Context: an optimization exercise on an open-source flow, tuned for small area, a short achievable clock period and few clock cycles. The choices shown serve that exercise and are no tape-out recipe. The RTL was checked by simulation tests, not by an equivalence proof against the original design. The series may have gaps, and a smaller design here may also do less where the tests do not look.

==> flow/config.mk <==
export PLATFORM = sky130hd
export DESIGN_NAME = matrix_mult
export DESIGN_NICKNAME = matrix_mult
export VERILOG_FILES = /design/flow/design.v
export SDC_FILE = /design/flow/constraint.sdc
export NUM_CORES = 4
export LEC_CHECK = 0
export CAP_MARGIN = 20
export CORE_MARGIN = 2
export CORE_UTILIZATION = 60
export CTS_BUF_LIST = sky130_fd_sc_hd__clkbuf_16
export CTS_CLUSTER_DIAMETER = 80
export CTS_CLUSTER_SIZE = 25
export PLACE_DENSITY = 0.65
export SETUP_SLACK_MARGIN = 5
export SLEW_MARGIN = 20
export SYNTH_HIERARCHICAL = 1
export SYNTH_MINIMUM_KEEP_SIZE = 0
==> flow/constraint.sdc <==
create_clock -name core_clock -period 8.0 [get_ports {clk}]
set_input_delay 1.6000 -clock core_clock [delete_from_list [all_inputs] [get_ports {clk}]]
set_output_delay 1.6000 -clock core_clock [all_outputs]
set_load 0.01 [all_outputs]
==> flow/design.v <==
module dot8 (
  input clk,
  input [63:0] a,    
  input [35:0] ap,   
  input [63:0] b,    
  output reg [15:0] dot
);
  wire [71:0] pq0;   
  wire [8:0] u0 = {1'b0, a[0 +: 8]};
  wire [8:0] v0 = {1'b0, a[8 +: 8]};
  wire [8:0] w0 = ap[0 +: 9];
  wire e0_0_1 = b[0] & ~b[8];
  wire e0_0_2 = ~b[0] & b[8];
  wire e0_0_3 = b[0] & b[8];
  sel3 u_sel0_0_0 (.s1(e0_0_1), .s2(e0_0_2), .s3(e0_0_3), .u(u0[0]), .v(v0[0]), .w(w0[0]), .y(pq0[0]));
  sel3 u_sel0_0_1 (.s1(e0_0_1), .s2(e0_0_2), .s3(e0_0_3), .u(u0[1]), .v(v0[1]), .w(w0[1]), .y(pq0[1]));
  sel3 u_sel0_0_2 (.s1(e0_0_1), .s2(e0_0_2), .s3(e0_0_3), .u(u0[2]), .v(v0[2]), .w(w0[2]), .y(pq0[2]));
  sel3 u_sel0_0_3 (.s1(e0_0_1), .s2(e0_0_2), .s3(e0_0_3), .u(u0[3]), .v(v0[3]), .w(w0[3]), .y(pq0[3]));
  sel3 u_sel0_0_4 (.s1(e0_0_1), .s2(e0_0_2), .s3(e0_0_3), .u(u0[4]), .v(v0[4]), .w(w0[4]), .y(pq0[4]));
  sel3 u_sel0_0_5 (.s1(e0_0_1), .s2(e0_0_2), .s3(e0_0_3), .u(u0[5]), .v(v0[5]), .w(w0[5]), .y(pq0[5]));
  sel3 u_sel0_0_6 (.s1(e0_0_1), .s2(e0_0_2), .s3(e0_0_3), .u(u0[6]), .v(v0[6]), .w(w0[6]), .y(pq0[6]));
  sel3 u_sel0_0_7 (.s1(e0_0_1), .s2(e0_0_2), .s3(e0_0_3), .u(u0[7]), .v(v0[7]), .w(w0[7]), .y(pq0[7]));
  assign pq0[8] = ~(e0_0_3 & w0[8]);
  wire e0_1_1 = b[1] & ~b[9];
  wire e0_1_2 = ~b[1] & b[9];
  wire e0_1_3 = b[1] & b[9];
  sel3 u_sel0_1_0 (.s1(e0_1_1), .s2(e0_1_2), .s3(e0_1_3), .u(u0[0]), .v(v0[0]), .w(w0[0]), .y(pq0[9]));
  sel3 u_sel0_1_1 (.s1(e0_1_1), .s2(e0_1_2), .s3(e0_1_3), .u(u0[1]), .v(v0[1]), .w(w0[1]), .y(pq0[10]));
  sel3 u_sel0_1_2 (.s1(e0_1_1), .s2(e0_1_2), .s3(e0_1_3), .u(u0[2]), .v(v0[2]), .w(w0[2]), .y(pq0[11]));
  sel3 u_sel0_1_3 (.s1(e0_1_1), .s2(e0_1_2), .s3(e0_1_3), .u(u0[3]), .v(v0[3]), .w(w0[3]), .y(pq0[12]));
  sel3 u_sel0_1_4 (.s1(e0_1_1), .s2(e0_1_2), .s3(e0_1_3), .u(u0[4]), .v(v0[4]), .w(w0[4]), .y(pq0[13]));
  sel3 u_sel0_1_5 (.s1(e0_1_1), .s2(e0_1_2), .s3(e0_1_3), .u(u0[5]), .v(v0[5]), .w(w0[5]), .y(pq0[14]));
  sel3 u_sel0_1_6 (.s1(e0_1_1), .s2(e0_1_2), .s3(e0_1_3), .u(u0[6]), .v(v0[6]), .w(w0[6]), .y(pq0[15]));
  sel3 u_sel0_1_7 (.s1(e0_1_1), .s2(e0_1_2), .s3(e0_1_3), .u(u0[7]), .v(v0[7]), .w(w0[7]), .y(pq0[16]));
  assign pq0[17] = ~(e0_1_3 & w0[8]);
  wire e0_2_1 = b[2] & ~b[10];
  wire e0_2_2 = ~b[2] & b[10];
  wire e0_2_3 = b[2] & b[10];
  sel3 u_sel0_2_0 (.s1(e0_2_1), .s2(e0_2_2), .s3(e0_2_3), .u(u0[0]), .v(v0[0]), .w(w0[0]), .y(pq0[18]));
  sel3 u_sel0_2_1 (.s1(e0_2_1), .s2(e0_2_2), .s3(e0_2_3), .u(u0[1]), .v(v0[1]), .w(w0[1]), .y(pq0[19]));
  sel3 u_sel0_2_2 (.s1(e0_2_1), .s2(e0_2_2), .s3(e0_2_3), .u(u0[2]), .v(v0[2]), .w(w0[2]), .y(pq0[20]));
  sel3 u_sel0_2_3 (.s1(e0_2_1), .s2(e0_2_2), .s3(e0_2_3), .u(u0[3]), .v(v0[3]), .w(w0[3]), .y(pq0[21]));
  sel3 u_sel0_2_4 (.s1(e0_2_1), .s2(e0_2_2), .s3(e0_2_3), .u(u0[4]), .v(v0[4]), .w(w0[4]), .y(pq0[22]));
  sel3 u_sel0_2_5 (.s1(e0_2_1), .s2(e0_2_2), .s3(e0_2_3), .u(u0[5]), .v(v0[5]), .w(w0[5]), .y(pq0[23]));
  sel3 u_sel0_2_6 (.s1(e0_2_1), .s2(e0_2_2), .s3(e0_2_3), .u(u0[6]), .v(v0[6]), .w(w0[6]), .y(pq0[24]));
  sel3 u_sel0_2_7 (.s1(e0_2_1), .s2(e0_2_2), .s3(e0_2_3), .u(u0[7]), .v(v0[7]), .w(w0[7]), .y(pq0[25]));
  assign pq0[26] = ~(e0_2_3 & w0[8]);
  wire e0_3_1 = b[3] & ~b[11];
  wire e0_3_2 = ~b[3] & b[11];
  wire e0_3_3 = b[3] & b[11];
  sel3 u_sel0_3_0 (.s1(e0_3_1), .s2(e0_3_2), .s3(e0_3_3), .u(u0[0]), .v(v0[0]), .w(w0[0]), .y(pq0[27]));
  sel3 u_sel0_3_1 (.s1(e0_3_1), .s2(e0_3_2), .s3(e0_3_3), .u(u0[1]), .v(v0[1]), .w(w0[1]), .y(pq0[28]));
  sel3 u_sel0_3_2 (.s1(e0_3_1), .s2(e0_3_2), .s3(e0_3_3), .u(u0[2]), .v(v0[2]), .w(w0[2]), .y(pq0[29]));
  sel3 u_sel0_3_3 (.s1(e0_3_1), .s2(e0_3_2), .s3(e0_3_3), .u(u0[3]), .v(v0[3]), .w(w0[3]), .y(pq0[30]));
  sel3 u_sel0_3_4 (.s1(e0_3_1), .s2(e0_3_2), .s3(e0_3_3), .u(u0[4]), .v(v0[4]), .w(w0[4]), .y(pq0[31]));
  sel3 u_sel0_3_5 (.s1(e0_3_1), .s2(e0_3_2), .s3(e0_3_3), .u(u0[5]), .v(v0[5]), .w(w0[5]), .y(pq0[32]));
  sel3 u_sel0_3_6 (.s1(e0_3_1), .s2(e0_3_2), .s3(e0_3_3), .u(u0[6]), .v(v0[6]), .w(w0[6]), .y(pq0[33]));
  sel3 u_sel0_3_7 (.s1(e0_3_1), .s2(e0_3_2), .s3(e0_3_3), .u(u0[7]), .v(v0[7]), .w(w0[7]), .y(pq0[34]));
  assign pq0[35] = ~(e0_3_3 & w0[8]);
  wire e0_4_1 = b[4] & ~b[12];
  wire e0_4_2 = ~b[4] & b[12];
  wire e0_4_3 = b[4] & b[12];
  sel3 u_sel0_4_0 (.s1(e0_4_1), .s2(e0_4_2), .s3(e0_4_3), .u(u0[0]), .v(v0[0]), .w(w0[0]), .y(pq0[36]));
  sel3 u_sel0_4_1 (.s1(e0_4_1), .s2(e0_4_2), .s3(e0_4_3), .u(u0[1]), .v(v0[1]), .w(w0[1]), .y(pq0[37]));
  sel3 u_sel0_4_2 (.s1(e0_4_1), .s2(e0_4_2), .s3(e0_4_3), .u(u0[2]), .v(v0[2]), .w(w0[2]), .y(pq0[38]));
  sel3 u_sel0_4_3 (.s1(e0_4_1), .s2(e0_4_2), .s3(e0_4_3), .u(u0[3]), .v(v0[3]), .w(w0[3]), .y(pq0[39]));
  sel3 u_sel0_4_4 (.s1(e0_4_1), .s2(e0_4_2), .s3(e0_4_3), .u(u0[4]), .v(v0[4]), .w(w0[4]), .y(pq0[40]));
  sel3 u_sel0_4_5 (.s1(e0_4_1), .s2(e0_4_2), .s3(e0_4_3), .u(u0[5]), .v(v0[5]), .w(w0[5]), .y(pq0[41]));
  sel3 u_sel0_4_6 (.s1(e0_4_1), .s2(e0_4_2), .s3(e0_4_3), .u(u0[6]), .v(v0[6]), .w(w0[6]), .y(pq0[42]));
  sel3 u_sel0_4_7 (.s1(e0_4_1), .s2(e0_4_2), .s3(e0_4_3), .u(u0[7]), .v(v0[7]), .w(w0[7]), .y(pq0[43]));
  assign pq0[44] = ~(e0_4_3 & w0[8]);
  wire e0_5_1 = b[5] & ~b[13];
  wire e0_5_2 = ~b[5] & b[13];
  wire e0_5_3 = b[5] & b[13];
  sel3 u_sel0_5_0 (.s1(e0_5_1), .s2(e0_5_2), .s3(e0_5_3), .u(u0[0]), .v(v0[0]), .w(w0[0]), .y(pq0[45]));
  sel3 u_sel0_5_1 (.s1(e0_5_1), .s2(e0_5_2), .s3(e0_5_3), .u(u0[1]), .v(v0[1]), .w(w0[1]), .y(pq0[46]));
  sel3 u_sel0_5_2 (.s1(e0_5_1), .s2(e0_5_2), .s3(e0_5_3), .u(u0[2]), .v(v0[2]), .w(w0[2]), .y(pq0[47]));
  sel3 u_sel0_5_3 (.s1(e0_5_1), .s2(e0_5_2), .s3(e0_5_3), .u(u0[3]), .v(v0[3]), .w(w0[3]), .y(pq0[48]));
  sel3 u_sel0_5_4 (.s1(e0_5_1), .s2(e0_5_2), .s3(e0_5_3), .u(u0[4]), .v(v0[4]), .w(w0[4]), .y(pq0[49]));
  sel3 u_sel0_5_5 (.s1(e0_5_1), .s2(e0_5_2), .s3(e0_5_3), .u(u0[5]), .v(v0[5]), .w(w0[5]), .y(pq0[50]));
  sel3 u_sel0_5_6 (.s1(e0_5_1), .s2(e0_5_2), .s3(e0_5_3), .u(u0[6]), .v(v0[6]), .w(w0[6]), .y(pq0[51]));
  sel3 u_sel0_5_7 (.s1(e0_5_1), .s2(e0_5_2), .s3(e0_5_3), .u(u0[7]), .v(v0[7]), .w(w0[7]), .y(pq0[52]));
  assign pq0[53] = ~(e0_5_3 & w0[8]);
  wire e0_6_1 = b[6] & ~b[14];
  wire e0_6_2 = ~b[6] & b[14];
  wire e0_6_3 = b[6] & b[14];
  sel3 u_sel0_6_0 (.s1(e0_6_1), .s2(e0_6_2), .s3(e0_6_3), .u(u0[0]), .v(v0[0]), .w(w0[0]), .y(pq0[54]));
  sel3 u_sel0_6_1 (.s1(e0_6_1), .s2(e0_6_2), .s3(e0_6_3), .u(u0[1]), .v(v0[1]), .w(w0[1]), .y(pq0[55]));
  sel3 u_sel0_6_2 (.s1(e0_6_1), .s2(e0_6_2), .s3(e0_6_3), .u(u0[2]), .v(v0[2]), .w(w0[2]), .y(pq0[56]));
  sel3 u_sel0_6_3 (.s1(e0_6_1), .s2(e0_6_2), .s3(e0_6_3), .u(u0[3]), .v(v0[3]), .w(w0[3]), .y(pq0[57]));
  sel3 u_sel0_6_4 (.s1(e0_6_1), .s2(e0_6_2), .s3(e0_6_3), .u(u0[4]), .v(v0[4]), .w(w0[4]), .y(pq0[58]));
  sel3 u_sel0_6_5 (.s1(e0_6_1), .s2(e0_6_2), .s3(e0_6_3), .u(u0[5]), .v(v0[5]), .w(w0[5]), .y(pq0[59]));
  sel3 u_sel0_6_6 (.s1(e0_6_1), .s2(e0_6_2), .s3(e0_6_3), .u(u0[6]), .v(v0[6]), .w(w0[6]), .y(pq0[60]));
  sel3 u_sel0_6_7 (.s1(e0_6_1), .s2(e0_6_2), .s3(e0_6_3), .u(u0[7]), .v(v0[7]), .w(w0[7]), .y(pq0[61]));
  assign pq0[62] = ~(e0_6_3 & w0[8]);
  wire e0_7_1 = b[7] & ~b[15];
  wire e0_7_2 = ~b[7] & b[15];
  wire e0_7_3 = b[7] & b[15];
  sel3 u_sel0_7_0 (.s1(e0_7_1), .s2(e0_7_2), .s3(e0_7_3), .u(u0[0]), .v(v0[0]), .w(w0[0]), .y(pq0[63]));
  sel3 u_sel0_7_1 (.s1(e0_7_1), .s2(e0_7_2), .s3(e0_7_3), .u(u0[1]), .v(v0[1]), .w(w0[1]), .y(pq0[64]));
  sel3 u_sel0_7_2 (.s1(e0_7_1), .s2(e0_7_2), .s3(e0_7_3), .u(u0[2]), .v(v0[2]), .w(w0[2]), .y(pq0[65]));
  sel3 u_sel0_7_3 (.s1(e0_7_1), .s2(e0_7_2), .s3(e0_7_3), .u(u0[3]), .v(v0[3]), .w(w0[3]), .y(pq0[66]));
  sel3 u_sel0_7_4 (.s1(e0_7_1), .s2(e0_7_2), .s3(e0_7_3), .u(u0[4]), .v(v0[4]), .w(w0[4]), .y(pq0[67]));
  sel3 u_sel0_7_5 (.s1(e0_7_1), .s2(e0_7_2), .s3(e0_7_3), .u(u0[5]), .v(v0[5]), .w(w0[5]), .y(pq0[68]));
  sel3 u_sel0_7_6 (.s1(e0_7_1), .s2(e0_7_2), .s3(e0_7_3), .u(u0[6]), .v(v0[6]), .w(w0[6]), .y(pq0[69]));
  sel3 u_sel0_7_7 (.s1(e0_7_1), .s2(e0_7_2), .s3(e0_7_3), .u(u0[7]), .v(v0[7]), .w(w0[7]), .y(pq0[70]));
  assign pq0[71] = ~(e0_7_3 & w0[8]);
  wire [71:0] pq1;   
  wire [8:0] u1 = {1'b0, a[16 +: 8]};
  wire [8:0] v1 = {1'b0, a[24 +: 8]};
  wire [8:0] w1 = ap[9 +: 9];
  wire e1_0_1 = b[16] & ~b[24];
  wire e1_0_2 = ~b[16] & b[24];
  wire e1_0_3 = b[16] & b[24];
  sel3 u_sel1_0_0 (.s1(e1_0_1), .s2(e1_0_2), .s3(e1_0_3), .u(u1[0]), .v(v1[0]), .w(w1[0]), .y(pq1[0]));
  sel3 u_sel1_0_1 (.s1(e1_0_1), .s2(e1_0_2), .s3(e1_0_3), .u(u1[1]), .v(v1[1]), .w(w1[1]), .y(pq1[1]));
  sel3 u_sel1_0_2 (.s1(e1_0_1), .s2(e1_0_2), .s3(e1_0_3), .u(u1[2]), .v(v1[2]), .w(w1[2]), .y(pq1[2]));
  sel3 u_sel1_0_3 (.s1(e1_0_1), .s2(e1_0_2), .s3(e1_0_3), .u(u1[3]), .v(v1[3]), .w(w1[3]), .y(pq1[3]));
  sel3 u_sel1_0_4 (.s1(e1_0_1), .s2(e1_0_2), .s3(e1_0_3), .u(u1[4]), .v(v1[4]), .w(w1[4]), .y(pq1[4]));
  sel3 u_sel1_0_5 (.s1(e1_0_1), .s2(e1_0_2), .s3(e1_0_3), .u(u1[5]), .v(v1[5]), .w(w1[5]), .y(pq1[5]));
  sel3 u_sel1_0_6 (.s1(e1_0_1), .s2(e1_0_2), .s3(e1_0_3), .u(u1[6]), .v(v1[6]), .w(w1[6]), .y(pq1[6]));
  sel3 u_sel1_0_7 (.s1(e1_0_1), .s2(e1_0_2), .s3(e1_0_3), .u(u1[7]), .v(v1[7]), .w(w1[7]), .y(pq1[7]));
  assign pq1[8] = ~(e1_0_3 & w1[8]);
  wire e1_1_1 = b[17] & ~b[25];
  wire e1_1_2 = ~b[17] & b[25];
  wire e1_1_3 = b[17] & b[25];
  sel3 u_sel1_1_0 (.s1(e1_1_1), .s2(e1_1_2), .s3(e1_1_3), .u(u1[0]), .v(v1[0]), .w(w1[0]), .y(pq1[9]));
  sel3 u_sel1_1_1 (.s1(e1_1_1), .s2(e1_1_2), .s3(e1_1_3), .u(u1[1]), .v(v1[1]), .w(w1[1]), .y(pq1[10]));
  sel3 u_sel1_1_2 (.s1(e1_1_1), .s2(e1_1_2), .s3(e1_1_3), .u(u1[2]), .v(v1[2]), .w(w1[2]), .y(pq1[11]));
  sel3 u_sel1_1_3 (.s1(e1_1_1), .s2(e1_1_2), .s3(e1_1_3), .u(u1[3]), .v(v1[3]), .w(w1[3]), .y(pq1[12]));
  sel3 u_sel1_1_4 (.s1(e1_1_1), .s2(e1_1_2), .s3(e1_1_3), .u(u1[4]), .v(v1[4]), .w(w1[4]), .y(pq1[13]));
  sel3 u_sel1_1_5 (.s1(e1_1_1), .s2(e1_1_2), .s3(e1_1_3), .u(u1[5]), .v(v1[5]), .w(w1[5]), .y(pq1[14]));
  sel3 u_sel1_1_6 (.s1(e1_1_1), .s2(e1_1_2), .s3(e1_1_3), .u(u1[6]), .v(v1[6]), .w(w1[6]), .y(pq1[15]));
  sel3 u_sel1_1_7 (.s1(e1_1_1), .s2(e1_1_2), .s3(e1_1_3), .u(u1[7]), .v(v1[7]), .w(w1[7]), .y(pq1[16]));
  assign pq1[17] = ~(e1_1_3 & w1[8]);
  wire e1_2_1 = b[18] & ~b[26];
  wire e1_2_2 = ~b[18] & b[26];
  wire e1_2_3 = b[18] & b[26];
  sel3 u_sel1_2_0 (.s1(e1_2_1), .s2(e1_2_2), .s3(e1_2_3), .u(u1[0]), .v(v1[0]), .w(w1[0]), .y(pq1[18]));
  sel3 u_sel1_2_1 (.s1(e1_2_1), .s2(e1_2_2), .s3(e1_2_3), .u(u1[1]), .v(v1[1]), .w(w1[1]), .y(pq1[19]));
  sel3 u_sel1_2_2 (.s1(e1_2_1), .s2(e1_2_2), .s3(e1_2_3), .u(u1[2]), .v(v1[2]), .w(w1[2]), .y(pq1[20]));
  sel3 u_sel1_2_3 (.s1(e1_2_1), .s2(e1_2_2), .s3(e1_2_3), .u(u1[3]), .v(v1[3]), .w(w1[3]), .y(pq1[21]));
  sel3 u_sel1_2_4 (.s1(e1_2_1), .s2(e1_2_2), .s3(e1_2_3), .u(u1[4]), .v(v1[4]), .w(w1[4]), .y(pq1[22]));
  sel3 u_sel1_2_5 (.s1(e1_2_1), .s2(e1_2_2), .s3(e1_2_3), .u(u1[5]), .v(v1[5]), .w(w1[5]), .y(pq1[23]));
  sel3 u_sel1_2_6 (.s1(e1_2_1), .s2(e1_2_2), .s3(e1_2_3), .u(u1[6]), .v(v1[6]), .w(w1[6]), .y(pq1[24]));
  sel3 u_sel1_2_7 (.s1(e1_2_1), .s2(e1_2_2), .s3(e1_2_3), .u(u1[7]), .v(v1[7]), .w(w1[7]), .y(pq1[25]));
  assign pq1[26] = ~(e1_2_3 & w1[8]);
  wire e1_3_1 = b[19] & ~b[27];
  wire e1_3_2 = ~b[19] & b[27];
  wire e1_3_3 = b[19] & b[27];
  sel3 u_sel1_3_0 (.s1(e1_3_1), .s2(e1_3_2), .s3(e1_3_3), .u(u1[0]), .v(v1[0]), .w(w1[0]), .y(pq1[27]));
  sel3 u_sel1_3_1 (.s1(e1_3_1), .s2(e1_3_2), .s3(e1_3_3), .u(u1[1]), .v(v1[1]), .w(w1[1]), .y(pq1[28]));
  sel3 u_sel1_3_2 (.s1(e1_3_1), .s2(e1_3_2), .s3(e1_3_3), .u(u1[2]), .v(v1[2]), .w(w1[2]), .y(pq1[29]));
  sel3 u_sel1_3_3 (.s1(e1_3_1), .s2(e1_3_2), .s3(e1_3_3), .u(u1[3]), .v(v1[3]), .w(w1[3]), .y(pq1[30]));
  sel3 u_sel1_3_4 (.s1(e1_3_1), .s2(e1_3_2), .s3(e1_3_3), .u(u1[4]), .v(v1[4]), .w(w1[4]), .y(pq1[31]));
  sel3 u_sel1_3_5 (.s1(e1_3_1), .s2(e1_3_2), .s3(e1_3_3), .u(u1[5]), .v(v1[5]), .w(w1[5]), .y(pq1[32]));
  sel3 u_sel1_3_6 (.s1(e1_3_1), .s2(e1_3_2), .s3(e1_3_3), .u(u1[6]), .v(v1[6]), .w(w1[6]), .y(pq1[33]));
  sel3 u_sel1_3_7 (.s1(e1_3_1), .s2(e1_3_2), .s3(e1_3_3), .u(u1[7]), .v(v1[7]), .w(w1[7]), .y(pq1[34]));
  assign pq1[35] = ~(e1_3_3 & w1[8]);
  wire e1_4_1 = b[20] & ~b[28];
  wire e1_4_2 = ~b[20] & b[28];
  wire e1_4_3 = b[20] & b[28];
  sel3 u_sel1_4_0 (.s1(e1_4_1), .s2(e1_4_2), .s3(e1_4_3), .u(u1[0]), .v(v1[0]), .w(w1[0]), .y(pq1[36]));
  sel3 u_sel1_4_1 (.s1(e1_4_1), .s2(e1_4_2), .s3(e1_4_3), .u(u1[1]), .v(v1[1]), .w(w1[1]), .y(pq1[37]));
  sel3 u_sel1_4_2 (.s1(e1_4_1), .s2(e1_4_2), .s3(e1_4_3), .u(u1[2]), .v(v1[2]), .w(w1[2]), .y(pq1[38]));
  sel3 u_sel1_4_3 (.s1(e1_4_1), .s2(e1_4_2), .s3(e1_4_3), .u(u1[3]), .v(v1[3]), .w(w1[3]), .y(pq1[39]));
  sel3 u_sel1_4_4 (.s1(e1_4_1), .s2(e1_4_2), .s3(e1_4_3), .u(u1[4]), .v(v1[4]), .w(w1[4]), .y(pq1[40]));
  sel3 u_sel1_4_5 (.s1(e1_4_1), .s2(e1_4_2), .s3(e1_4_3), .u(u1[5]), .v(v1[5]), .w(w1[5]), .y(pq1[41]));
  sel3 u_sel1_4_6 (.s1(e1_4_1), .s2(e1_4_2), .s3(e1_4_3), .u(u1[6]), .v(v1[6]), .w(w1[6]), .y(pq1[42]));
  sel3 u_sel1_4_7 (.s1(e1_4_1), .s2(e1_4_2), .s3(e1_4_3), .u(u1[7]), .v(v1[7]), .w(w1[7]), .y(pq1[43]));
  assign pq1[44] = ~(e1_4_3 & w1[8]);
  wire e1_5_1 = b[21] & ~b[29];
  wire e1_5_2 = ~b[21] & b[29];
  wire e1_5_3 = b[21] & b[29];
  sel3 u_sel1_5_0 (.s1(e1_5_1), .s2(e1_5_2), .s3(e1_5_3), .u(u1[0]), .v(v1[0]), .w(w1[0]), .y(pq1[45]));
  sel3 u_sel1_5_1 (.s1(e1_5_1), .s2(e1_5_2), .s3(e1_5_3), .u(u1[1]), .v(v1[1]), .w(w1[1]), .y(pq1[46]));
  sel3 u_sel1_5_2 (.s1(e1_5_1), .s2(e1_5_2), .s3(e1_5_3), .u(u1[2]), .v(v1[2]), .w(w1[2]), .y(pq1[47]));
  sel3 u_sel1_5_3 (.s1(e1_5_1), .s2(e1_5_2), .s3(e1_5_3), .u(u1[3]), .v(v1[3]), .w(w1[3]), .y(pq1[48]));
  sel3 u_sel1_5_4 (.s1(e1_5_1), .s2(e1_5_2), .s3(e1_5_3), .u(u1[4]), .v(v1[4]), .w(w1[4]), .y(pq1[49]));
  sel3 u_sel1_5_5 (.s1(e1_5_1), .s2(e1_5_2), .s3(e1_5_3), .u(u1[5]), .v(v1[5]), .w(w1[5]), .y(pq1[50]));
  sel3 u_sel1_5_6 (.s1(e1_5_1), .s2(e1_5_2), .s3(e1_5_3), .u(u1[6]), .v(v1[6]), .w(w1[6]), .y(pq1[51]));
  sel3 u_sel1_5_7 (.s1(e1_5_1), .s2(e1_5_2), .s3(e1_5_3), .u(u1[7]), .v(v1[7]), .w(w1[7]), .y(pq1[52]));
  assign pq1[53] = ~(e1_5_3 & w1[8]);
  wire e1_6_1 = b[22] & ~b[30];
  wire e1_6_2 = ~b[22] & b[30];
  wire e1_6_3 = b[22] & b[30];
  sel3 u_sel1_6_0 (.s1(e1_6_1), .s2(e1_6_2), .s3(e1_6_3), .u(u1[0]), .v(v1[0]), .w(w1[0]), .y(pq1[54]));
  sel3 u_sel1_6_1 (.s1(e1_6_1), .s2(e1_6_2), .s3(e1_6_3), .u(u1[1]), .v(v1[1]), .w(w1[1]), .y(pq1[55]));
  sel3 u_sel1_6_2 (.s1(e1_6_1), .s2(e1_6_2), .s3(e1_6_3), .u(u1[2]), .v(v1[2]), .w(w1[2]), .y(pq1[56]));
  sel3 u_sel1_6_3 (.s1(e1_6_1), .s2(e1_6_2), .s3(e1_6_3), .u(u1[3]), .v(v1[3]), .w(w1[3]), .y(pq1[57]));
  sel3 u_sel1_6_4 (.s1(e1_6_1), .s2(e1_6_2), .s3(e1_6_3), .u(u1[4]), .v(v1[4]), .w(w1[4]), .y(pq1[58]));
  sel3 u_sel1_6_5 (.s1(e1_6_1), .s2(e1_6_2), .s3(e1_6_3), .u(u1[5]), .v(v1[5]), .w(w1[5]), .y(pq1[59]));
  sel3 u_sel1_6_6 (.s1(e1_6_1), .s2(e1_6_2), .s3(e1_6_3), .u(u1[6]), .v(v1[6]), .w(w1[6]), .y(pq1[60]));
  sel3 u_sel1_6_7 (.s1(e1_6_1), .s2(e1_6_2), .s3(e1_6_3), .u(u1[7]), .v(v1[7]), .w(w1[7]), .y(pq1[61]));
  assign pq1[62] = ~(e1_6_3 & w1[8]);
  wire e1_7_1 = b[23] & ~b[31];
  wire e1_7_2 = ~b[23] & b[31];
  wire e1_7_3 = b[23] & b[31];
  sel3 u_sel1_7_0 (.s1(e1_7_1), .s2(e1_7_2), .s3(e1_7_3), .u(u1[0]), .v(v1[0]), .w(w1[0]), .y(pq1[63]));
  sel3 u_sel1_7_1 (.s1(e1_7_1), .s2(e1_7_2), .s3(e1_7_3), .u(u1[1]), .v(v1[1]), .w(w1[1]), .y(pq1[64]));
  sel3 u_sel1_7_2 (.s1(e1_7_1), .s2(e1_7_2), .s3(e1_7_3), .u(u1[2]), .v(v1[2]), .w(w1[2]), .y(pq1[65]));
  sel3 u_sel1_7_3 (.s1(e1_7_1), .s2(e1_7_2), .s3(e1_7_3), .u(u1[3]), .v(v1[3]), .w(w1[3]), .y(pq1[66]));
  sel3 u_sel1_7_4 (.s1(e1_7_1), .s2(e1_7_2), .s3(e1_7_3), .u(u1[4]), .v(v1[4]), .w(w1[4]), .y(pq1[67]));
  sel3 u_sel1_7_5 (.s1(e1_7_1), .s2(e1_7_2), .s3(e1_7_3), .u(u1[5]), .v(v1[5]), .w(w1[5]), .y(pq1[68]));
  sel3 u_sel1_7_6 (.s1(e1_7_1), .s2(e1_7_2), .s3(e1_7_3), .u(u1[6]), .v(v1[6]), .w(w1[6]), .y(pq1[69]));
  sel3 u_sel1_7_7 (.s1(e1_7_1), .s2(e1_7_2), .s3(e1_7_3), .u(u1[7]), .v(v1[7]), .w(w1[7]), .y(pq1[70]));
  assign pq1[71] = ~(e1_7_3 & w1[8]);
  wire [71:0] pq2;   
  wire [8:0] u2 = {1'b0, a[32 +: 8]};
  wire [8:0] v2 = {1'b0, a[40 +: 8]};
  wire [8:0] w2 = ap[18 +: 9];
  wire e2_0_1 = b[32] & ~b[40];
  wire e2_0_2 = ~b[32] & b[40];
  wire e2_0_3 = b[32] & b[40];
  sel3 u_sel2_0_0 (.s1(e2_0_1), .s2(e2_0_2), .s3(e2_0_3), .u(u2[0]), .v(v2[0]), .w(w2[0]), .y(pq2[0]));
  sel3 u_sel2_0_1 (.s1(e2_0_1), .s2(e2_0_2), .s3(e2_0_3), .u(u2[1]), .v(v2[1]), .w(w2[1]), .y(pq2[1]));
  sel3 u_sel2_0_2 (.s1(e2_0_1), .s2(e2_0_2), .s3(e2_0_3), .u(u2[2]), .v(v2[2]), .w(w2[2]), .y(pq2[2]));
  sel3 u_sel2_0_3 (.s1(e2_0_1), .s2(e2_0_2), .s3(e2_0_3), .u(u2[3]), .v(v2[3]), .w(w2[3]), .y(pq2[3]));
  sel3 u_sel2_0_4 (.s1(e2_0_1), .s2(e2_0_2), .s3(e2_0_3), .u(u2[4]), .v(v2[4]), .w(w2[4]), .y(pq2[4]));
  sel3 u_sel2_0_5 (.s1(e2_0_1), .s2(e2_0_2), .s3(e2_0_3), .u(u2[5]), .v(v2[5]), .w(w2[5]), .y(pq2[5]));
  sel3 u_sel2_0_6 (.s1(e2_0_1), .s2(e2_0_2), .s3(e2_0_3), .u(u2[6]), .v(v2[6]), .w(w2[6]), .y(pq2[6]));
  sel3 u_sel2_0_7 (.s1(e2_0_1), .s2(e2_0_2), .s3(e2_0_3), .u(u2[7]), .v(v2[7]), .w(w2[7]), .y(pq2[7]));
  assign pq2[8] = ~(e2_0_3 & w2[8]);
  wire e2_1_1 = b[33] & ~b[41];
  wire e2_1_2 = ~b[33] & b[41];
  wire e2_1_3 = b[33] & b[41];
  sel3 u_sel2_1_0 (.s1(e2_1_1), .s2(e2_1_2), .s3(e2_1_3), .u(u2[0]), .v(v2[0]), .w(w2[0]), .y(pq2[9]));
  sel3 u_sel2_1_1 (.s1(e2_1_1), .s2(e2_1_2), .s3(e2_1_3), .u(u2[1]), .v(v2[1]), .w(w2[1]), .y(pq2[10]));
  sel3 u_sel2_1_2 (.s1(e2_1_1), .s2(e2_1_2), .s3(e2_1_3), .u(u2[2]), .v(v2[2]), .w(w2[2]), .y(pq2[11]));
  sel3 u_sel2_1_3 (.s1(e2_1_1), .s2(e2_1_2), .s3(e2_1_3), .u(u2[3]), .v(v2[3]), .w(w2[3]), .y(pq2[12]));
  sel3 u_sel2_1_4 (.s1(e2_1_1), .s2(e2_1_2), .s3(e2_1_3), .u(u2[4]), .v(v2[4]), .w(w2[4]), .y(pq2[13]));
  sel3 u_sel2_1_5 (.s1(e2_1_1), .s2(e2_1_2), .s3(e2_1_3), .u(u2[5]), .v(v2[5]), .w(w2[5]), .y(pq2[14]));
  sel3 u_sel2_1_6 (.s1(e2_1_1), .s2(e2_1_2), .s3(e2_1_3), .u(u2[6]), .v(v2[6]), .w(w2[6]), .y(pq2[15]));
  sel3 u_sel2_1_7 (.s1(e2_1_1), .s2(e2_1_2), .s3(e2_1_3), .u(u2[7]), .v(v2[7]), .w(w2[7]), .y(pq2[16]));
  assign pq2[17] = ~(e2_1_3 & w2[8]);
  wire e2_2_1 = b[34] & ~b[42];
  wire e2_2_2 = ~b[34] & b[42];
  wire e2_2_3 = b[34] & b[42];
  sel3 u_sel2_2_0 (.s1(e2_2_1), .s2(e2_2_2), .s3(e2_2_3), .u(u2[0]), .v(v2[0]), .w(w2[0]), .y(pq2[18]));
  sel3 u_sel2_2_1 (.s1(e2_2_1), .s2(e2_2_2), .s3(e2_2_3), .u(u2[1]), .v(v2[1]), .w(w2[1]), .y(pq2[19]));
  sel3 u_sel2_2_2 (.s1(e2_2_1), .s2(e2_2_2), .s3(e2_2_3), .u(u2[2]), .v(v2[2]), .w(w2[2]), .y(pq2[20]));
  sel3 u_sel2_2_3 (.s1(e2_2_1), .s2(e2_2_2), .s3(e2_2_3), .u(u2[3]), .v(v2[3]), .w(w2[3]), .y(pq2[21]));
  sel3 u_sel2_2_4 (.s1(e2_2_1), .s2(e2_2_2), .s3(e2_2_3), .u(u2[4]), .v(v2[4]), .w(w2[4]), .y(pq2[22]));
  sel3 u_sel2_2_5 (.s1(e2_2_1), .s2(e2_2_2), .s3(e2_2_3), .u(u2[5]), .v(v2[5]), .w(w2[5]), .y(pq2[23]));
  sel3 u_sel2_2_6 (.s1(e2_2_1), .s2(e2_2_2), .s3(e2_2_3), .u(u2[6]), .v(v2[6]), .w(w2[6]), .y(pq2[24]));
  sel3 u_sel2_2_7 (.s1(e2_2_1), .s2(e2_2_2), .s3(e2_2_3), .u(u2[7]), .v(v2[7]), .w(w2[7]), .y(pq2[25]));
  assign pq2[26] = ~(e2_2_3 & w2[8]);
  wire e2_3_1 = b[35] & ~b[43];
  wire e2_3_2 = ~b[35] & b[43];
  wire e2_3_3 = b[35] & b[43];
  sel3 u_sel2_3_0 (.s1(e2_3_1), .s2(e2_3_2), .s3(e2_3_3), .u(u2[0]), .v(v2[0]), .w(w2[0]), .y(pq2[27]));
  sel3 u_sel2_3_1 (.s1(e2_3_1), .s2(e2_3_2), .s3(e2_3_3), .u(u2[1]), .v(v2[1]), .w(w2[1]), .y(pq2[28]));
  sel3 u_sel2_3_2 (.s1(e2_3_1), .s2(e2_3_2), .s3(e2_3_3), .u(u2[2]), .v(v2[2]), .w(w2[2]), .y(pq2[29]));
  sel3 u_sel2_3_3 (.s1(e2_3_1), .s2(e2_3_2), .s3(e2_3_3), .u(u2[3]), .v(v2[3]), .w(w2[3]), .y(pq2[30]));
  sel3 u_sel2_3_4 (.s1(e2_3_1), .s2(e2_3_2), .s3(e2_3_3), .u(u2[4]), .v(v2[4]), .w(w2[4]), .y(pq2[31]));
  sel3 u_sel2_3_5 (.s1(e2_3_1), .s2(e2_3_2), .s3(e2_3_3), .u(u2[5]), .v(v2[5]), .w(w2[5]), .y(pq2[32]));
  sel3 u_sel2_3_6 (.s1(e2_3_1), .s2(e2_3_2), .s3(e2_3_3), .u(u2[6]), .v(v2[6]), .w(w2[6]), .y(pq2[33]));
  sel3 u_sel2_3_7 (.s1(e2_3_1), .s2(e2_3_2), .s3(e2_3_3), .u(u2[7]), .v(v2[7]), .w(w2[7]), .y(pq2[34]));
  assign pq2[35] = ~(e2_3_3 & w2[8]);
  wire e2_4_1 = b[36] & ~b[44];
  wire e2_4_2 = ~b[36] & b[44];
  wire e2_4_3 = b[36] & b[44];
  sel3 u_sel2_4_0 (.s1(e2_4_1), .s2(e2_4_2), .s3(e2_4_3), .u(u2[0]), .v(v2[0]), .w(w2[0]), .y(pq2[36]));
  sel3 u_sel2_4_1 (.s1(e2_4_1), .s2(e2_4_2), .s3(e2_4_3), .u(u2[1]), .v(v2[1]), .w(w2[1]), .y(pq2[37]));
  sel3 u_sel2_4_2 (.s1(e2_4_1), .s2(e2_4_2), .s3(e2_4_3), .u(u2[2]), .v(v2[2]), .w(w2[2]), .y(pq2[38]));
  sel3 u_sel2_4_3 (.s1(e2_4_1), .s2(e2_4_2), .s3(e2_4_3), .u(u2[3]), .v(v2[3]), .w(w2[3]), .y(pq2[39]));
  sel3 u_sel2_4_4 (.s1(e2_4_1), .s2(e2_4_2), .s3(e2_4_3), .u(u2[4]), .v(v2[4]), .w(w2[4]), .y(pq2[40]));
  sel3 u_sel2_4_5 (.s1(e2_4_1), .s2(e2_4_2), .s3(e2_4_3), .u(u2[5]), .v(v2[5]), .w(w2[5]), .y(pq2[41]));
  sel3 u_sel2_4_6 (.s1(e2_4_1), .s2(e2_4_2), .s3(e2_4_3), .u(u2[6]), .v(v2[6]), .w(w2[6]), .y(pq2[42]));
  sel3 u_sel2_4_7 (.s1(e2_4_1), .s2(e2_4_2), .s3(e2_4_3), .u(u2[7]), .v(v2[7]), .w(w2[7]), .y(pq2[43]));
  assign pq2[44] = ~(e2_4_3 & w2[8]);
  wire e2_5_1 = b[37] & ~b[45];
  wire e2_5_2 = ~b[37] & b[45];
  wire e2_5_3 = b[37] & b[45];
  sel3 u_sel2_5_0 (.s1(e2_5_1), .s2(e2_5_2), .s3(e2_5_3), .u(u2[0]), .v(v2[0]), .w(w2[0]), .y(pq2[45]));
  sel3 u_sel2_5_1 (.s1(e2_5_1), .s2(e2_5_2), .s3(e2_5_3), .u(u2[1]), .v(v2[1]), .w(w2[1]), .y(pq2[46]));
  sel3 u_sel2_5_2 (.s1(e2_5_1), .s2(e2_5_2), .s3(e2_5_3), .u(u2[2]), .v(v2[2]), .w(w2[2]), .y(pq2[47]));
  sel3 u_sel2_5_3 (.s1(e2_5_1), .s2(e2_5_2), .s3(e2_5_3), .u(u2[3]), .v(v2[3]), .w(w2[3]), .y(pq2[48]));
  sel3 u_sel2_5_4 (.s1(e2_5_1), .s2(e2_5_2), .s3(e2_5_3), .u(u2[4]), .v(v2[4]), .w(w2[4]), .y(pq2[49]));
  sel3 u_sel2_5_5 (.s1(e2_5_1), .s2(e2_5_2), .s3(e2_5_3), .u(u2[5]), .v(v2[5]), .w(w2[5]), .y(pq2[50]));
  sel3 u_sel2_5_6 (.s1(e2_5_1), .s2(e2_5_2), .s3(e2_5_3), .u(u2[6]), .v(v2[6]), .w(w2[6]), .y(pq2[51]));
  sel3 u_sel2_5_7 (.s1(e2_5_1), .s2(e2_5_2), .s3(e2_5_3), .u(u2[7]), .v(v2[7]), .w(w2[7]), .y(pq2[52]));
  assign pq2[53] = ~(e2_5_3 & w2[8]);
  wire e2_6_1 = b[38] & ~b[46];
  wire e2_6_2 = ~b[38] & b[46];
  wire e2_6_3 = b[38] & b[46];
  sel3 u_sel2_6_0 (.s1(e2_6_1), .s2(e2_6_2), .s3(e2_6_3), .u(u2[0]), .v(v2[0]), .w(w2[0]), .y(pq2[54]));
  sel3 u_sel2_6_1 (.s1(e2_6_1), .s2(e2_6_2), .s3(e2_6_3), .u(u2[1]), .v(v2[1]), .w(w2[1]), .y(pq2[55]));
  sel3 u_sel2_6_2 (.s1(e2_6_1), .s2(e2_6_2), .s3(e2_6_3), .u(u2[2]), .v(v2[2]), .w(w2[2]), .y(pq2[56]));
  sel3 u_sel2_6_3 (.s1(e2_6_1), .s2(e2_6_2), .s3(e2_6_3), .u(u2[3]), .v(v2[3]), .w(w2[3]), .y(pq2[57]));
  sel3 u_sel2_6_4 (.s1(e2_6_1), .s2(e2_6_2), .s3(e2_6_3), .u(u2[4]), .v(v2[4]), .w(w2[4]), .y(pq2[58]));
  sel3 u_sel2_6_5 (.s1(e2_6_1), .s2(e2_6_2), .s3(e2_6_3), .u(u2[5]), .v(v2[5]), .w(w2[5]), .y(pq2[59]));
  sel3 u_sel2_6_6 (.s1(e2_6_1), .s2(e2_6_2), .s3(e2_6_3), .u(u2[6]), .v(v2[6]), .w(w2[6]), .y(pq2[60]));
  sel3 u_sel2_6_7 (.s1(e2_6_1), .s2(e2_6_2), .s3(e2_6_3), .u(u2[7]), .v(v2[7]), .w(w2[7]), .y(pq2[61]));
  assign pq2[62] = ~(e2_6_3 & w2[8]);
  wire e2_7_1 = b[39] & ~b[47];
  wire e2_7_2 = ~b[39] & b[47];
  wire e2_7_3 = b[39] & b[47];
  sel3 u_sel2_7_0 (.s1(e2_7_1), .s2(e2_7_2), .s3(e2_7_3), .u(u2[0]), .v(v2[0]), .w(w2[0]), .y(pq2[63]));
  sel3 u_sel2_7_1 (.s1(e2_7_1), .s2(e2_7_2), .s3(e2_7_3), .u(u2[1]), .v(v2[1]), .w(w2[1]), .y(pq2[64]));
  sel3 u_sel2_7_2 (.s1(e2_7_1), .s2(e2_7_2), .s3(e2_7_3), .u(u2[2]), .v(v2[2]), .w(w2[2]), .y(pq2[65]));
  sel3 u_sel2_7_3 (.s1(e2_7_1), .s2(e2_7_2), .s3(e2_7_3), .u(u2[3]), .v(v2[3]), .w(w2[3]), .y(pq2[66]));
  sel3 u_sel2_7_4 (.s1(e2_7_1), .s2(e2_7_2), .s3(e2_7_3), .u(u2[4]), .v(v2[4]), .w(w2[4]), .y(pq2[67]));
  sel3 u_sel2_7_5 (.s1(e2_7_1), .s2(e2_7_2), .s3(e2_7_3), .u(u2[5]), .v(v2[5]), .w(w2[5]), .y(pq2[68]));
  sel3 u_sel2_7_6 (.s1(e2_7_1), .s2(e2_7_2), .s3(e2_7_3), .u(u2[6]), .v(v2[6]), .w(w2[6]), .y(pq2[69]));
  sel3 u_sel2_7_7 (.s1(e2_7_1), .s2(e2_7_2), .s3(e2_7_3), .u(u2[7]), .v(v2[7]), .w(w2[7]), .y(pq2[70]));
  assign pq2[71] = ~(e2_7_3 & w2[8]);
  wire [71:0] pq3;   
  wire [8:0] u3 = {1'b0, a[48 +: 8]};
  wire [8:0] v3 = {1'b0, a[56 +: 8]};
  wire [8:0] w3 = ap[27 +: 9];
  wire e3_0_1 = b[48] & ~b[56];
  wire e3_0_2 = ~b[48] & b[56];
  wire e3_0_3 = b[48] & b[56];
  sel3 u_sel3_0_0 (.s1(e3_0_1), .s2(e3_0_2), .s3(e3_0_3), .u(u3[0]), .v(v3[0]), .w(w3[0]), .y(pq3[0]));
  sel3 u_sel3_0_1 (.s1(e3_0_1), .s2(e3_0_2), .s3(e3_0_3), .u(u3[1]), .v(v3[1]), .w(w3[1]), .y(pq3[1]));
  sel3 u_sel3_0_2 (.s1(e3_0_1), .s2(e3_0_2), .s3(e3_0_3), .u(u3[2]), .v(v3[2]), .w(w3[2]), .y(pq3[2]));
  sel3 u_sel3_0_3 (.s1(e3_0_1), .s2(e3_0_2), .s3(e3_0_3), .u(u3[3]), .v(v3[3]), .w(w3[3]), .y(pq3[3]));
  sel3 u_sel3_0_4 (.s1(e3_0_1), .s2(e3_0_2), .s3(e3_0_3), .u(u3[4]), .v(v3[4]), .w(w3[4]), .y(pq3[4]));
  sel3 u_sel3_0_5 (.s1(e3_0_1), .s2(e3_0_2), .s3(e3_0_3), .u(u3[5]), .v(v3[5]), .w(w3[5]), .y(pq3[5]));
  sel3 u_sel3_0_6 (.s1(e3_0_1), .s2(e3_0_2), .s3(e3_0_3), .u(u3[6]), .v(v3[6]), .w(w3[6]), .y(pq3[6]));
  sel3 u_sel3_0_7 (.s1(e3_0_1), .s2(e3_0_2), .s3(e3_0_3), .u(u3[7]), .v(v3[7]), .w(w3[7]), .y(pq3[7]));
  assign pq3[8] = ~(e3_0_3 & w3[8]);
  wire e3_1_1 = b[49] & ~b[57];
  wire e3_1_2 = ~b[49] & b[57];
  wire e3_1_3 = b[49] & b[57];
  sel3 u_sel3_1_0 (.s1(e3_1_1), .s2(e3_1_2), .s3(e3_1_3), .u(u3[0]), .v(v3[0]), .w(w3[0]), .y(pq3[9]));
  sel3 u_sel3_1_1 (.s1(e3_1_1), .s2(e3_1_2), .s3(e3_1_3), .u(u3[1]), .v(v3[1]), .w(w3[1]), .y(pq3[10]));
  sel3 u_sel3_1_2 (.s1(e3_1_1), .s2(e3_1_2), .s3(e3_1_3), .u(u3[2]), .v(v3[2]), .w(w3[2]), .y(pq3[11]));
  sel3 u_sel3_1_3 (.s1(e3_1_1), .s2(e3_1_2), .s3(e3_1_3), .u(u3[3]), .v(v3[3]), .w(w3[3]), .y(pq3[12]));
  sel3 u_sel3_1_4 (.s1(e3_1_1), .s2(e3_1_2), .s3(e3_1_3), .u(u3[4]), .v(v3[4]), .w(w3[4]), .y(pq3[13]));
  sel3 u_sel3_1_5 (.s1(e3_1_1), .s2(e3_1_2), .s3(e3_1_3), .u(u3[5]), .v(v3[5]), .w(w3[5]), .y(pq3[14]));
  sel3 u_sel3_1_6 (.s1(e3_1_1), .s2(e3_1_2), .s3(e3_1_3), .u(u3[6]), .v(v3[6]), .w(w3[6]), .y(pq3[15]));
  sel3 u_sel3_1_7 (.s1(e3_1_1), .s2(e3_1_2), .s3(e3_1_3), .u(u3[7]), .v(v3[7]), .w(w3[7]), .y(pq3[16]));
  assign pq3[17] = ~(e3_1_3 & w3[8]);
  wire e3_2_1 = b[50] & ~b[58];
  wire e3_2_2 = ~b[50] & b[58];
  wire e3_2_3 = b[50] & b[58];
  sel3 u_sel3_2_0 (.s1(e3_2_1), .s2(e3_2_2), .s3(e3_2_3), .u(u3[0]), .v(v3[0]), .w(w3[0]), .y(pq3[18]));
  sel3 u_sel3_2_1 (.s1(e3_2_1), .s2(e3_2_2), .s3(e3_2_3), .u(u3[1]), .v(v3[1]), .w(w3[1]), .y(pq3[19]));
  sel3 u_sel3_2_2 (.s1(e3_2_1), .s2(e3_2_2), .s3(e3_2_3), .u(u3[2]), .v(v3[2]), .w(w3[2]), .y(pq3[20]));
  sel3 u_sel3_2_3 (.s1(e3_2_1), .s2(e3_2_2), .s3(e3_2_3), .u(u3[3]), .v(v3[3]), .w(w3[3]), .y(pq3[21]));
  sel3 u_sel3_2_4 (.s1(e3_2_1), .s2(e3_2_2), .s3(e3_2_3), .u(u3[4]), .v(v3[4]), .w(w3[4]), .y(pq3[22]));
  sel3 u_sel3_2_5 (.s1(e3_2_1), .s2(e3_2_2), .s3(e3_2_3), .u(u3[5]), .v(v3[5]), .w(w3[5]), .y(pq3[23]));
  sel3 u_sel3_2_6 (.s1(e3_2_1), .s2(e3_2_2), .s3(e3_2_3), .u(u3[6]), .v(v3[6]), .w(w3[6]), .y(pq3[24]));
  sel3 u_sel3_2_7 (.s1(e3_2_1), .s2(e3_2_2), .s3(e3_2_3), .u(u3[7]), .v(v3[7]), .w(w3[7]), .y(pq3[25]));
  assign pq3[26] = ~(e3_2_3 & w3[8]);
  wire e3_3_1 = b[51] & ~b[59];
  wire e3_3_2 = ~b[51] & b[59];
  wire e3_3_3 = b[51] & b[59];
  sel3 u_sel3_3_0 (.s1(e3_3_1), .s2(e3_3_2), .s3(e3_3_3), .u(u3[0]), .v(v3[0]), .w(w3[0]), .y(pq3[27]));
  sel3 u_sel3_3_1 (.s1(e3_3_1), .s2(e3_3_2), .s3(e3_3_3), .u(u3[1]), .v(v3[1]), .w(w3[1]), .y(pq3[28]));
  sel3 u_sel3_3_2 (.s1(e3_3_1), .s2(e3_3_2), .s3(e3_3_3), .u(u3[2]), .v(v3[2]), .w(w3[2]), .y(pq3[29]));
  sel3 u_sel3_3_3 (.s1(e3_3_1), .s2(e3_3_2), .s3(e3_3_3), .u(u3[3]), .v(v3[3]), .w(w3[3]), .y(pq3[30]));
  sel3 u_sel3_3_4 (.s1(e3_3_1), .s2(e3_3_2), .s3(e3_3_3), .u(u3[4]), .v(v3[4]), .w(w3[4]), .y(pq3[31]));
  sel3 u_sel3_3_5 (.s1(e3_3_1), .s2(e3_3_2), .s3(e3_3_3), .u(u3[5]), .v(v3[5]), .w(w3[5]), .y(pq3[32]));
  sel3 u_sel3_3_6 (.s1(e3_3_1), .s2(e3_3_2), .s3(e3_3_3), .u(u3[6]), .v(v3[6]), .w(w3[6]), .y(pq3[33]));
  sel3 u_sel3_3_7 (.s1(e3_3_1), .s2(e3_3_2), .s3(e3_3_3), .u(u3[7]), .v(v3[7]), .w(w3[7]), .y(pq3[34]));
  assign pq3[35] = ~(e3_3_3 & w3[8]);
  wire e3_4_1 = b[52] & ~b[60];
  wire e3_4_2 = ~b[52] & b[60];
  wire e3_4_3 = b[52] & b[60];
  sel3 u_sel3_4_0 (.s1(e3_4_1), .s2(e3_4_2), .s3(e3_4_3), .u(u3[0]), .v(v3[0]), .w(w3[0]), .y(pq3[36]));
  sel3 u_sel3_4_1 (.s1(e3_4_1), .s2(e3_4_2), .s3(e3_4_3), .u(u3[1]), .v(v3[1]), .w(w3[1]), .y(pq3[37]));
  sel3 u_sel3_4_2 (.s1(e3_4_1), .s2(e3_4_2), .s3(e3_4_3), .u(u3[2]), .v(v3[2]), .w(w3[2]), .y(pq3[38]));
  sel3 u_sel3_4_3 (.s1(e3_4_1), .s2(e3_4_2), .s3(e3_4_3), .u(u3[3]), .v(v3[3]), .w(w3[3]), .y(pq3[39]));
  sel3 u_sel3_4_4 (.s1(e3_4_1), .s2(e3_4_2), .s3(e3_4_3), .u(u3[4]), .v(v3[4]), .w(w3[4]), .y(pq3[40]));
  sel3 u_sel3_4_5 (.s1(e3_4_1), .s2(e3_4_2), .s3(e3_4_3), .u(u3[5]), .v(v3[5]), .w(w3[5]), .y(pq3[41]));
  sel3 u_sel3_4_6 (.s1(e3_4_1), .s2(e3_4_2), .s3(e3_4_3), .u(u3[6]), .v(v3[6]), .w(w3[6]), .y(pq3[42]));
  sel3 u_sel3_4_7 (.s1(e3_4_1), .s2(e3_4_2), .s3(e3_4_3), .u(u3[7]), .v(v3[7]), .w(w3[7]), .y(pq3[43]));
  assign pq3[44] = ~(e3_4_3 & w3[8]);
  wire e3_5_1 = b[53] & ~b[61];
  wire e3_5_2 = ~b[53] & b[61];
  wire e3_5_3 = b[53] & b[61];
  sel3 u_sel3_5_0 (.s1(e3_5_1), .s2(e3_5_2), .s3(e3_5_3), .u(u3[0]), .v(v3[0]), .w(w3[0]), .y(pq3[45]));
  sel3 u_sel3_5_1 (.s1(e3_5_1), .s2(e3_5_2), .s3(e3_5_3), .u(u3[1]), .v(v3[1]), .w(w3[1]), .y(pq3[46]));
  sel3 u_sel3_5_2 (.s1(e3_5_1), .s2(e3_5_2), .s3(e3_5_3), .u(u3[2]), .v(v3[2]), .w(w3[2]), .y(pq3[47]));
  sel3 u_sel3_5_3 (.s1(e3_5_1), .s2(e3_5_2), .s3(e3_5_3), .u(u3[3]), .v(v3[3]), .w(w3[3]), .y(pq3[48]));
  sel3 u_sel3_5_4 (.s1(e3_5_1), .s2(e3_5_2), .s3(e3_5_3), .u(u3[4]), .v(v3[4]), .w(w3[4]), .y(pq3[49]));
  sel3 u_sel3_5_5 (.s1(e3_5_1), .s2(e3_5_2), .s3(e3_5_3), .u(u3[5]), .v(v3[5]), .w(w3[5]), .y(pq3[50]));
  sel3 u_sel3_5_6 (.s1(e3_5_1), .s2(e3_5_2), .s3(e3_5_3), .u(u3[6]), .v(v3[6]), .w(w3[6]), .y(pq3[51]));
  sel3 u_sel3_5_7 (.s1(e3_5_1), .s2(e3_5_2), .s3(e3_5_3), .u(u3[7]), .v(v3[7]), .w(w3[7]), .y(pq3[52]));
  assign pq3[53] = ~(e3_5_3 & w3[8]);
  wire e3_6_1 = b[54] & ~b[62];
  wire e3_6_2 = ~b[54] & b[62];
  wire e3_6_3 = b[54] & b[62];
  sel3 u_sel3_6_0 (.s1(e3_6_1), .s2(e3_6_2), .s3(e3_6_3), .u(u3[0]), .v(v3[0]), .w(w3[0]), .y(pq3[54]));
  sel3 u_sel3_6_1 (.s1(e3_6_1), .s2(e3_6_2), .s3(e3_6_3), .u(u3[1]), .v(v3[1]), .w(w3[1]), .y(pq3[55]));
  sel3 u_sel3_6_2 (.s1(e3_6_1), .s2(e3_6_2), .s3(e3_6_3), .u(u3[2]), .v(v3[2]), .w(w3[2]), .y(pq3[56]));
  sel3 u_sel3_6_3 (.s1(e3_6_1), .s2(e3_6_2), .s3(e3_6_3), .u(u3[3]), .v(v3[3]), .w(w3[3]), .y(pq3[57]));
  sel3 u_sel3_6_4 (.s1(e3_6_1), .s2(e3_6_2), .s3(e3_6_3), .u(u3[4]), .v(v3[4]), .w(w3[4]), .y(pq3[58]));
  sel3 u_sel3_6_5 (.s1(e3_6_1), .s2(e3_6_2), .s3(e3_6_3), .u(u3[5]), .v(v3[5]), .w(w3[5]), .y(pq3[59]));
  sel3 u_sel3_6_6 (.s1(e3_6_1), .s2(e3_6_2), .s3(e3_6_3), .u(u3[6]), .v(v3[6]), .w(w3[6]), .y(pq3[60]));
  sel3 u_sel3_6_7 (.s1(e3_6_1), .s2(e3_6_2), .s3(e3_6_3), .u(u3[7]), .v(v3[7]), .w(w3[7]), .y(pq3[61]));
  assign pq3[62] = ~(e3_6_3 & w3[8]);
  wire e3_7_1 = b[55] & ~b[63];
  wire e3_7_2 = ~b[55] & b[63];
  wire e3_7_3 = b[55] & b[63];
  sel3 u_sel3_7_0 (.s1(e3_7_1), .s2(e3_7_2), .s3(e3_7_3), .u(u3[0]), .v(v3[0]), .w(w3[0]), .y(pq3[63]));
  sel3 u_sel3_7_1 (.s1(e3_7_1), .s2(e3_7_2), .s3(e3_7_3), .u(u3[1]), .v(v3[1]), .w(w3[1]), .y(pq3[64]));
  sel3 u_sel3_7_2 (.s1(e3_7_1), .s2(e3_7_2), .s3(e3_7_3), .u(u3[2]), .v(v3[2]), .w(w3[2]), .y(pq3[65]));
  sel3 u_sel3_7_3 (.s1(e3_7_1), .s2(e3_7_2), .s3(e3_7_3), .u(u3[3]), .v(v3[3]), .w(w3[3]), .y(pq3[66]));
  sel3 u_sel3_7_4 (.s1(e3_7_1), .s2(e3_7_2), .s3(e3_7_3), .u(u3[4]), .v(v3[4]), .w(w3[4]), .y(pq3[67]));
  sel3 u_sel3_7_5 (.s1(e3_7_1), .s2(e3_7_2), .s3(e3_7_3), .u(u3[5]), .v(v3[5]), .w(w3[5]), .y(pq3[68]));
  sel3 u_sel3_7_6 (.s1(e3_7_1), .s2(e3_7_2), .s3(e3_7_3), .u(u3[6]), .v(v3[6]), .w(w3[6]), .y(pq3[69]));
  sel3 u_sel3_7_7 (.s1(e3_7_1), .s2(e3_7_2), .s3(e3_7_3), .u(u3[7]), .v(v3[7]), .w(w3[7]), .y(pq3[70]));
  assign pq3[71] = ~(e3_7_3 & w3[8]);
  reg [96:0] st1;
  reg [31:0] st2;
  wire s1, c2, s3, c4, s5, c6, s7, c8, s9, c10, s11, c12, s13, c14, s15, c16;
  wire s17, c18, s19, c20, s21, c22, s23, c24, s25, c26, s27, c28, s29, c30, s31, c32;
  wire s33, c34, s35, c36, s37, c38, s39, c40, s41, c42, s43, c44, s45, c46, s47, c48;
  wire s49, c50, s51, c52, s53, c54, s55, c56, s57, c58, s59, c60, s61, c62, s63, c64;
  wire s65, c66, s67, c68, s69, c70, s71, c72, s73, c74, s75, c76, s77, c78, s79, c80;
  wire s81, c82, s83, c84, s85, c86, s87, c88, s89, c90, s91, c92, s93, c94, s95, c96;
  wire s97, c98, s99, c100, s101, c102, s103, c104, s105, c106, s107, c108, s109, c110, s111, c112;
  wire s113, c114, s115, c116, s117, c118, s119, c120, s121, c122, s123, c124, s125, c126, s127, c128;
  wire s129, c130, s131, c132, s133, c134, s135, c136, s137, c138, s139, c140, s141, c142, s143, c144;
  wire s145, c146, s147, c148, s149, c150, s151, c152, s153, c154, s155, c156, s157, c158, s159, c160;
  wire s161, c162, s163, c164, s165, c166, s167, c168, s169, c170, s171, c172, s173, c174, s175, c176;
  wire s177, c178, s179, c180, s181, c182, s183, c184, s185, c186, s187, c188, s189, c190, s191, c192;
  wire s193, c194, s195, c196, s197, c198, s199, c200, s201, c202, s203, c204, s205, c206, s207, c208;
  wire s209, c210, s211, c212, s213, c214, s215, c216, s217, c218, s219, c220, s221, c222, s223, c224;
  wire s225, c226, s227, c228, s229, c230, s231, c232, s233, c234, s235, c236, s237, c238, s239, c240;
  wire s241, c242, s243, c244, s245, c246, s247, c248, s249, c250, s251, c252, s253, c254, s255, c256;
  wire s257, c258, s259, c260, s261, c262, s263, c264, s265, c266, s267, c268, s269, c270, s271, c272;
  wire s273, c274, s275, c276, s277, c278, s279, c280, s281, c282, s283, c284, s285, c286, s287, c288;
  wire s289, c290, s291, c292, s293, c294, s295, c296, s297, c298, s299, c300, s301, c302, s303, c304;
  wire s305, c306, s307, c308, s309, c310, s311, c312, s313, c314, s315, c316, s317, c318, s319, c320;
  wire s321, c322, s323, c324, s325, c326, s327, c328, s329, c330, s331, c332, s333, c334, s335, c336;
  wire s337, c338, s339, c340, s341, c342, s343, c344, s345, c346, s347, c348, s349, c350, s351, c352;
  wire s353, c354, s355, c356, s357, c358, s359, c360, s361, c362, s363, c364, s365, c366, s367, c368;
  wire s369, c370, s371, c372, s373, c374, s375, c376, s377, c378, s379, c380, s381, c382, s383, c384;
  wire s385, c386, s387, c388, s389, s390, s391, s392, c393, s394, c395, s396, c397, s398, c399, s400;
  wire c401, s402, c403, s404, c405, s406, c407, s408, c409, s410, c411, s412, c413, s414, c415, s416;
  wire c417, s418, c419, s420, c421, s422, c423, s424, c425, s426, c427, s428, c429, s430, c431, s432;
  wire c433, s434, c435, s436, c437, s438, c439, s440, c441, s442, c443, s444, c445, s446, c447, s448;
  wire c449, s450, c451, s452, c453, s454, c455, s456, c457, s458, c459, s460, c461, s462, c463, s464;
  wire c465, s466, c467, s468, c469, s470, c471, s472, c473, s474, c475, s476, c477, s478, c479, s480;
  wire c481, s482, c483, s484, c485, s486, c487, s488, c489, s490, c491, s492, c493, s494, c495, s496;
  wire c497, s498, c499, s500, c501, s502, c503, s504, c505, s506, c507, s508, c509, s510, s511, s512;
  csa_fa u_s1 (.a(pq0[0]), .b(pq1[0]), .c(pq2[0]), .s(s1), .co(c2));
  assign s3 = ~(pq0[1] ^ pq0[9]);
  assign c4 = pq0[1] | pq0[9];
  csa_fa u_s5 (.a(pq1[1]), .b(pq1[9]), .c(pq2[1]), .s(s5), .co(c6));
  csa_fa u_s7 (.a(pq2[9]), .b(pq3[1]), .c(pq3[9]), .s(s7), .co(c8));
  csa_fa u_s9 (.a(s3), .b(c2), .c(s5), .s(s9), .co(c10));
  csa_fa u_s11 (.a(pq0[10]), .b(pq0[18]), .c(pq0[2]), .s(s11), .co(c12));
  csa_fa u_s13 (.a(pq1[10]), .b(pq1[18]), .c(pq1[2]), .s(s13), .co(c14));
  csa_fa u_s15 (.a(pq2[10]), .b(pq2[18]), .c(pq2[2]), .s(s15), .co(c16));
  csa_fa u_s17 (.a(pq3[10]), .b(pq3[18]), .c(pq3[2]), .s(s17), .co(c18));
  csa_fa u_s19 (.a(c4), .b(c6), .c(c8), .s(s19), .co(c20));
  csa_fa u_s21 (.a(s11), .b(s13), .c(s15), .s(s21), .co(c22));
  csa_fa u_s23 (.a(s17), .b(c10), .c(s19), .s(s23), .co(c24));
  assign s25 = ~(pq0[11] ^ pq0[19]);
  assign c26 = pq0[11] | pq0[19];
  csa_fa u_s27 (.a(pq0[27]), .b(pq0[3]), .c(pq1[11]), .s(s27), .co(c28));
  csa_fa u_s29 (.a(pq1[19]), .b(pq1[27]), .c(pq1[3]), .s(s29), .co(c30));
  csa_fa u_s31 (.a(pq2[11]), .b(pq2[19]), .c(pq2[27]), .s(s31), .co(c32));
  csa_fa u_s33 (.a(pq2[3]), .b(pq3[11]), .c(pq3[19]), .s(s33), .co(c34));
  csa_fa u_s35 (.a(pq3[27]), .b(pq3[3]), .c(s25), .s(s35), .co(c36));
  csa_fa u_s37 (.a(c12), .b(c14), .c(c16), .s(s37), .co(c38));
  csa_fa u_s39 (.a(c18), .b(s27), .c(s29), .s(s39), .co(c40));
  csa_fa u_s41 (.a(s31), .b(s33), .c(s35), .s(s41), .co(c42));
  csa_fa u_s43 (.a(c20), .b(c22), .c(s37), .s(s43), .co(c44));
  assign s45 = ~(pq0[12] ^ pq0[20]);
  assign c46 = pq0[12] | pq0[20];
  csa_fa u_s47 (.a(pq0[28]), .b(pq0[36]), .c(pq0[4]), .s(s47), .co(c48));
  csa_fa u_s49 (.a(pq1[12]), .b(pq1[20]), .c(pq1[28]), .s(s49), .co(c50));
  csa_fa u_s51 (.a(pq1[36]), .b(pq1[4]), .c(pq2[12]), .s(s51), .co(c52));
  csa_fa u_s53 (.a(pq2[20]), .b(pq2[28]), .c(pq2[36]), .s(s53), .co(c54));
  csa_fa u_s55 (.a(pq2[4]), .b(pq3[12]), .c(pq3[20]), .s(s55), .co(c56));
  csa_fa u_s57 (.a(pq3[28]), .b(pq3[36]), .c(pq3[4]), .s(s57), .co(c58));
  csa_fa u_s59 (.a(c26), .b(s45), .c(c28), .s(s59), .co(c60));
  csa_fa u_s61 (.a(c30), .b(c32), .c(c34), .s(s61), .co(c62));
  csa_fa u_s63 (.a(s47), .b(s49), .c(s51), .s(s63), .co(c64));
  csa_fa u_s65 (.a(s53), .b(s55), .c(s57), .s(s65), .co(c66));
  csa_fa u_s67 (.a(c36), .b(c38), .c(c40), .s(s67), .co(c68));
  csa_fa u_s69 (.a(s59), .b(s61), .c(s63), .s(s69), .co(c70));
  assign s71 = ~(pq0[13] ^ pq0[21]);
  assign c72 = pq0[13] | pq0[21];
  csa_fa u_s73 (.a(pq0[29]), .b(pq0[37]), .c(pq0[45]), .s(s73), .co(c74));
  csa_fa u_s75 (.a(pq0[5]), .b(pq1[13]), .c(pq1[21]), .s(s75), .co(c76));
  csa_fa u_s77 (.a(pq1[29]), .b(pq1[37]), .c(pq1[45]), .s(s77), .co(c78));
  csa_fa u_s79 (.a(pq1[5]), .b(pq2[13]), .c(pq2[21]), .s(s79), .co(c80));
  csa_fa u_s81 (.a(pq2[29]), .b(pq2[37]), .c(pq2[45]), .s(s81), .co(c82));
  csa_fa u_s83 (.a(pq2[5]), .b(pq3[13]), .c(pq3[21]), .s(s83), .co(c84));
  csa_fa u_s85 (.a(pq3[29]), .b(pq3[37]), .c(pq3[45]), .s(s85), .co(c86));
  csa_fa u_s87 (.a(pq3[5]), .b(c46), .c(s71), .s(s87), .co(c88));
  csa_fa u_s89 (.a(c48), .b(c50), .c(c52), .s(s89), .co(c90));
  csa_fa u_s91 (.a(c54), .b(c56), .c(c58), .s(s91), .co(c92));
  csa_fa u_s93 (.a(s73), .b(s75), .c(s77), .s(s93), .co(c94));
  csa_fa u_s95 (.a(s79), .b(s81), .c(s83), .s(s95), .co(c96));
  csa_fa u_s97 (.a(s85), .b(s87), .c(c60), .s(s97), .co(c98));
  csa_fa u_s99 (.a(c62), .b(c64), .c(c66), .s(s99), .co(c100));
  csa_fa u_s101 (.a(s89), .b(s91), .c(s93), .s(s101), .co(c102));
  assign s103 = ~(pq0[14] ^ pq0[22]);
  assign c104 = pq0[14] | pq0[22];
  csa_fa u_s105 (.a(pq0[30]), .b(pq0[38]), .c(pq0[46]), .s(s105), .co(c106));
  csa_fa u_s107 (.a(pq0[54]), .b(pq0[6]), .c(pq1[14]), .s(s107), .co(c108));
  csa_fa u_s109 (.a(pq1[22]), .b(pq1[30]), .c(pq1[38]), .s(s109), .co(c110));
  csa_fa u_s111 (.a(pq1[46]), .b(pq1[54]), .c(pq1[6]), .s(s111), .co(c112));
  csa_fa u_s113 (.a(pq2[14]), .b(pq2[22]), .c(pq2[30]), .s(s113), .co(c114));
  csa_fa u_s115 (.a(pq2[38]), .b(pq2[46]), .c(pq2[54]), .s(s115), .co(c116));
  csa_fa u_s117 (.a(pq2[6]), .b(pq3[14]), .c(pq3[22]), .s(s117), .co(c118));
  csa_fa u_s119 (.a(pq3[30]), .b(pq3[38]), .c(pq3[46]), .s(s119), .co(c120));
  csa_fa u_s121 (.a(pq3[54]), .b(pq3[6]), .c(c72), .s(s121), .co(c122));
  csa_fa u_s123 (.a(s103), .b(c74), .c(c76), .s(s123), .co(c124));
  csa_fa u_s125 (.a(c78), .b(c80), .c(c82), .s(s125), .co(c126));
  csa_fa u_s127 (.a(c84), .b(c86), .c(s105), .s(s127), .co(c128));
  csa_fa u_s129 (.a(s107), .b(s109), .c(s111), .s(s129), .co(c130));
  csa_fa u_s131 (.a(s113), .b(s115), .c(s117), .s(s131), .co(c132));
  csa_fa u_s133 (.a(s119), .b(c88), .c(s121), .s(s133), .co(c134));
  csa_fa u_s135 (.a(c90), .b(c92), .c(c94), .s(s135), .co(c136));
  csa_fa u_s137 (.a(c96), .b(s123), .c(s125), .s(s137), .co(c138));
  csa_fa u_s139 (.a(s127), .b(s129), .c(s131), .s(s139), .co(c140));
  assign s141 = ~(pq0[15] ^ pq0[23]);
  assign c142 = pq0[15] | pq0[23];
  csa_fa u_s143 (.a(pq0[31]), .b(pq0[39]), .c(pq0[47]), .s(s143), .co(c144));
  csa_fa u_s145 (.a(pq0[55]), .b(pq0[63]), .c(pq0[7]), .s(s145), .co(c146));
  csa_fa u_s147 (.a(pq1[15]), .b(pq1[23]), .c(pq1[31]), .s(s147), .co(c148));
  csa_fa u_s149 (.a(pq1[39]), .b(pq1[47]), .c(pq1[55]), .s(s149), .co(c150));
  csa_fa u_s151 (.a(pq1[63]), .b(pq1[7]), .c(pq2[15]), .s(s151), .co(c152));
  csa_fa u_s153 (.a(pq2[23]), .b(pq2[31]), .c(pq2[39]), .s(s153), .co(c154));
  csa_fa u_s155 (.a(pq2[47]), .b(pq2[55]), .c(pq2[63]), .s(s155), .co(c156));
  csa_fa u_s157 (.a(pq2[7]), .b(pq3[15]), .c(pq3[23]), .s(s157), .co(c158));
  csa_fa u_s159 (.a(pq3[31]), .b(pq3[39]), .c(pq3[47]), .s(s159), .co(c160));
  csa_fa u_s161 (.a(pq3[55]), .b(pq3[63]), .c(pq3[7]), .s(s161), .co(c162));
  csa_fa u_s163 (.a(c104), .b(s141), .c(c106), .s(s163), .co(c164));
  csa_fa u_s165 (.a(c108), .b(c110), .c(c112), .s(s165), .co(c166));
  csa_fa u_s167 (.a(c114), .b(c116), .c(c118), .s(s167), .co(c168));
  csa_fa u_s169 (.a(c120), .b(s143), .c(s145), .s(s169), .co(c170));
  csa_fa u_s171 (.a(s147), .b(s149), .c(s151), .s(s171), .co(c172));
  csa_fa u_s173 (.a(s153), .b(s155), .c(s157), .s(s173), .co(c174));
  csa_fa u_s175 (.a(s159), .b(s161), .c(c122), .s(s175), .co(c176));
  csa_fa u_s177 (.a(c124), .b(c126), .c(c128), .s(s177), .co(c178));
  csa_fa u_s179 (.a(c130), .b(c132), .c(s163), .s(s179), .co(c180));
  csa_fa u_s181 (.a(s165), .b(s167), .c(s169), .s(s181), .co(c182));
  assign s183 = ~(pq0[16] ^ pq0[24]);
  assign c184 = pq0[16] | pq0[24];
  csa_fa u_s185 (.a(pq0[32]), .b(pq0[40]), .c(pq0[48]), .s(s185), .co(c186));
  csa_fa u_s187 (.a(pq0[56]), .b(pq0[64]), .c(pq0[8]), .s(s187), .co(c188));
  csa_fa u_s189 (.a(pq1[16]), .b(pq1[24]), .c(pq1[32]), .s(s189), .co(c190));
  csa_fa u_s191 (.a(pq1[40]), .b(pq1[48]), .c(pq1[56]), .s(s191), .co(c192));
  csa_fa u_s193 (.a(pq1[64]), .b(pq1[8]), .c(pq2[16]), .s(s193), .co(c194));
  csa_fa u_s195 (.a(pq2[24]), .b(pq2[32]), .c(pq2[40]), .s(s195), .co(c196));
  csa_fa u_s197 (.a(pq2[48]), .b(pq2[56]), .c(pq2[64]), .s(s197), .co(c198));
  csa_fa u_s199 (.a(pq2[8]), .b(pq3[16]), .c(pq3[24]), .s(s199), .co(c200));
  csa_fa u_s201 (.a(pq3[32]), .b(pq3[40]), .c(pq3[48]), .s(s201), .co(c202));
  csa_fa u_s203 (.a(pq3[56]), .b(pq3[64]), .c(pq3[8]), .s(s203), .co(c204));
  csa_fa u_s205 (.a(c142), .b(s183), .c(c144), .s(s205), .co(c206));
  csa_fa u_s207 (.a(c146), .b(c148), .c(c150), .s(s207), .co(c208));
  csa_fa u_s209 (.a(c152), .b(c154), .c(c156), .s(s209), .co(c210));
  csa_fa u_s211 (.a(c158), .b(c160), .c(c162), .s(s211), .co(c212));
  csa_fa u_s213 (.a(s185), .b(s187), .c(s189), .s(s213), .co(c214));
  csa_fa u_s215 (.a(s191), .b(s193), .c(s195), .s(s215), .co(c216));
  csa_fa u_s217 (.a(s197), .b(s199), .c(s201), .s(s217), .co(c218));
  csa_fa u_s219 (.a(s203), .b(c164), .c(c166), .s(s219), .co(c220));
  csa_fa u_s221 (.a(c168), .b(c170), .c(c172), .s(s221), .co(c222));
  csa_fa u_s223 (.a(c174), .b(s205), .c(s207), .s(s223), .co(c224));
  csa_fa u_s225 (.a(s209), .b(s211), .c(s213), .s(s225), .co(c226));
  csa_fa u_s227 (.a(s215), .b(s217), .c(c176), .s(s227), .co(c228));
  assign s229 = ~(pq0[17] ^ pq0[25]);
  assign c230 = pq0[17] | pq0[25];
  csa_fa u_s231 (.a(pq0[33]), .b(pq0[41]), .c(pq0[49]), .s(s231), .co(c232));
  csa_fa u_s233 (.a(pq0[57]), .b(pq0[65]), .c(pq1[17]), .s(s233), .co(c234));
  csa_fa u_s235 (.a(pq1[25]), .b(pq1[33]), .c(pq1[41]), .s(s235), .co(c236));
  csa_fa u_s237 (.a(pq1[49]), .b(pq1[57]), .c(pq1[65]), .s(s237), .co(c238));
  csa_fa u_s239 (.a(pq2[17]), .b(pq2[25]), .c(pq2[33]), .s(s239), .co(c240));
  csa_fa u_s241 (.a(pq2[41]), .b(pq2[49]), .c(pq2[57]), .s(s241), .co(c242));
  csa_fa u_s243 (.a(pq2[65]), .b(pq3[17]), .c(pq3[25]), .s(s243), .co(c244));
  csa_fa u_s245 (.a(pq3[33]), .b(pq3[41]), .c(pq3[49]), .s(s245), .co(c246));
  csa_fa u_s247 (.a(pq3[57]), .b(pq3[65]), .c(c184), .s(s247), .co(c248));
  csa_fa u_s249 (.a(s229), .b(c186), .c(c188), .s(s249), .co(c250));
  csa_fa u_s251 (.a(c190), .b(c192), .c(c194), .s(s251), .co(c252));
  csa_fa u_s253 (.a(c196), .b(c198), .c(c200), .s(s253), .co(c254));
  csa_fa u_s255 (.a(c202), .b(c204), .c(s231), .s(s255), .co(c256));
  csa_fa u_s257 (.a(s233), .b(s235), .c(s237), .s(s257), .co(c258));
  csa_fa u_s259 (.a(s239), .b(s241), .c(s243), .s(s259), .co(c260));
  csa_fa u_s261 (.a(s245), .b(s247), .c(c206), .s(s261), .co(c262));
  csa_fa u_s263 (.a(c208), .b(c210), .c(c212), .s(s263), .co(c264));
  csa_fa u_s265 (.a(c214), .b(c216), .c(c218), .s(s265), .co(c266));
  csa_fa u_s267 (.a(s249), .b(s251), .c(s253), .s(s267), .co(c268));
  csa_fa u_s269 (.a(s255), .b(s257), .c(s259), .s(s269), .co(c270));
  csa_fa u_s271 (.a(pq0[26]), .b(pq0[34]), .c(pq0[42]), .s(s271), .co(c272));
  csa_fa u_s273 (.a(pq0[50]), .b(pq0[58]), .c(pq0[66]), .s(s273), .co(c274));
  csa_fa u_s275 (.a(pq1[26]), .b(pq1[34]), .c(pq1[42]), .s(s275), .co(c276));
  csa_fa u_s277 (.a(pq1[50]), .b(pq1[58]), .c(pq1[66]), .s(s277), .co(c278));
  csa_fa u_s279 (.a(pq2[26]), .b(pq2[34]), .c(pq2[42]), .s(s279), .co(c280));
  csa_fa u_s281 (.a(pq2[50]), .b(pq2[58]), .c(pq2[66]), .s(s281), .co(c282));
  csa_fa u_s283 (.a(pq3[26]), .b(pq3[34]), .c(pq3[42]), .s(s283), .co(c284));
  csa_fa u_s285 (.a(pq3[50]), .b(pq3[58]), .c(pq3[66]), .s(s285), .co(c286));
  csa_fa u_s287 (.a(c230), .b(c232), .c(c234), .s(s287), .co(c288));
  csa_fa u_s289 (.a(c236), .b(c238), .c(c240), .s(s289), .co(c290));
  csa_fa u_s291 (.a(c242), .b(c244), .c(c246), .s(s291), .co(c292));
  csa_fa u_s293 (.a(s271), .b(s273), .c(s275), .s(s293), .co(c294));
  csa_fa u_s295 (.a(s277), .b(s279), .c(s281), .s(s295), .co(c296));
  csa_fa u_s297 (.a(s283), .b(s285), .c(c248), .s(s297), .co(c298));
  csa_fa u_s299 (.a(c250), .b(c252), .c(c254), .s(s299), .co(c300));
  csa_fa u_s301 (.a(c256), .b(c258), .c(c260), .s(s301), .co(c302));
  csa_fa u_s303 (.a(s287), .b(s289), .c(s291), .s(s303), .co(c304));
  assign s305 = ~(pq0[35] ^ pq0[43]);
  assign c306 = pq0[35] | pq0[43];
  csa_fa u_s307 (.a(pq0[51]), .b(pq0[59]), .c(pq0[67]), .s(s307), .co(c308));
  csa_fa u_s309 (.a(pq1[35]), .b(pq1[43]), .c(pq1[51]), .s(s309), .co(c310));
  csa_fa u_s311 (.a(pq1[59]), .b(pq1[67]), .c(pq2[35]), .s(s311), .co(c312));
  csa_fa u_s313 (.a(pq2[43]), .b(pq2[51]), .c(pq2[59]), .s(s313), .co(c314));
  csa_fa u_s315 (.a(pq2[67]), .b(pq3[35]), .c(pq3[43]), .s(s315), .co(c316));
  csa_fa u_s317 (.a(pq3[51]), .b(pq3[59]), .c(pq3[67]), .s(s317), .co(c318));
  csa_fa u_s319 (.a(s305), .b(c272), .c(c274), .s(s319), .co(c320));
  csa_fa u_s321 (.a(c276), .b(c278), .c(c280), .s(s321), .co(c322));
  csa_fa u_s323 (.a(c282), .b(c284), .c(c286), .s(s323), .co(c324));
  csa_fa u_s325 (.a(s307), .b(s309), .c(s311), .s(s325), .co(c326));
  csa_fa u_s327 (.a(s313), .b(s315), .c(s317), .s(s327), .co(c328));
  csa_fa u_s329 (.a(c288), .b(c290), .c(c292), .s(s329), .co(c330));
  csa_fa u_s331 (.a(c294), .b(c296), .c(s319), .s(s331), .co(c332));
  csa_fa u_s333 (.a(s321), .b(s323), .c(s325), .s(s333), .co(c334));
  csa_fa u_s335 (.a(pq0[44]), .b(pq0[52]), .c(pq0[60]), .s(s335), .co(c336));
  csa_fa u_s337 (.a(pq0[68]), .b(pq1[44]), .c(pq1[52]), .s(s337), .co(c338));
  csa_fa u_s339 (.a(pq1[60]), .b(pq1[68]), .c(pq2[44]), .s(s339), .co(c340));
  csa_fa u_s341 (.a(pq2[52]), .b(pq2[60]), .c(pq2[68]), .s(s341), .co(c342));
  csa_fa u_s343 (.a(pq3[44]), .b(pq3[52]), .c(pq3[60]), .s(s343), .co(c344));
  csa_fa u_s345 (.a(pq3[68]), .b(c306), .c(c308), .s(s345), .co(c346));
  csa_fa u_s347 (.a(c310), .b(c312), .c(c314), .s(s347), .co(c348));
  csa_fa u_s349 (.a(c316), .b(c318), .c(s335), .s(s349), .co(c350));
  csa_fa u_s351 (.a(s337), .b(s339), .c(s341), .s(s351), .co(c352));
  csa_fa u_s353 (.a(s343), .b(c320), .c(c322), .s(s353), .co(c354));
  csa_fa u_s355 (.a(c324), .b(c326), .c(c328), .s(s355), .co(c356));
  csa_fa u_s357 (.a(s345), .b(s347), .c(s349), .s(s357), .co(c358));
  csa_fa u_s359 (.a(pq0[53]), .b(pq0[61]), .c(pq0[69]), .s(s359), .co(c360));
  csa_fa u_s361 (.a(pq1[53]), .b(pq1[61]), .c(pq1[69]), .s(s361), .co(c362));
  csa_fa u_s363 (.a(pq2[53]), .b(pq2[61]), .c(pq2[69]), .s(s363), .co(c364));
  csa_fa u_s365 (.a(pq3[53]), .b(pq3[61]), .c(pq3[69]), .s(s365), .co(c366));
  csa_fa u_s367 (.a(c336), .b(c338), .c(c340), .s(s367), .co(c368));
  csa_fa u_s369 (.a(c342), .b(c344), .c(s359), .s(s369), .co(c370));
  csa_fa u_s371 (.a(s361), .b(s363), .c(s365), .s(s371), .co(c372));
  csa_fa u_s373 (.a(c346), .b(c348), .c(c350), .s(s373), .co(c374));
  csa_fa u_s375 (.a(c352), .b(s367), .c(s369), .s(s375), .co(c376));
  csa_fa u_s377 (.a(pq0[62]), .b(pq0[70]), .c(pq1[62]), .s(s377), .co(c378));
  csa_fa u_s379 (.a(pq1[70]), .b(pq2[62]), .c(pq2[70]), .s(s379), .co(c380));
  csa_fa u_s381 (.a(pq3[62]), .b(pq3[70]), .c(c360), .s(s381), .co(c382));
  csa_fa u_s383 (.a(c362), .b(c364), .c(c366), .s(s383), .co(c384));
  csa_fa u_s385 (.a(s377), .b(s379), .c(c368), .s(s385), .co(c386));
  csa_fa u_s387 (.a(c370), .b(c372), .c(s381), .s(s387), .co(c388));
  assign s389 = pq0[71] ^ pq1[71] ^ pq2[71];
  assign s390 = pq3[71] ^ c378 ^ c380;
  assign s391 = s389 ^ c382 ^ c384;
  always @(posedge clk) begin
      st1[0] <= pq3[0];
      st1[1] <= s1;
      st1[2] <= s7;
      st1[3] <= s9;
      st1[4] <= s21;
      st1[5] <= s23;
      st1[6] <= s39;
      st1[7] <= s41;
      st1[8] <= c24;
      st1[9] <= s43;
      st1[10] <= s65;
      st1[11] <= c42;
      st1[12] <= c44;
      st1[13] <= s67;
      st1[14] <= s69;
      st1[15] <= s95;
      st1[16] <= c68;
      st1[17] <= s97;
      st1[18] <= c70;
      st1[19] <= s99;
      st1[20] <= s101;
      st1[21] <= s133;
      st1[22] <= c98;
      st1[23] <= c100;
      st1[24] <= c102;
      st1[25] <= s135;
      st1[26] <= s137;
      st1[27] <= s139;
      st1[28] <= s171;
      st1[29] <= s173;
      st1[30] <= c134;
      st1[31] <= s175;
      st1[32] <= c136;
      st1[33] <= c138;
      st1[34] <= c140;
      st1[35] <= s177;
      st1[36] <= s179;
      st1[37] <= s181;
      st1[38] <= c178;
      st1[39] <= c180;
      st1[40] <= s219;
      st1[41] <= c182;
      st1[42] <= s221;
      st1[43] <= s223;
      st1[44] <= s225;
      st1[45] <= s227;
      st1[46] <= c220;
      st1[47] <= c222;
      st1[48] <= c224;
      st1[49] <= s261;
      st1[50] <= s263;
      st1[51] <= c226;
      st1[52] <= s265;
      st1[53] <= s267;
      st1[54] <= s269;
      st1[55] <= c228;
      st1[56] <= s293;
      st1[57] <= s295;
      st1[58] <= s297;
      st1[59] <= c262;
      st1[60] <= c264;
      st1[61] <= c266;
      st1[62] <= c268;
      st1[63] <= s299;
      st1[64] <= c270;
      st1[65] <= s301;
      st1[66] <= s303;
      st1[67] <= s327;
      st1[68] <= c298;
      st1[69] <= c300;
      st1[70] <= c302;
      st1[71] <= c304;
      st1[72] <= s329;
      st1[73] <= s331;
      st1[74] <= s333;
      st1[75] <= s351;
      st1[76] <= c330;
      st1[77] <= c332;
      st1[78] <= s353;
      st1[79] <= c334;
      st1[80] <= s355;
      st1[81] <= s357;
      st1[82] <= s371;
      st1[83] <= c354;
      st1[84] <= c356;
      st1[85] <= c358;
      st1[86] <= s373;
      st1[87] <= s375;
      st1[88] <= s383;
      st1[89] <= c374;
      st1[90] <= s385;
      st1[91] <= c376;
      st1[92] <= s387;
      st1[93] <= s390;
      st1[94] <= c386;
      st1[95] <= c388;
      st1[96] <= s391;
  end
  csa_fa u_s392 (.a(st1[6]), .b(st1[7]), .c(st1[8]), .s(s392), .co(c393));
  csa_fa u_s394 (.a(st1[10]), .b(st1[11]), .c(st1[12]), .s(s394), .co(c395));
  csa_fa u_s396 (.a(st1[13]), .b(st1[14]), .c(c393), .s(s396), .co(c397));
  csa_fa u_s398 (.a(st1[15]), .b(st1[16]), .c(st1[17]), .s(s398), .co(c399));
  csa_fa u_s400 (.a(st1[18]), .b(st1[19]), .c(st1[20]), .s(s400), .co(c401));
  csa_fa u_s402 (.a(c395), .b(s398), .c(s400), .s(s402), .co(c403));
  csa_fa u_s404 (.a(st1[21]), .b(st1[22]), .c(st1[23]), .s(s404), .co(c405));
  csa_fa u_s406 (.a(st1[24]), .b(st1[25]), .c(st1[26]), .s(s406), .co(c407));
  csa_fa u_s408 (.a(st1[27]), .b(c399), .c(c401), .s(s408), .co(c409));
  csa_fa u_s410 (.a(s404), .b(s406), .c(c403), .s(s410), .co(c411));
  csa_fa u_s412 (.a(st1[28]), .b(st1[29]), .c(st1[30]), .s(s412), .co(c413));
  csa_fa u_s414 (.a(st1[31]), .b(st1[32]), .c(st1[33]), .s(s414), .co(c415));
  csa_fa u_s416 (.a(st1[34]), .b(st1[35]), .c(st1[36]), .s(s416), .co(c417));
  csa_fa u_s418 (.a(st1[37]), .b(c405), .c(c407), .s(s418), .co(c419));
  csa_fa u_s420 (.a(s412), .b(s414), .c(s416), .s(s420), .co(c421));
  csa_fa u_s422 (.a(c409), .b(s418), .c(s420), .s(s422), .co(c423));
  csa_fa u_s424 (.a(st1[38]), .b(st1[39]), .c(st1[40]), .s(s424), .co(c425));
  csa_fa u_s426 (.a(st1[41]), .b(st1[42]), .c(st1[43]), .s(s426), .co(c427));
  csa_fa u_s428 (.a(st1[44]), .b(st1[45]), .c(c413), .s(s428), .co(c429));
  csa_fa u_s430 (.a(c415), .b(c417), .c(s424), .s(s430), .co(c431));
  csa_fa u_s432 (.a(s426), .b(c419), .c(c421), .s(s432), .co(c433));
  csa_fa u_s434 (.a(s428), .b(s430), .c(c423), .s(s434), .co(c435));
  csa_fa u_s436 (.a(st1[46]), .b(st1[47]), .c(st1[48]), .s(s436), .co(c437));
  csa_fa u_s438 (.a(st1[49]), .b(st1[50]), .c(st1[51]), .s(s438), .co(c439));
  csa_fa u_s440 (.a(st1[52]), .b(st1[53]), .c(st1[54]), .s(s440), .co(c441));
  csa_fa u_s442 (.a(st1[55]), .b(c425), .c(c427), .s(s442), .co(c443));
  csa_fa u_s444 (.a(s436), .b(s438), .c(s440), .s(s444), .co(c445));
  csa_fa u_s446 (.a(c429), .b(c431), .c(s442), .s(s446), .co(c447));
  csa_fa u_s448 (.a(s444), .b(c433), .c(s446), .s(s448), .co(c449));
  csa_fa u_s450 (.a(st1[56]), .b(st1[57]), .c(st1[58]), .s(s450), .co(c451));
  csa_fa u_s452 (.a(st1[59]), .b(st1[60]), .c(st1[61]), .s(s452), .co(c453));
  csa_fa u_s454 (.a(st1[62]), .b(st1[63]), .c(st1[64]), .s(s454), .co(c455));
  csa_fa u_s456 (.a(st1[65]), .b(st1[66]), .c(c437), .s(s456), .co(c457));
  csa_fa u_s458 (.a(c439), .b(c441), .c(s450), .s(s458), .co(c459));
  csa_fa u_s460 (.a(s452), .b(s454), .c(c443), .s(s460), .co(c461));
  csa_fa u_s462 (.a(c445), .b(s456), .c(s458), .s(s462), .co(c463));
  csa_fa u_s464 (.a(c447), .b(s460), .c(s462), .s(s464), .co(c465));
  csa_fa u_s466 (.a(st1[67]), .b(st1[68]), .c(st1[69]), .s(s466), .co(c467));
  csa_fa u_s468 (.a(st1[70]), .b(st1[71]), .c(st1[72]), .s(s468), .co(c469));
  csa_fa u_s470 (.a(st1[73]), .b(st1[74]), .c(c451), .s(s470), .co(c471));
  csa_fa u_s472 (.a(c453), .b(c455), .c(s466), .s(s472), .co(c473));
  csa_fa u_s474 (.a(s468), .b(c457), .c(c459), .s(s474), .co(c475));
  csa_fa u_s476 (.a(s470), .b(s472), .c(c461), .s(s476), .co(c477));
  csa_fa u_s478 (.a(c463), .b(s474), .c(s476), .s(s478), .co(c479));
  csa_fa u_s480 (.a(st1[75]), .b(st1[76]), .c(st1[77]), .s(s480), .co(c481));
  csa_fa u_s482 (.a(st1[78]), .b(st1[79]), .c(st1[80]), .s(s482), .co(c483));
  csa_fa u_s484 (.a(st1[81]), .b(c467), .c(c469), .s(s484), .co(c485));
  csa_fa u_s486 (.a(s480), .b(s482), .c(c471), .s(s486), .co(c487));
  csa_fa u_s488 (.a(c473), .b(s484), .c(c475), .s(s488), .co(c489));
  csa_fa u_s490 (.a(s486), .b(c477), .c(s488), .s(s490), .co(c491));
  csa_fa u_s492 (.a(st1[82]), .b(st1[83]), .c(st1[84]), .s(s492), .co(c493));
  csa_fa u_s494 (.a(st1[85]), .b(st1[86]), .c(st1[87]), .s(s494), .co(c495));
  csa_fa u_s496 (.a(c481), .b(c483), .c(s492), .s(s496), .co(c497));
  csa_fa u_s498 (.a(s494), .b(c485), .c(s496), .s(s498), .co(c499));
  csa_fa u_s500 (.a(c487), .b(s498), .c(c489), .s(s500), .co(c501));
  csa_fa u_s502 (.a(st1[88]), .b(st1[89]), .c(st1[90]), .s(s502), .co(c503));
  csa_fa u_s504 (.a(st1[91]), .b(st1[92]), .c(c493), .s(s504), .co(c505));
  csa_fa u_s506 (.a(c495), .b(s502), .c(c497), .s(s506), .co(c507));
  csa_fa u_s508 (.a(s504), .b(c499), .c(s506), .s(s508), .co(c509));
  assign s510 = st1[93] ^ st1[94] ^ st1[95];
  assign s511 = st1[96] ^ c503 ^ s510;
  assign s512 = c505 ^ s511 ^ c507;
  always @(posedge clk) begin
      st2[0] <= st1[0];
      st2[1] <= st1[1];
      st2[2] <= st1[2];
      st2[3] <= st1[3];
      st2[4] <= st1[4];
      st2[5] <= st1[5];
      st2[6] <= st1[9];
      st2[7] <= s392;
      st2[8] <= s394;
      st2[9] <= s396;
      st2[10] <= c397;
      st2[11] <= s402;
      st2[12] <= s408;
      st2[13] <= s410;
      st2[14] <= c411;
      st2[15] <= s422;
      st2[16] <= s432;
      st2[17] <= s434;
      st2[18] <= c435;
      st2[19] <= s448;
      st2[20] <= c449;
      st2[21] <= s464;
      st2[22] <= c465;
      st2[23] <= s478;
      st2[24] <= c479;
      st2[25] <= s490;
      st2[26] <= c491;
      st2[27] <= s500;
      st2[28] <= s508;
      st2[29] <= c501;
      st2[30] <= c509;
      st2[31] <= s512;
  end
  wire [15:0] row0 = {st2[30], st2[28], st2[26], st2[24], st2[22], st2[20], st2[18], st2[16], st2[14], st2[12], st2[10], st2[8], st2[6], st2[4], st2[2], st2[0]};
  wire [15:0] row1 = {st2[31], st2[29], st2[27], st2[25], st2[23], st2[21], st2[19], st2[17], st2[15], st2[13], st2[11], st2[9], st2[7], st2[5], st2[3], st2[1]};
  always @(posedge clk) dot <= ~row0 + ~row1;
endmodule
module csa_fa (input a, input b, input c, output s, output co);
  assign s = a ^ b ^ c;
  assign co = (a & b) | (a & c) | (b & c);
endmodule
module csa_ha (input a, input b, output s, output co);
  assign s = a ^ b;
  assign co = a & b;
endmodule
module sel3 (input s1, input s2, input s3, input u, input v, input w, output y);
  assign y = ~((s1 & u) | (s2 & v) | (s3 & w));
endmodule
module matrix_mult #(parameter DW = 8, m = 8, n = 8)(
    input clk,
    input reset,
    input [DW-1:0] data_in,
    input start,
    output [2*DW-1:0] data_out,
    output reg done
);
  localparam S = 3;
  localparam LAST = 186 + S;
  reg [7:0] cnt;
  wire idle = (cnt == 8'd0) || (cnt == LAST);
  always @(posedge clk) begin
    if (reset)
      cnt <= 8'd0;
    else if (idle)
      cnt <= start ? 8'd1 : 8'd0;
    else
      cnt <= cnt + 8'd1;
  end
  always @(posedge clk) begin
    if (reset)
      done <= 1'b0;
    else
      done <= (cnt >= 122 + S) && (cnt <= 185 + S);
  end
  reg load_a, load_row;
  reg [7:0] load_b;
  wire [6:0] bidx = cnt[6:0] - 7'd1;    
  integer lb;
  always @(posedge clk) begin
    load_a <= (cnt >= 8'd1) && (cnt <= 8'd64);
    load_row <= (cnt[2:0] == 3'd1);
    for (lb = 0; lb < 8; lb = lb + 1)
      load_b[lb] <= (cnt >= 8'd65) && (cnt <= 8'd128) && (bidx[5:3] == lb);
  end
  reg [7:0] ar [0:63];
  integer p;
  always @(posedge clk) begin
    ar[0] <= load_a ? data_in : ar[63];
    for (p = 1; p < 64; p = p + 1)
      ar[p] <= ar[p-1];
  end
  wire [8:0] psum [0:3];
  genvar pg;
  generate for (pg = 0; pg < 4; pg = pg + 1) begin : pa
    add8 u_add (.x(ar[55 - 2*pg]), .y(ar[54 - 2*pg]), .s(psum[pg]));
  end endgenerate
  reg [63:0] arow;
  reg [35:0] arowp;
  integer q;
  always @(posedge clk) begin
    if (load_row) begin
      for (q = 0; q < 8; q = q + 1)
        arow[8*q +: 8] <= ar[55 - q];
      for (q = 0; q < 4; q = q + 1)
        arowp[9*q +: 9] <= psum[q];
    end
  end
  reg [7:0] bl [0:63];
  integer k, r;
  always @(posedge clk) begin
    for (k = 0; k < 8; k = k + 1) begin
      bl[8*k] <= load_b[k] ? data_in : bl[8*k+7];
      for (r = 1; r < 8; r = r + 1)
        bl[8*k+r] <= bl[8*k+r-1];
    end
  end
  wire [63:0] bcol;
  genvar g;
  generate for (g = 0; g < 8; g = g + 1) begin : bc
    assign bcol[8*g +: 8] = bl[8*g];
  end endgenerate
  dot8 u_dot (.clk(clk), .a(arow), .ap(arowp), .b(bcol), .dot(data_out));
endmodule
module add8 (input [7:0] x, input [7:0] y, output [8:0] s);
  assign s = {1'b0, x} + {1'b0, y};
endmodule
==> flow/run.sh <==
#!/bin/bash
# synth_recipe.tcl (not shown) runs the flow's synth.tcl, then flattens the netlist and writes it again
# the make line also repeats each setting of config.mk as NAME=value (left out here)
make -C /OpenROAD-flow-scripts/flow DESIGN_CONFIG=/design/flow/config.mk WORK_HOME=/design/flow/orfs CLKGATE_MAP_FILE= SYNTH_SCRIPT=/design/flow/synth_recipe.tcl finish
Figure 1. Supply voltage drop heat map (run 1).
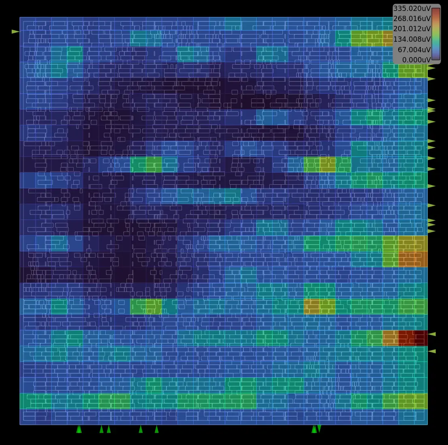

Figure 2. Signal metal coverage by tile (run 1).
The die is cut into 26 by 26 equal tiles; white is low, dark blue is high, scaled to the fullest tile. Values are wire area over tile area, all layers added.
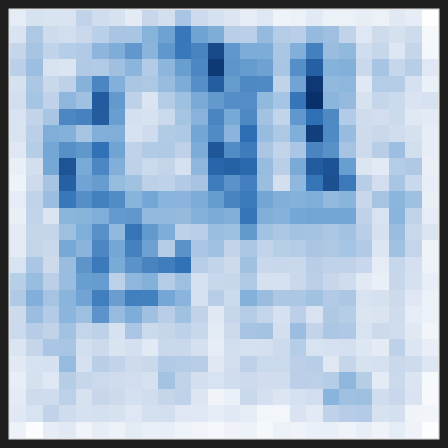
17% of the tiles are over half the peak. 0.30% of the tiles are nearly empty. The mean over all tiles is 0.24.

==> run summary, run 1 <==
status no timing/DRC/antenna violations; via/cell ratio 6.06; area of the multi-input gates 11900 µm²; layout net count 2838; setup tns final 0 ns; mapped cell area 38800 µm²; Final min period 3.14 ns; leading cell type in the layout, fill and taps excluded dfxtp_1; Final Cycle Share 0.392; asr flop ratio synth 0; synthesized instance count 2419; DIE WIDTH 258 µm; sequential fraction of the synthesis area 0.690; Setup Crit Path Kind reg2reg; CTS tree done; Clock transition at path regs 0.10 ns; crit end category flip-flop; dominant cells by area after synthesis dfxtp_1 (61%), fa_1 (13%), edfxtp_1 (7.7%), a222oi_1 (6.6%), mux2_2 (2.1%); # clock sinks 1288; Core ar. 64200 µm²; Min-Delay Path Depth 0; r2r setup slk 4.86 ns; 1st-iter DRT viols 3199; Synth Flop Type dfxtp_1; Reg area 26800 µm²; Yosys Warn Count 12; arrival time at the worst endpoint 3.70 ns; Area Overhead vs Synth 8.87%; Congestion Overflow GR 0; H-tree depth 2; CP startpoint arow[16]; fin. max-slew vios 0; Die Footprint 66800 µm²; Post-synth EDFFs 100; TritonCTS Buffers 60; count of different cell masters after synthesis 60; residual DRC count 0; Root Driver clkbuf_16; critical path startpoint category flip-flop; Synth top area share 0.613; Min-Delay Path Class reg2reg; vias in the first global route 21100; Routed Antenna Nets 0; CP Max Fanout 8; Syn Area/Cell 16.0 µm²; Cell Rows 93; Final Hold Fails 0; max_cap viols 0; Worst Clk Skew 0.0540 ns; DRT Pass-1 Iters 13; WL final 96.8 mm; starting density of the core 0.604; initial antenna violation count 7; # IOs 28; reg-to-reg startpoint arow[16]; r2r endpoint u_dot.st1[14]; Skew-Pair Late Insertion Delay 0.69 ns; Port Buf Inserts 27; Synth area leader dfxtp_1; RSZ-0062 raised after global routing yes; FF+latch count, synth 1288; Final setup viols 0; Rel. slew slack 0.295
Testbench counts for the RTL of run 1, summed over its fixed seeds: cycles 6,056.
Figure 3. Register map, names as in the netlist (run 1).
Other sequential cells in the stronger gray, the rest of the logic in the fainter gray.
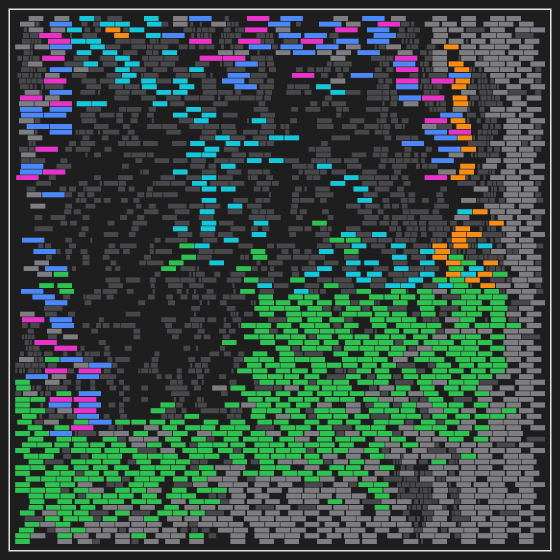
Green shows bl, placed flops 512. Magenta shows arowp, placed flops 36, where widely spread. Cyan shows u_dot.st1, placed flops 97. Orange shows u_dot.st2, placed flops 32. Blue shows arow, placed flops 64, where widely spread.
Another 547 sequential cells are not colored.

-- run 1: synthesized netlist by cell type (2+ instances only) --
library cell  instances
nand4_1               3
dfxtp_1            1188
inv_2                 4
nand2b_1              4
a311o_1               8
or3_1                 2
a222oi_1            256
fa_1                249
a31oi_1               2
xnor2_1              28
nor2b_1              77
a21o_1               15
o211ai_1              4
and2_1               32
and3_1                3
nor3b_1               2
o21ai_1               2
mux2_2               73
clkbuf_1             13
ha_1                 60
o21bai_1              5
mux2i_1               4
a221oi_1              4
nor3_1               10
a2111oi_0             4
nand3_1              11
edfxtp_1            100
nor2_1               25
xor2_1               21
nand2_1              54
inv_1                79
nor4_1                5
a21oi_1              37
o21ai_0               9
-- run 1: per-layer routing --
layer / track usage / vias up / wire [µm]
li1: - / 8910 / -
met3: 0.0501 / 185 / 7720
met5: 0 / - / 16
met1: 0.413 / 10500 / 41000
met2: 0.469 / 983 / 44400
met4: 0.0878 / 2 / 3610
-- run 1: cell type report --
type,instances,area share
flip-flops and latches,1288,0.634
multi-input cells,1032,0.281
clock buffers,60,0.0355
well taps,855,0.0253
repair buffers,53,0.0105
inverters,83,0.00737
clock inverters,21,0.00548
diodes,2,0.000118
-- run 1: worst min path at each step --
stage          startpoint         to  slack, ns
6_report        bl[46][7]  bl[47][7]       0.30
3_5_place_dp    ar[15][7]  ar[16][7]       0.31
5_1_grt         bl[36][1]  bl[37][1]       0.29
4_1_cts         bl[36][1]  bl[37][1]       0.27
3_3_place_gp     ar[2][2]   ar[3][2]       0.31
2_1_floorplan    ar[9][0]  ar[10][0]       0.31
-- run 1: worst max-delay path, stage by stage, from the launching register on --
cell and delay [ns]:
edfxtp_1 0.55, a222oi_1 0.98, fa_1 0.57, fa_2 0.54
fa_1 0.41
-- run 1: per-module statistics from Yosys, one instance, submodules excluded --
module / cells / area [µm²]
matrix_mult: 1296 / 25200
csa_fa: 1 / 20.0
dot8: 455 / 4850
add8: 42 / 324
sel3: 1 / 10.0
-- run 1: metrics by stage --
step | cell area, µm² | cells | setup slack, ns
floorplan | 38800 | 2419 | 5.07
global placement | 40100 | 3286 | 4.72
detailed placement | 40100 | 3286 | 4.80
CTS | 42000 | 3379 | 4.86
global route | 42300 | 3392 | 4.86
finish | 42300 | 3394 | 4.86
-- run 1: repair_timing --
item                                    CTS  global route
endpoints found under the setup margin   55            44
resized for setup                        72            61
pin swaps                                20            35
hold buffers                              0             0
setup buffers                            12            12
-- run 1: logic make-up (layout without fill, tap and decap cells) --
| family | count (synthesis) | after routing | share of synthesized area |
|---|---|---|---|
| multiplexers | 77 | 77 | 0.0222 |
| buffers and inverters | 99 | 217 | 0.00989 |
| XOR/XNOR | 49 | 49 | 0.0111 |
| other | 0 | 2 | 0 |
| AO/OA/AOI/OAI | 360 | 360 | 0.0856 |
| flip-flops | 1288 | 1288 | 0.690 |
| AND/OR/NAND/NOR | 237 | 237 | 0.0335 |
| adder cells (fa/ha/maj) | 309 | 309 | 0.148 |
-- run 1: registers in the layout (all words and copies together) (netlist names) --
name / cells
load_row: 1
load_b: 8
arowp: 36
u_dot.st1: 97
done: 1
u_dot.dot: 16
cnt: 8
bl: 512
ar: 512
load_a: 1
arow: 64
u_dot.st2: 32
--- run 2: outline of the changes from run 1 ---
flow/design.v: 935 -> 1035 lines; modules unchanged: 3
  dot8: edited, 846 -> 931 lines
  matrix_mult: edited, 75 -> 93 lines
  removed: add8
==> module matrix_mult as of run 2 <==
module matrix_mult #(parameter DW = 8, m = 8, n = 8)(
    input clk,
    input reset,
    input [DW-1:0] data_in,
    input start,
    output [2*DW-1:0] data_out,
    output reg done
);
  localparam S = 3;
  localparam LAST = 186 + S;
  reg [7:0] cnt;
  wire idle = (cnt == 8'd0) || (cnt == LAST);
  always @(posedge clk) begin
    if (reset)
      cnt <= 8'd0;
    else if (idle)
      cnt <= start ? 8'd1 : 8'd0;
    else
      cnt <= cnt + 8'd1;
  end
  always @(posedge clk) begin
    if (reset)
      done <= 1'b0;
    else
      done <= (cnt >= 122 + S) && (cnt <= 185 + S);
  end
  reg load_a, load_row;
  reg [7:0] load_b;
  wire [6:0] bidx = cnt[6:0] - 7'd1;    
  integer lb;
  always @(posedge clk) begin
    load_a <= (cnt >= 8'd1) && (cnt <= 8'd64);
    load_row <= (cnt[2:0] == 3'd1);
    for (lb = 0; lb < 8; lb = lb + 1)
      load_b[lb] <= (cnt >= 8'd65) && (cnt <= 8'd128) && (bidx[5:3] == lb);
  end
  reg [7:0] ar [0:63];
  integer p;
  always @(posedge clk) begin
    ar[0] <= load_a ? data_in : ar[63];
    for (p = 1; p < 64; p = p + 1)
      ar[p] <= ar[p-1];
  end
  wire [8:0] psum [0:3];
  reg [4:0] plo [0:3];
  genvar pg, pb;
  generate for (pg = 0; pg < 4; pg = pg + 1) begin : pa
    wire [3:0] xl = ar[54 - 2*pg][3:0];
    wire [3:0] yl = ar[53 - 2*pg][3:0];
    wire [3:0] xh = ar[55 - 2*pg][7:4];
    wire [3:0] yh = ar[54 - 2*pg][7:4];
    wire [4:0] cl, ch;
    wire [3:0] sl;
    csa_ha u_hl (.a(xl[0]), .b(yl[0]), .s(sl[0]), .co(cl[1]));
    for (pb = 1; pb < 4; pb = pb + 1) begin : fl
      csa_fa u_f (.a(xl[pb]), .b(yl[pb]), .c(cl[pb]), .s(sl[pb]), .co(cl[pb+1]));
    end
    always @(posedge clk)
      plo[pg] <= {cl[4], sl};
    assign ch[0] = plo[pg][4];
    for (pb = 0; pb < 4; pb = pb + 1) begin : fh
      csa_fa u_f (.a(xh[pb]), .b(yh[pb]), .c(ch[pb]), .s(psum[pg][4+pb]), .co(ch[pb+1]));
    end
    assign psum[pg][3:0] = plo[pg][3:0];
    assign psum[pg][8] = ch[4];
  end endgenerate
  reg [63:0] arow;
  reg [35:0] arowp;
  integer q;
  always @(posedge clk) begin
    if (load_row) begin
      for (q = 0; q < 8; q = q + 1)
        arow[8*q +: 8] <= ar[55 - q];
      for (q = 0; q < 4; q = q + 1)
        arowp[9*q +: 9] <= psum[q];
    end
  end
  reg [7:0] bl [0:63];
  integer k, r;
  always @(posedge clk) begin
    for (k = 0; k < 8; k = k + 1) begin
      bl[8*k] <= load_b[k] ? data_in : bl[8*k+7];
      for (r = 1; r < 8; r = r + 1)
        bl[8*k+r] <= bl[8*k+r-1];
    end
  end
  wire [63:0] bcol;
  genvar g;
  generate for (g = 0; g < 8; g = g + 1) begin : bc
    assign bcol[8*g +: 8] = bl[8*g];
  end endgenerate
  dot8 u_dot (.clk(clk), .a(arow), .ap(arowp), .b(bcol), .dot(data_out));
endmodule
--- a/flow/config.mk
+++ b/flow/config.mk
@@ -8,9 +8,9 @@
 export CAP_MARGIN = 20
 export CORE_MARGIN = 2
-export CORE_UTILIZATION = 60
+export CORE_UTILIZATION = 65
 export CTS_BUF_LIST = sky130_fd_sc_hd__clkbuf_16
 export CTS_CLUSTER_DIAMETER = 80
 export CTS_CLUSTER_SIZE = 25
-export PLACE_DENSITY = 0.65
+export PLACE_DENSITY = 0.75
 export SETUP_SLACK_MARGIN = 5
 export SLEW_MARGIN = 20
Figure 4. Register map, names as in the netlist (run 2).
Other sequential cells in the stronger gray, the rest of the logic in the fainter gray.
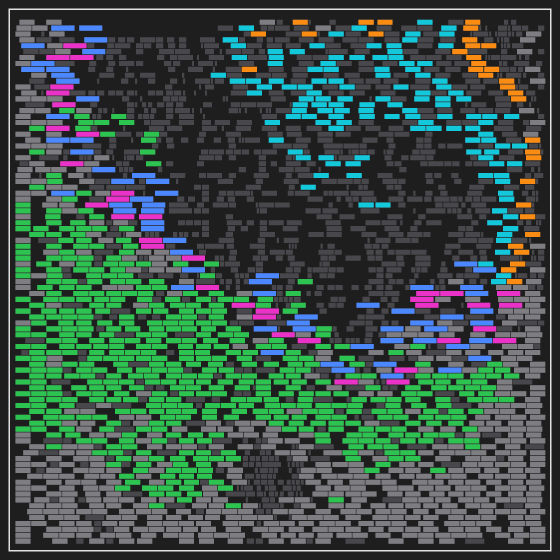
Blue shows arow, placed flops 64. Cyan shows u_dot.st1, placed flops 125. Green shows bl, placed flops 512. Magenta shows arowp, placed flops 36. Orange shows u_dot.st2, placed flops 34.
Another 567 sequential cells are not colored.

Figure 5. Placement by cell class (run 2).
Bar = 50 µm. Fill, decap, tap and diode cells in gray.
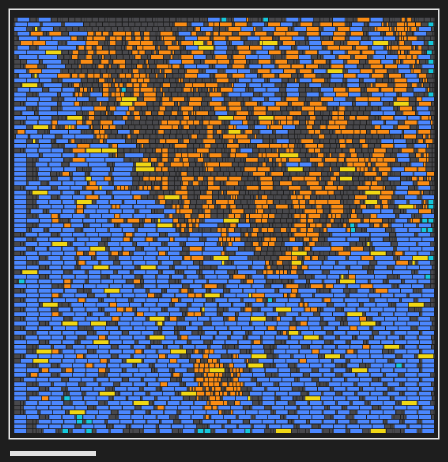
Orange shows all other logic, cells 949. Blue shows flip-flops, cells 1338. Cyan shows other buffers and delay cells, cells 31. Yellow shows clock drivers and dummy loads, cells 92.

Figure 6. Supply voltage drop heat map (run 2).
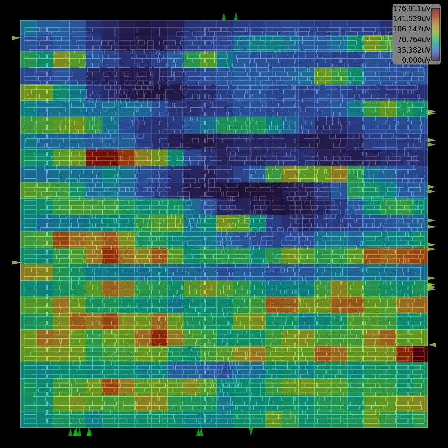

==> run 2 against run 1 <==
Effect of this change:
- sequential cell count up 50
- global-route usage up 2.0 points
- critical endpoint is now u_dot.st1[99]
- clock skew down 0.023 ns
- setup slack better by 0.14 ns
- via count down 3.9%
- utilization up 5.4 points
- synthesized area up 0.54%
- die area down 7.1%
- still clean
- cell count down 6.2%
- worst hold slack better by 0.026 ns
==> run summary, run 2 <==
Routed Antenna Nets 0; via count 19800; initial antenna violation count 8; TritonCTS Buffers 66; Slowest-stage cell, CP nor2b_1; Min-Delay Path Depth 0; most frequent cells in the layout dfxtp_1 (1237), fa_1 (280), a222oi_1 (256); fin. max-slew vios 0; Clock transition at path regs 0.09 ns; Total GRT Usage 0.313; residual DRC count 0; syn_nets 2626; # IOs 28; area of the multi-input gates 10900 µm²; Synth area leader dfxtp_1; CTS tree done; Setup Crit Path Kind reg2reg; wire per inst 29.8 µm; Cell Rows 89; 1st-iter DRT viols 3678; RSZ-0062 raised after global routing no; Die Footprint 62000 µm²; Final setup viols 0; Area Overhead vs Synth 8.04%; reg-to-reg startpoint bl[8][7]; layout cells sized above 1 0.0759; CP peak stage delay 0.61 ns; Max Fclk 333 MHz; HP Start bl[38][0]; count leader, synth dfxtp_1; sequential fraction of the synthesis area 0.712; r2r setup slk 5.00 ns; asr flop ratio synth 0; Post-DP HPWL 67.1 mm; first-pass GRT wire length 140 mm; setup tns final 0 ns; Post-synth EDFFs 100; # clock sinks 1338; Root Driver clkbuf_16; leading cell type in the layout, fill and taps excluded dfxtp_1; placer's final routability congestion estimate 1.02; via/cell ratio 6.21; CP Max Fanout 8; crit path cell chain nor2b_1 -> a222oi_1 -> fa_1 -> fa_1 -> fa_1; status no timing/DRC/antenna violations; FF+latch count, synth 1338; WL final 94.9 mm; Post-CTS Hold Fix Bufs 0; Congestion Overflow GR 0; CTS Buffer Depth 3; layout net count 2707; Post-Place Worst Slack 4.92 ns; dominant cells by area after synthesis dfxtp_1 (63%), fa_1 (14%), edfxtp_1 (7.7%), a222oi_1 (6.6%), mux2_2 (2.1%); Reg area 27800 µm²; DIE WIDTH 249 µm; final worst setup slack 5.00 ns; Synth top area share 0.635; largest net degree at the start of global routing 67; Skew-Pair Late Insertion Delay 0.65 ns; Yosys Warn Count 14; DRT Pass-1 Iters 17; arrival time at the worst endpoint 3.50 ns; r2r endpoint u_dot.st1[99]; max_cap viols 0; crit end category flip-flop; Synth Flop Type dfxtp_1; vias in the first global route 20300; Die Ht 249 µm; Core ar. 59200 µm²; CP required 8.50 ns; Worst Hold End bl[39][0]; Final Hold Fails 0; Slew @ Worst Pin 1.19 ns; Post-synth top cells dfxtp_1 (1238), fa_1 (280), a222oi_1 (256); count of different cell masters after synthesis 53; Final min period 3.00 ns; Min-Delay Path Class reg2reg; Syn Area/Cell 16.9 µm²; Worst Clk Skew 0.0313 ns; fill count 3649; Largest regs ar (512), bl (512), u_dot.st1 (125); Port Buf Inserts 27; starting density of the core 0.659; mapped cell area 39000 µm²; crit-path most repeated cell fa_1; H-tree depth 3; Hold WS 0.321 ns; Final Cycle Share 0.375; critical path startpoint category flip-flop; synthesized instance count 2305; Rel. slew slack 0.208; R2R depth 5
Testbench counts for the RTL of run 2, summed over its fixed seeds: cycles 6,056.
[run 2: modules after synthesis (local to each module, per instance)]
module	cells inside	cell area (µm²)
dot8	448	5270
sel3	1	10.0
csa_fa	1	20.0
csa_ha	1	12.5
matrix_mult	1325	25700
[run 2: through the flow]
step                std cells  utilization  area (µm²)
CTS                      3183        0.711       42100
global route             3183        0.712       42200
finish                   3185        0.712       42200
floorplan                2305            -       39000
global placement         3091        0.679       40200
detailed placement       3091        0.679       40200
[run 2: cell families (layout without fill, tap and decap cells)]
| group | count (synthesis) | after routing | share of synthesized area |
|---|---|---|---|
| flops | 1338 | 1338 | 0.712 |
| compound gates | 295 | 295 | 0.0729 |
| mux | 73 | 73 | 0.0211 |
| other cells | 0 | 2 | 0 |
| simple gates | 171 | 171 | 0.0256 |
| fa+ha+maj | 310 | 310 | 0.153 |
| xor+xnor | 26 | 26 | 0.00583 |
| buf+inv | 92 | 197 | 0.00955 |
[run 2: per-layer routing]
metal | vias to the layer above | track usage | share of wire | routed length, µm
met5 | - | 0 | 0 | 0
met4 | 0 | 0.103 | 0.040 | 3780
met3 | 243 | 0.0597 | 0.088 | 8360
met2 | 1169 | 0.505 | 0.47 | 44300
met1 | 9985 | 0.433 | 0.41 | 38500
li1 | 8375 | - | - | -
[run 2: layout make-up]
type | instances | area share
Antenna cell | 2 | 0.000119
Clock buffer | 67 | 0.0398
Clock inverter | 25 | 0.00617
Inverter | 74 | 0.00659
Multi-Input combinational cell | 875 | 0.259
Sequential cell | 1338 | 0.659
Tap cell | 773 | 0.0229
Timing Repair Buffer | 31 | 0.00662
[run 2: repair_timing]
| item | in CTS | in global routing |
|---|---|---|
| buffers inserted | 0 | 0 |
| endpoints found under the setup margin | 17 | 8 |
| resized for setup | 17 | 17 |
[run 2: worst max-delay path by stage]
stage	slack (ns)	cells past startpoint	end	start
floorplan	5.07	0	arow[0]	load_row
global placement	4.91	2	bl[0][3]	data_in[3]
detailed placement	4.92	2	bl[0][3]	data_in[3]
CTS	5.03	5	u_dot.st1[99]	bl[16][2]
global route	5.00	5	u_dot.st1[77]	bl[56][2]
finish	5.00	5	u_dot.st1[99]	bl[8][7]
[run 2: critical path: cells and delay by family, from the launching register on]
family	cells	cell delay, ns
adders and majority gates	3	1.53
AOI/OAI and AO/OA	1	0.24
DFF	1	0.47
and+or+nand+nor	1	0.61
## Run 3: what changed since run 2
--- a/flow/config.mk
+++ b/flow/config.mk
@@ -12,3 +12,3 @@
 export CTS_CLUSTER_DIAMETER = 80
-export CTS_CLUSTER_SIZE = 25
+export CTS_CLUSTER_SIZE = 30
 export PLACE_DENSITY = 0.75
Figure 7. Register map, names as in the netlist (run 3).
Other sequential cells in the stronger gray, the rest of the logic in the fainter gray.
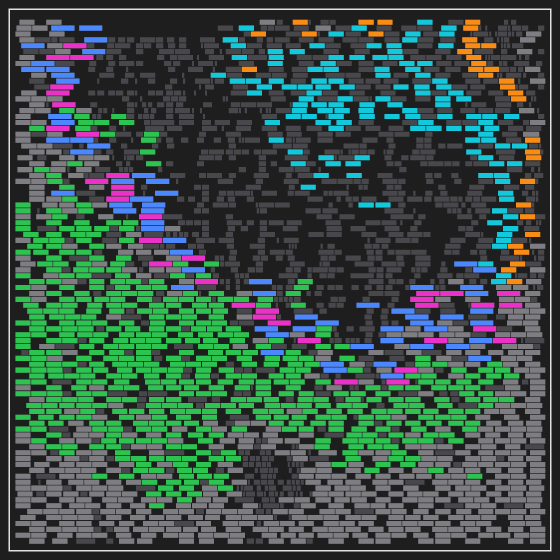
Orange shows u_dot.st2, placed flops 34. Blue shows arow, placed flops 64. Magenta shows arowp, placed flops 36. Cyan shows u_dot.st1, placed flops 125. Green shows bl, placed flops 512.
Another 567 sequential cells are not colored.

Figure 8. Supply voltage drop heat map (run 3).
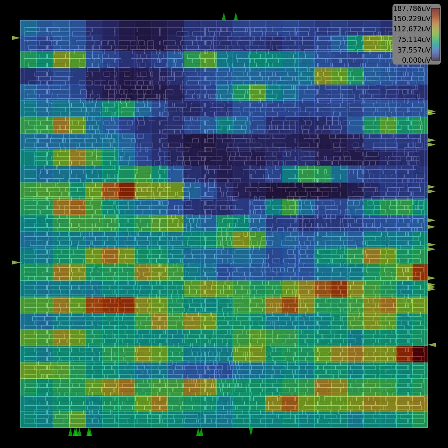

Figure 9. Placement by cell class (run 3).
Bar = 50 µm. Fill, decap, tap and diode cells in gray.
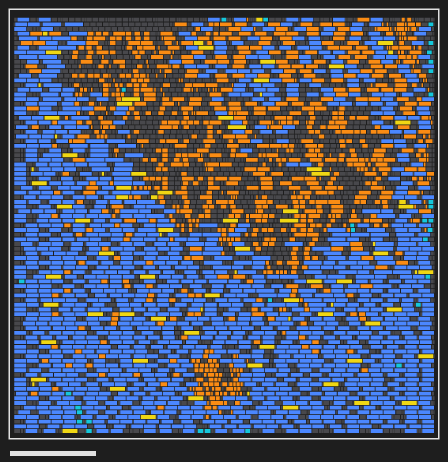
Yellow shows clock drivers and dummy loads, cells 80. Orange shows all other logic, cells 949. Cyan shows other buffers and delay cells, cells 31. Blue shows flip-flops, cells 1338.

==> run 3 against run 2 <==
Effect of this change:
- still clean
- synthesized area stayed put
- cell count is 0.38% lower
- critical path depth unchanged
==> run summary, run 3 <==
largest net degree at the start of global routing 67; FF+latch count, synth 1338; Worst Hold End ar[62][0]; r2r setup slk 5.01 ns; Skew-Pair Late Insertion Delay 0.66 ns; cts repair resizes 18; count leader, synth dfxtp_1; Min-Delay Path Class reg2reg; Post-synth top cells dfxtp_1 (1238), fa_1 (280), a222oi_1 (256); setup tns final 0 ns; count of different cell masters after synthesis 53; GRT met1 Usage 0.425; reg-to-reg startpoint bl[32][7]; Post-Synth Simple-Gate Area 0.0256; Non-Filler Instances 3173; # IOs 28; largest family of logic cells by synthesized area adder cells; Die Ht 249 µm; Final Cycle Share 0.374; Post-synth EDFFs 100; RSZ-0062 raised after global routing no; met2 usage 0.494; Die Footprint 62000 µm²; Root Driver clkbuf_16; Yosys Warn Count 14; TritonCTS Buffers 54; leading cell type in the layout, fill and taps excluded dfxtp_1; Rel. slew slack 0.226; H-tree depth 2; Core ar. 59200 µm²; Inst Count DP 3091; Final Hold Fails 0; Min-Delay Path Depth 0; Port Buf Inserts 27; 1st-iter DRT viols 3532; Clock transition at path regs 0.11 ns; Worst Clk Skew 0.0334 ns; complex-gate fraction of the synthesized area 0.0729; Final setup viols 0; dominant cells by area after synthesis dfxtp_1 (63%), fa_1 (14%), edfxtp_1 (7.7%), a222oi_1 (6.6%), mux2_2 (2.1%); Post-CTS Hold Fix Bufs 0; CTS Buffer Depth 3; Congestion Overflow GR 0; WL final 93.6 mm; Synth area leader dfxtp_1; initial antenna violation count 5; post-synthesis xor/xnor area fraction 0.00583; Cell Rows 89; DIE WIDTH 249 µm; Post-DP HPWL 67.1 mm; synthesized instance count 2305; Final min period 2.99 ns; Max Fclk 334 MHz; residual DRC count 0; DRT Pass-1 Iters 15; via count 19500; fin. max-slew vios 0; Largest regs ar (512), bl (512), u_dot.st1 (125); Synth Area in Adders 0.153; layout net count 2695; CP Max Fanout 8; mapped cell area 39000 µm²; Setup Crit Path Kind reg2reg; syn_nets 2626; Syn Area/Cell 16.9 µm²; critical path startpoint category flip-flop; HP Start ar[61][0]; Synth top area share 0.635; Total GRT Usage 0.307; via/cell ratio 6.15; R2R depth 5; busiest layer in global routing met2; layout cells sized above 1 0.0721; mux share of post-synthesis cell area 0.0211; sequential fraction of the synthesis area 0.712; max_cap viols 0; status no timing/DRC/antenna violations; first-pass GRT wire length 138 mm; vias in the first global route 20300; asr flop ratio synth 0; Area Overhead vs Synth 7.29%; # clock sinks 1338; crit end category flip-flop; Setup Fix Bufs, Post-CTS 0; placer's final routability congestion estimate 1.02; arrival time at the worst endpoint 3.51 ns; r2r endpoint u_dot.st1[99]; wire per inst 29.5 µm; starting density of the core 0.659; CP required 8.51 ns; global-route track usage on met3 0.0629; Routed Antenna Nets 0; Slew @ Worst Pin 1.16 ns; CTS tree done; most frequent cells in the layout dfxtp_1 (1236), fa_1 (280), a222oi_1 (256); Synth Flop Type dfxtp_1
-- run 3: cell counts after synthesis --
No cell type changed its count.
-- run 3: kinds of logic after synthesis --
| family | count (synthesis) |
|---|---|
| and+or+nand+nor | 171 |
| muxes | 73 |
| xor gates and xnor gates | 26 |
| adders and majority gates | 310 |
| AOI/OAI and AO/OA | 295 |
| buffers and inverters | 92 |
| DFF | 1338 |
-- run 3: worst max path at each step --
stage | endpoint | slack [ns] | cells past startpoint | start
2_1_floorplan | arow[0] | 5.07 | 0 | load_row
3_3_place_gp | bl[0][3] | 4.91 | 2 | data_in[3]
3_5_place_dp | bl[0][3] | 4.92 | 2 | data_in[3]
4_1_cts | u_dot.st1[99] | 5.03 | 5 | bl[16][2]
5_1_grt | u_dot.st1[99] | 5.00 | 5 | bl[32][7]
6_report | u_dot.st1[99] | 5.01 | 5 | bl[32][7]
-- run 3: stage by stage --
step / hold slack, ns / setup slack, ns / instance area (µm²) / utilization
after global placement: 0.310 / 4.91 / 40200 / 0.679
after detailed placement: 0.312 / 4.92 / 40200 / 0.679
final: 0.326 / 5.01 / 41900 / 0.707
after CTS: 0.324 / 5.03 / 41800 / 0.706
after global routing: 0.324 / 5.00 / 41900 / 0.707
after floorplan: 0.310 / 5.07 / 39000 / -
-- run 3: modules after synthesis, one instance, submodules excluded --
module | area [µm²] | times used | flops+latches | cells inside
matrix_mult | 25700 | 1 | 1163 | 1325
csa_fa | 20.0 | 272 | 0 | 1
sel3 | 10.0 | 256 | 0 | 1
csa_ha | 12.5 | 4 | 0 | 1
dot8 | 5270 | 1 | 175 | 448
-- run 3: critical path, cell delays in order, from the launching register on --
cell      delay (ns)
dfxtp_1         0.49
nor2b_1         0.65
a222oi_1        0.30
fa_1            0.52
fa_1            0.43
fa_1            0.44
-- run 3: metal layers --
layer / part of all wire / up-vias
met5: 0 / -
met4: 0.041 / 0
met3: 0.088 / 220
met2: 0.47 / 1079
met1: 0.40 / 9888
li1: - / 8341
-- run 3: layout make-up --
| type | instances | area [µm²] |
|---|---|---|
| antenna | 2 | 5.00 |
| inverter | 74 | 278 |
| tap | 773 | 967 |
| timing repair buffer | 31 | 279 |
| fill | 3695 | 17400 |
| clock buffer | 55 | 1380 |
| sequential | 1338 | 27800 |
| multi-input combinational | 875 | 10900 |
| clock inverter | 25 | 260 |
## Run 4: what changed since run 3
--- a/flow/config.mk
+++ b/flow/config.mk
@@ -9,3 +9,3 @@
 export CORE_MARGIN = 2
-export CORE_UTILIZATION = 65
+export CORE_UTILIZATION = 70
 export CTS_BUF_LIST = sky130_fd_sc_hd__clkbuf_16
@@ -13,3 +13,3 @@
 export CTS_CLUSTER_SIZE = 30
-export PLACE_DENSITY = 0.75
+export PLACE_DENSITY = 0.8
 export SETUP_SLACK_MARGIN = 5
Figure 10. Signal metal coverage by tile (run 4).
The die is cut into 24 by 24 equal tiles; white is low, dark blue is high, scaled to the fullest tile. Values are wire area over tile area, all layers added.
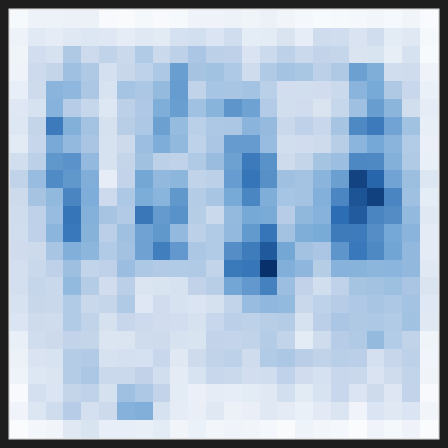
The mean over all tiles is 0.30. 13% of the tiles are over half the peak. The fullest tile reaches 1.0.

Figure 11. Placement by cell class (run 4).
Bar = 50 µm. Fill, decap, tap and diode cells in gray.
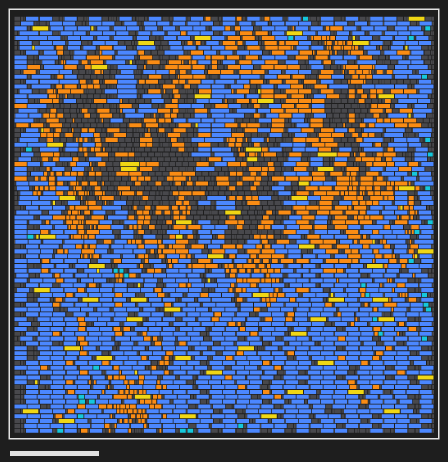
Blue shows flip-flops, cells 1338. Orange shows all other logic, cells 949. Cyan shows other buffers and delay cells, cells 34. Yellow shows clock drivers and dummy loads, cells 76.

Figure 12. Supply voltage drop heat map (run 4).
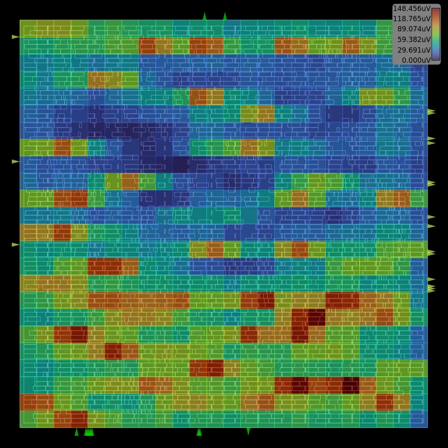

==> run 4 against run 3 <==
Effect of this change:
- die area shrank 7.0%
- fmax down 0.55%
- worst hold slack got worse by 0.0028 ns
- synthesized area did not move
- clock skew is 0.0080 ns lower
- critical path type unchanged
==> run summary, run 4 <==
Core ar. 55100 µm²; status no timing/DRC/antenna violations; first-pass GRT wire length 147 mm; Die Footprint 57700 µm²; TritonCTS Buffers 51; # clock sinks 1338; Final Hold Fails 0; layout cells sized above 1 0.0663; Synth top area share 0.635; Rel. slew slack 0.292; Worst Clk Skew 0.0255 ns; via count 20500; Final Cycle Share 0.376; Post-synth top cells dfxtp_1 (1238), fa_1 (280), a222oi_1 (256); vias in the first global route 21500; dominant cells by area after synthesis dfxtp_1 (63%), fa_1 (14%), edfxtp_1 (7.7%), a222oi_1 (6.6%), mux2_2 (2.1%); starting density of the core 0.709; setup tns final 0 ns; fin. max-slew vios 0; max_cap viols 0; area of the multi-input gates 10900 µm²; DIE WIDTH 240 µm; Synth area leader dfxtp_1; mapped cell area 39000 µm²; critical path startpoint category flip-flop; count leader, synth dfxtp_1; Syn Area/Cell 16.9 µm²; Root Driver clkbuf_16; 1st-iter DRT viols 4422; CTS tree done; synthesized instance count 2305; Clock transition at path regs 0.11 ns; wire per inst 32.3 µm; WL final 102 mm; arrival time at the worst endpoint 3.56 ns; sequential fraction of the synthesis area 0.712; Util after Layout 0.756; Die Ht 240 µm; initial antenna violation count 10; Slew @ Worst Pin 1.06 ns; fill count 3025; crit end category flip-flop; Setup Crit Path Kind reg2reg; Skew-Pair Late Insertion Delay 0.66 ns; asr flop ratio synth 0; Yosys Warn Count 14; H-tree depth 2; FF+latch count, synth 1338; Cell Rows 86; Reg area 27800 µm²; DRT Pass-1 Iters 15; Largest regs ar (512), bl (512), u_dot.st1 (125); CP Max Fanout 8; CTS Buffer Depth 3; Inst Count DP 3069; Max Fclk 332 MHz; RSZ-0062 raised after global routing no; via/cell ratio 6.50; Final setup viols 0; syn_nets 2626; Total GRT Usage 0.364; Routed Antenna Nets 0; largest net degree at the start of global routing 67; CP required 8.55 ns; # IOs 28; Port Buf Inserts 27; Post-synth EDFFs 100; Min-Delay Path Class reg2reg; Congestion Overflow GR 0; Area Overhead vs Synth 6.74%; most frequent cells in the layout dfxtp_1 (1237), fa_1 (280), a222oi_1 (256); Synth Flop Type dfxtp_1; placer's final routability congestion estimate 1.00; layout net count 2695; count of different cell masters after synthesis 53; leading cell type in the layout, fill and taps excluded dfxtp_1; Post-CTS Hold Fix Bufs 0
[run 4: cell count changes in the layout (fill, tap and decap cells not counted), moves of 3 or more]
cell / before / now
buf_4: 4 / 7
nor2b_1: 49 / 58
nor2b_2: 19 / 10
clkbuf_16: 55 / 51
inv_1: 88 / 91
[run 4: layout make-up]
class                   instances  share of cell area
inverters                      74             0.00667
diodes                          1           0.0000601
well taps                     748              0.0225
flip-flops and latches       1338               0.667
clock buffers                  51              0.0306
multi-input cells             875               0.262
repair buffers                 34             0.00724
clock inverters                25             0.00435
[run 4: path summary, 6_finish.rpt]
kind	start	to	slack, ns	cells after the start
min reg2reg	ar[2][2]	ar[3][2]	0.32	0
max reg2reg	bl[40][3]	u_dot.st1[89]	4.99	5
max	bl[40][3]	u_dot.st1[89]	4.99	5
min	ar[2][2]	ar[3][2]	0.32	0
[run 4: what timing repair did]
action | in CTS | in global routing
buffers inserted | 0 | 0
setup endpoints to repair | 17 | 9
pin swaps | 0 | 0
resized for setup | 17 | 11
[run 4: through the flow]
step           hold slack [ns]  instance area, µm²  setup WS [ns]
2_1_floorplan            0.310               39000           5.07
3_3_place_gp             0.310               40200           4.98
3_5_place_dp             0.312               40200           4.89
4_1_cts                  0.327               41600           5.01
5_1_grt                  0.332               41700           5.01
6_report                 0.324               41700           4.99
[run 4: per-module statistics from Yosys, one instance, submodules excluded]
| module | cell area (µm²) | cells inside |
|---|---|---|
| sel3 | 10.0 | 1 |
| csa_fa | 20.0 | 1 |
| matrix_mult | 25700 | 1325 |
| csa_ha | 12.5 | 1 |
| dot8 | 5270 | 448 |
[run 4: cell families (layout without fill, tap and decap cells)]
logic type,Yosys count,in the layout,share of synthesized area
compound gates,295,295,0.0729
mux,73,73,0.0211
flops,1338,1338,0.712
buf+inv,92,184,0.00955
simple gates,171,171,0.0256
other cells,0,1,0
xor+xnor,26,26,0.00583
fa+ha+maj,310,310,0.153
[run 4: layer usage]
layer | wire length [µm] | track usage | up-vias | share of wire
met3 | 10500 | 0.0893 | 427 | 0.10
met4 | 6380 | 0.179 | 2 | 0.063
met2 | 48400 | 0.601 | 1481 | 0.48
li1 | - | - | 8367 | -
met5 | 11 | 0 | - | 0.00011
met1 | 36400 | 0.451 | 10200 | 0.36
[run 4: critical path, stage by stage, from the launching register on]
cell      delay [ns]
dfxtp_1         0.45
nor2b_1         0.78
a222oi_1        0.21
fa_1            0.53
fa_1            0.50
fa_1            0.44

-- port drivers added, routing unchanged --
The flow's constraints put no driver on any port. The routed layouts listed below were extracted and timed again, unchanged, in two steps. Step 1 assumes that a clkbuf_16 drives the clock port and a buf_2 every other input. Step 2 also shifts input and output timing later by t, the mid clock arrival at the registers, as if the neighbouring blocks saw the same clock. a / b / c = no drivers / after step 1 / after step 2; a / b = the first two.
run | shift t [ns] | setup slack, ns | pins driven straight from the clock port
run 1 | 0.728 | 4.860 / 4.860 / 4.860 | 1
run 2 | 0.698 | 5.000 / 5.000 / 4.845 | 1
run 3 | 0.709 | 5.008 / 5.008 / 4.949 | 1
run 4 | 0.710 | 4.991 / 4.991 / 4.822 | 1
After both steps every run listed still meets setup and hold. For run 4, which loses most, drivers alone change the setup slack by 0.000 ns; drivers and shift together by -0.169 ns.
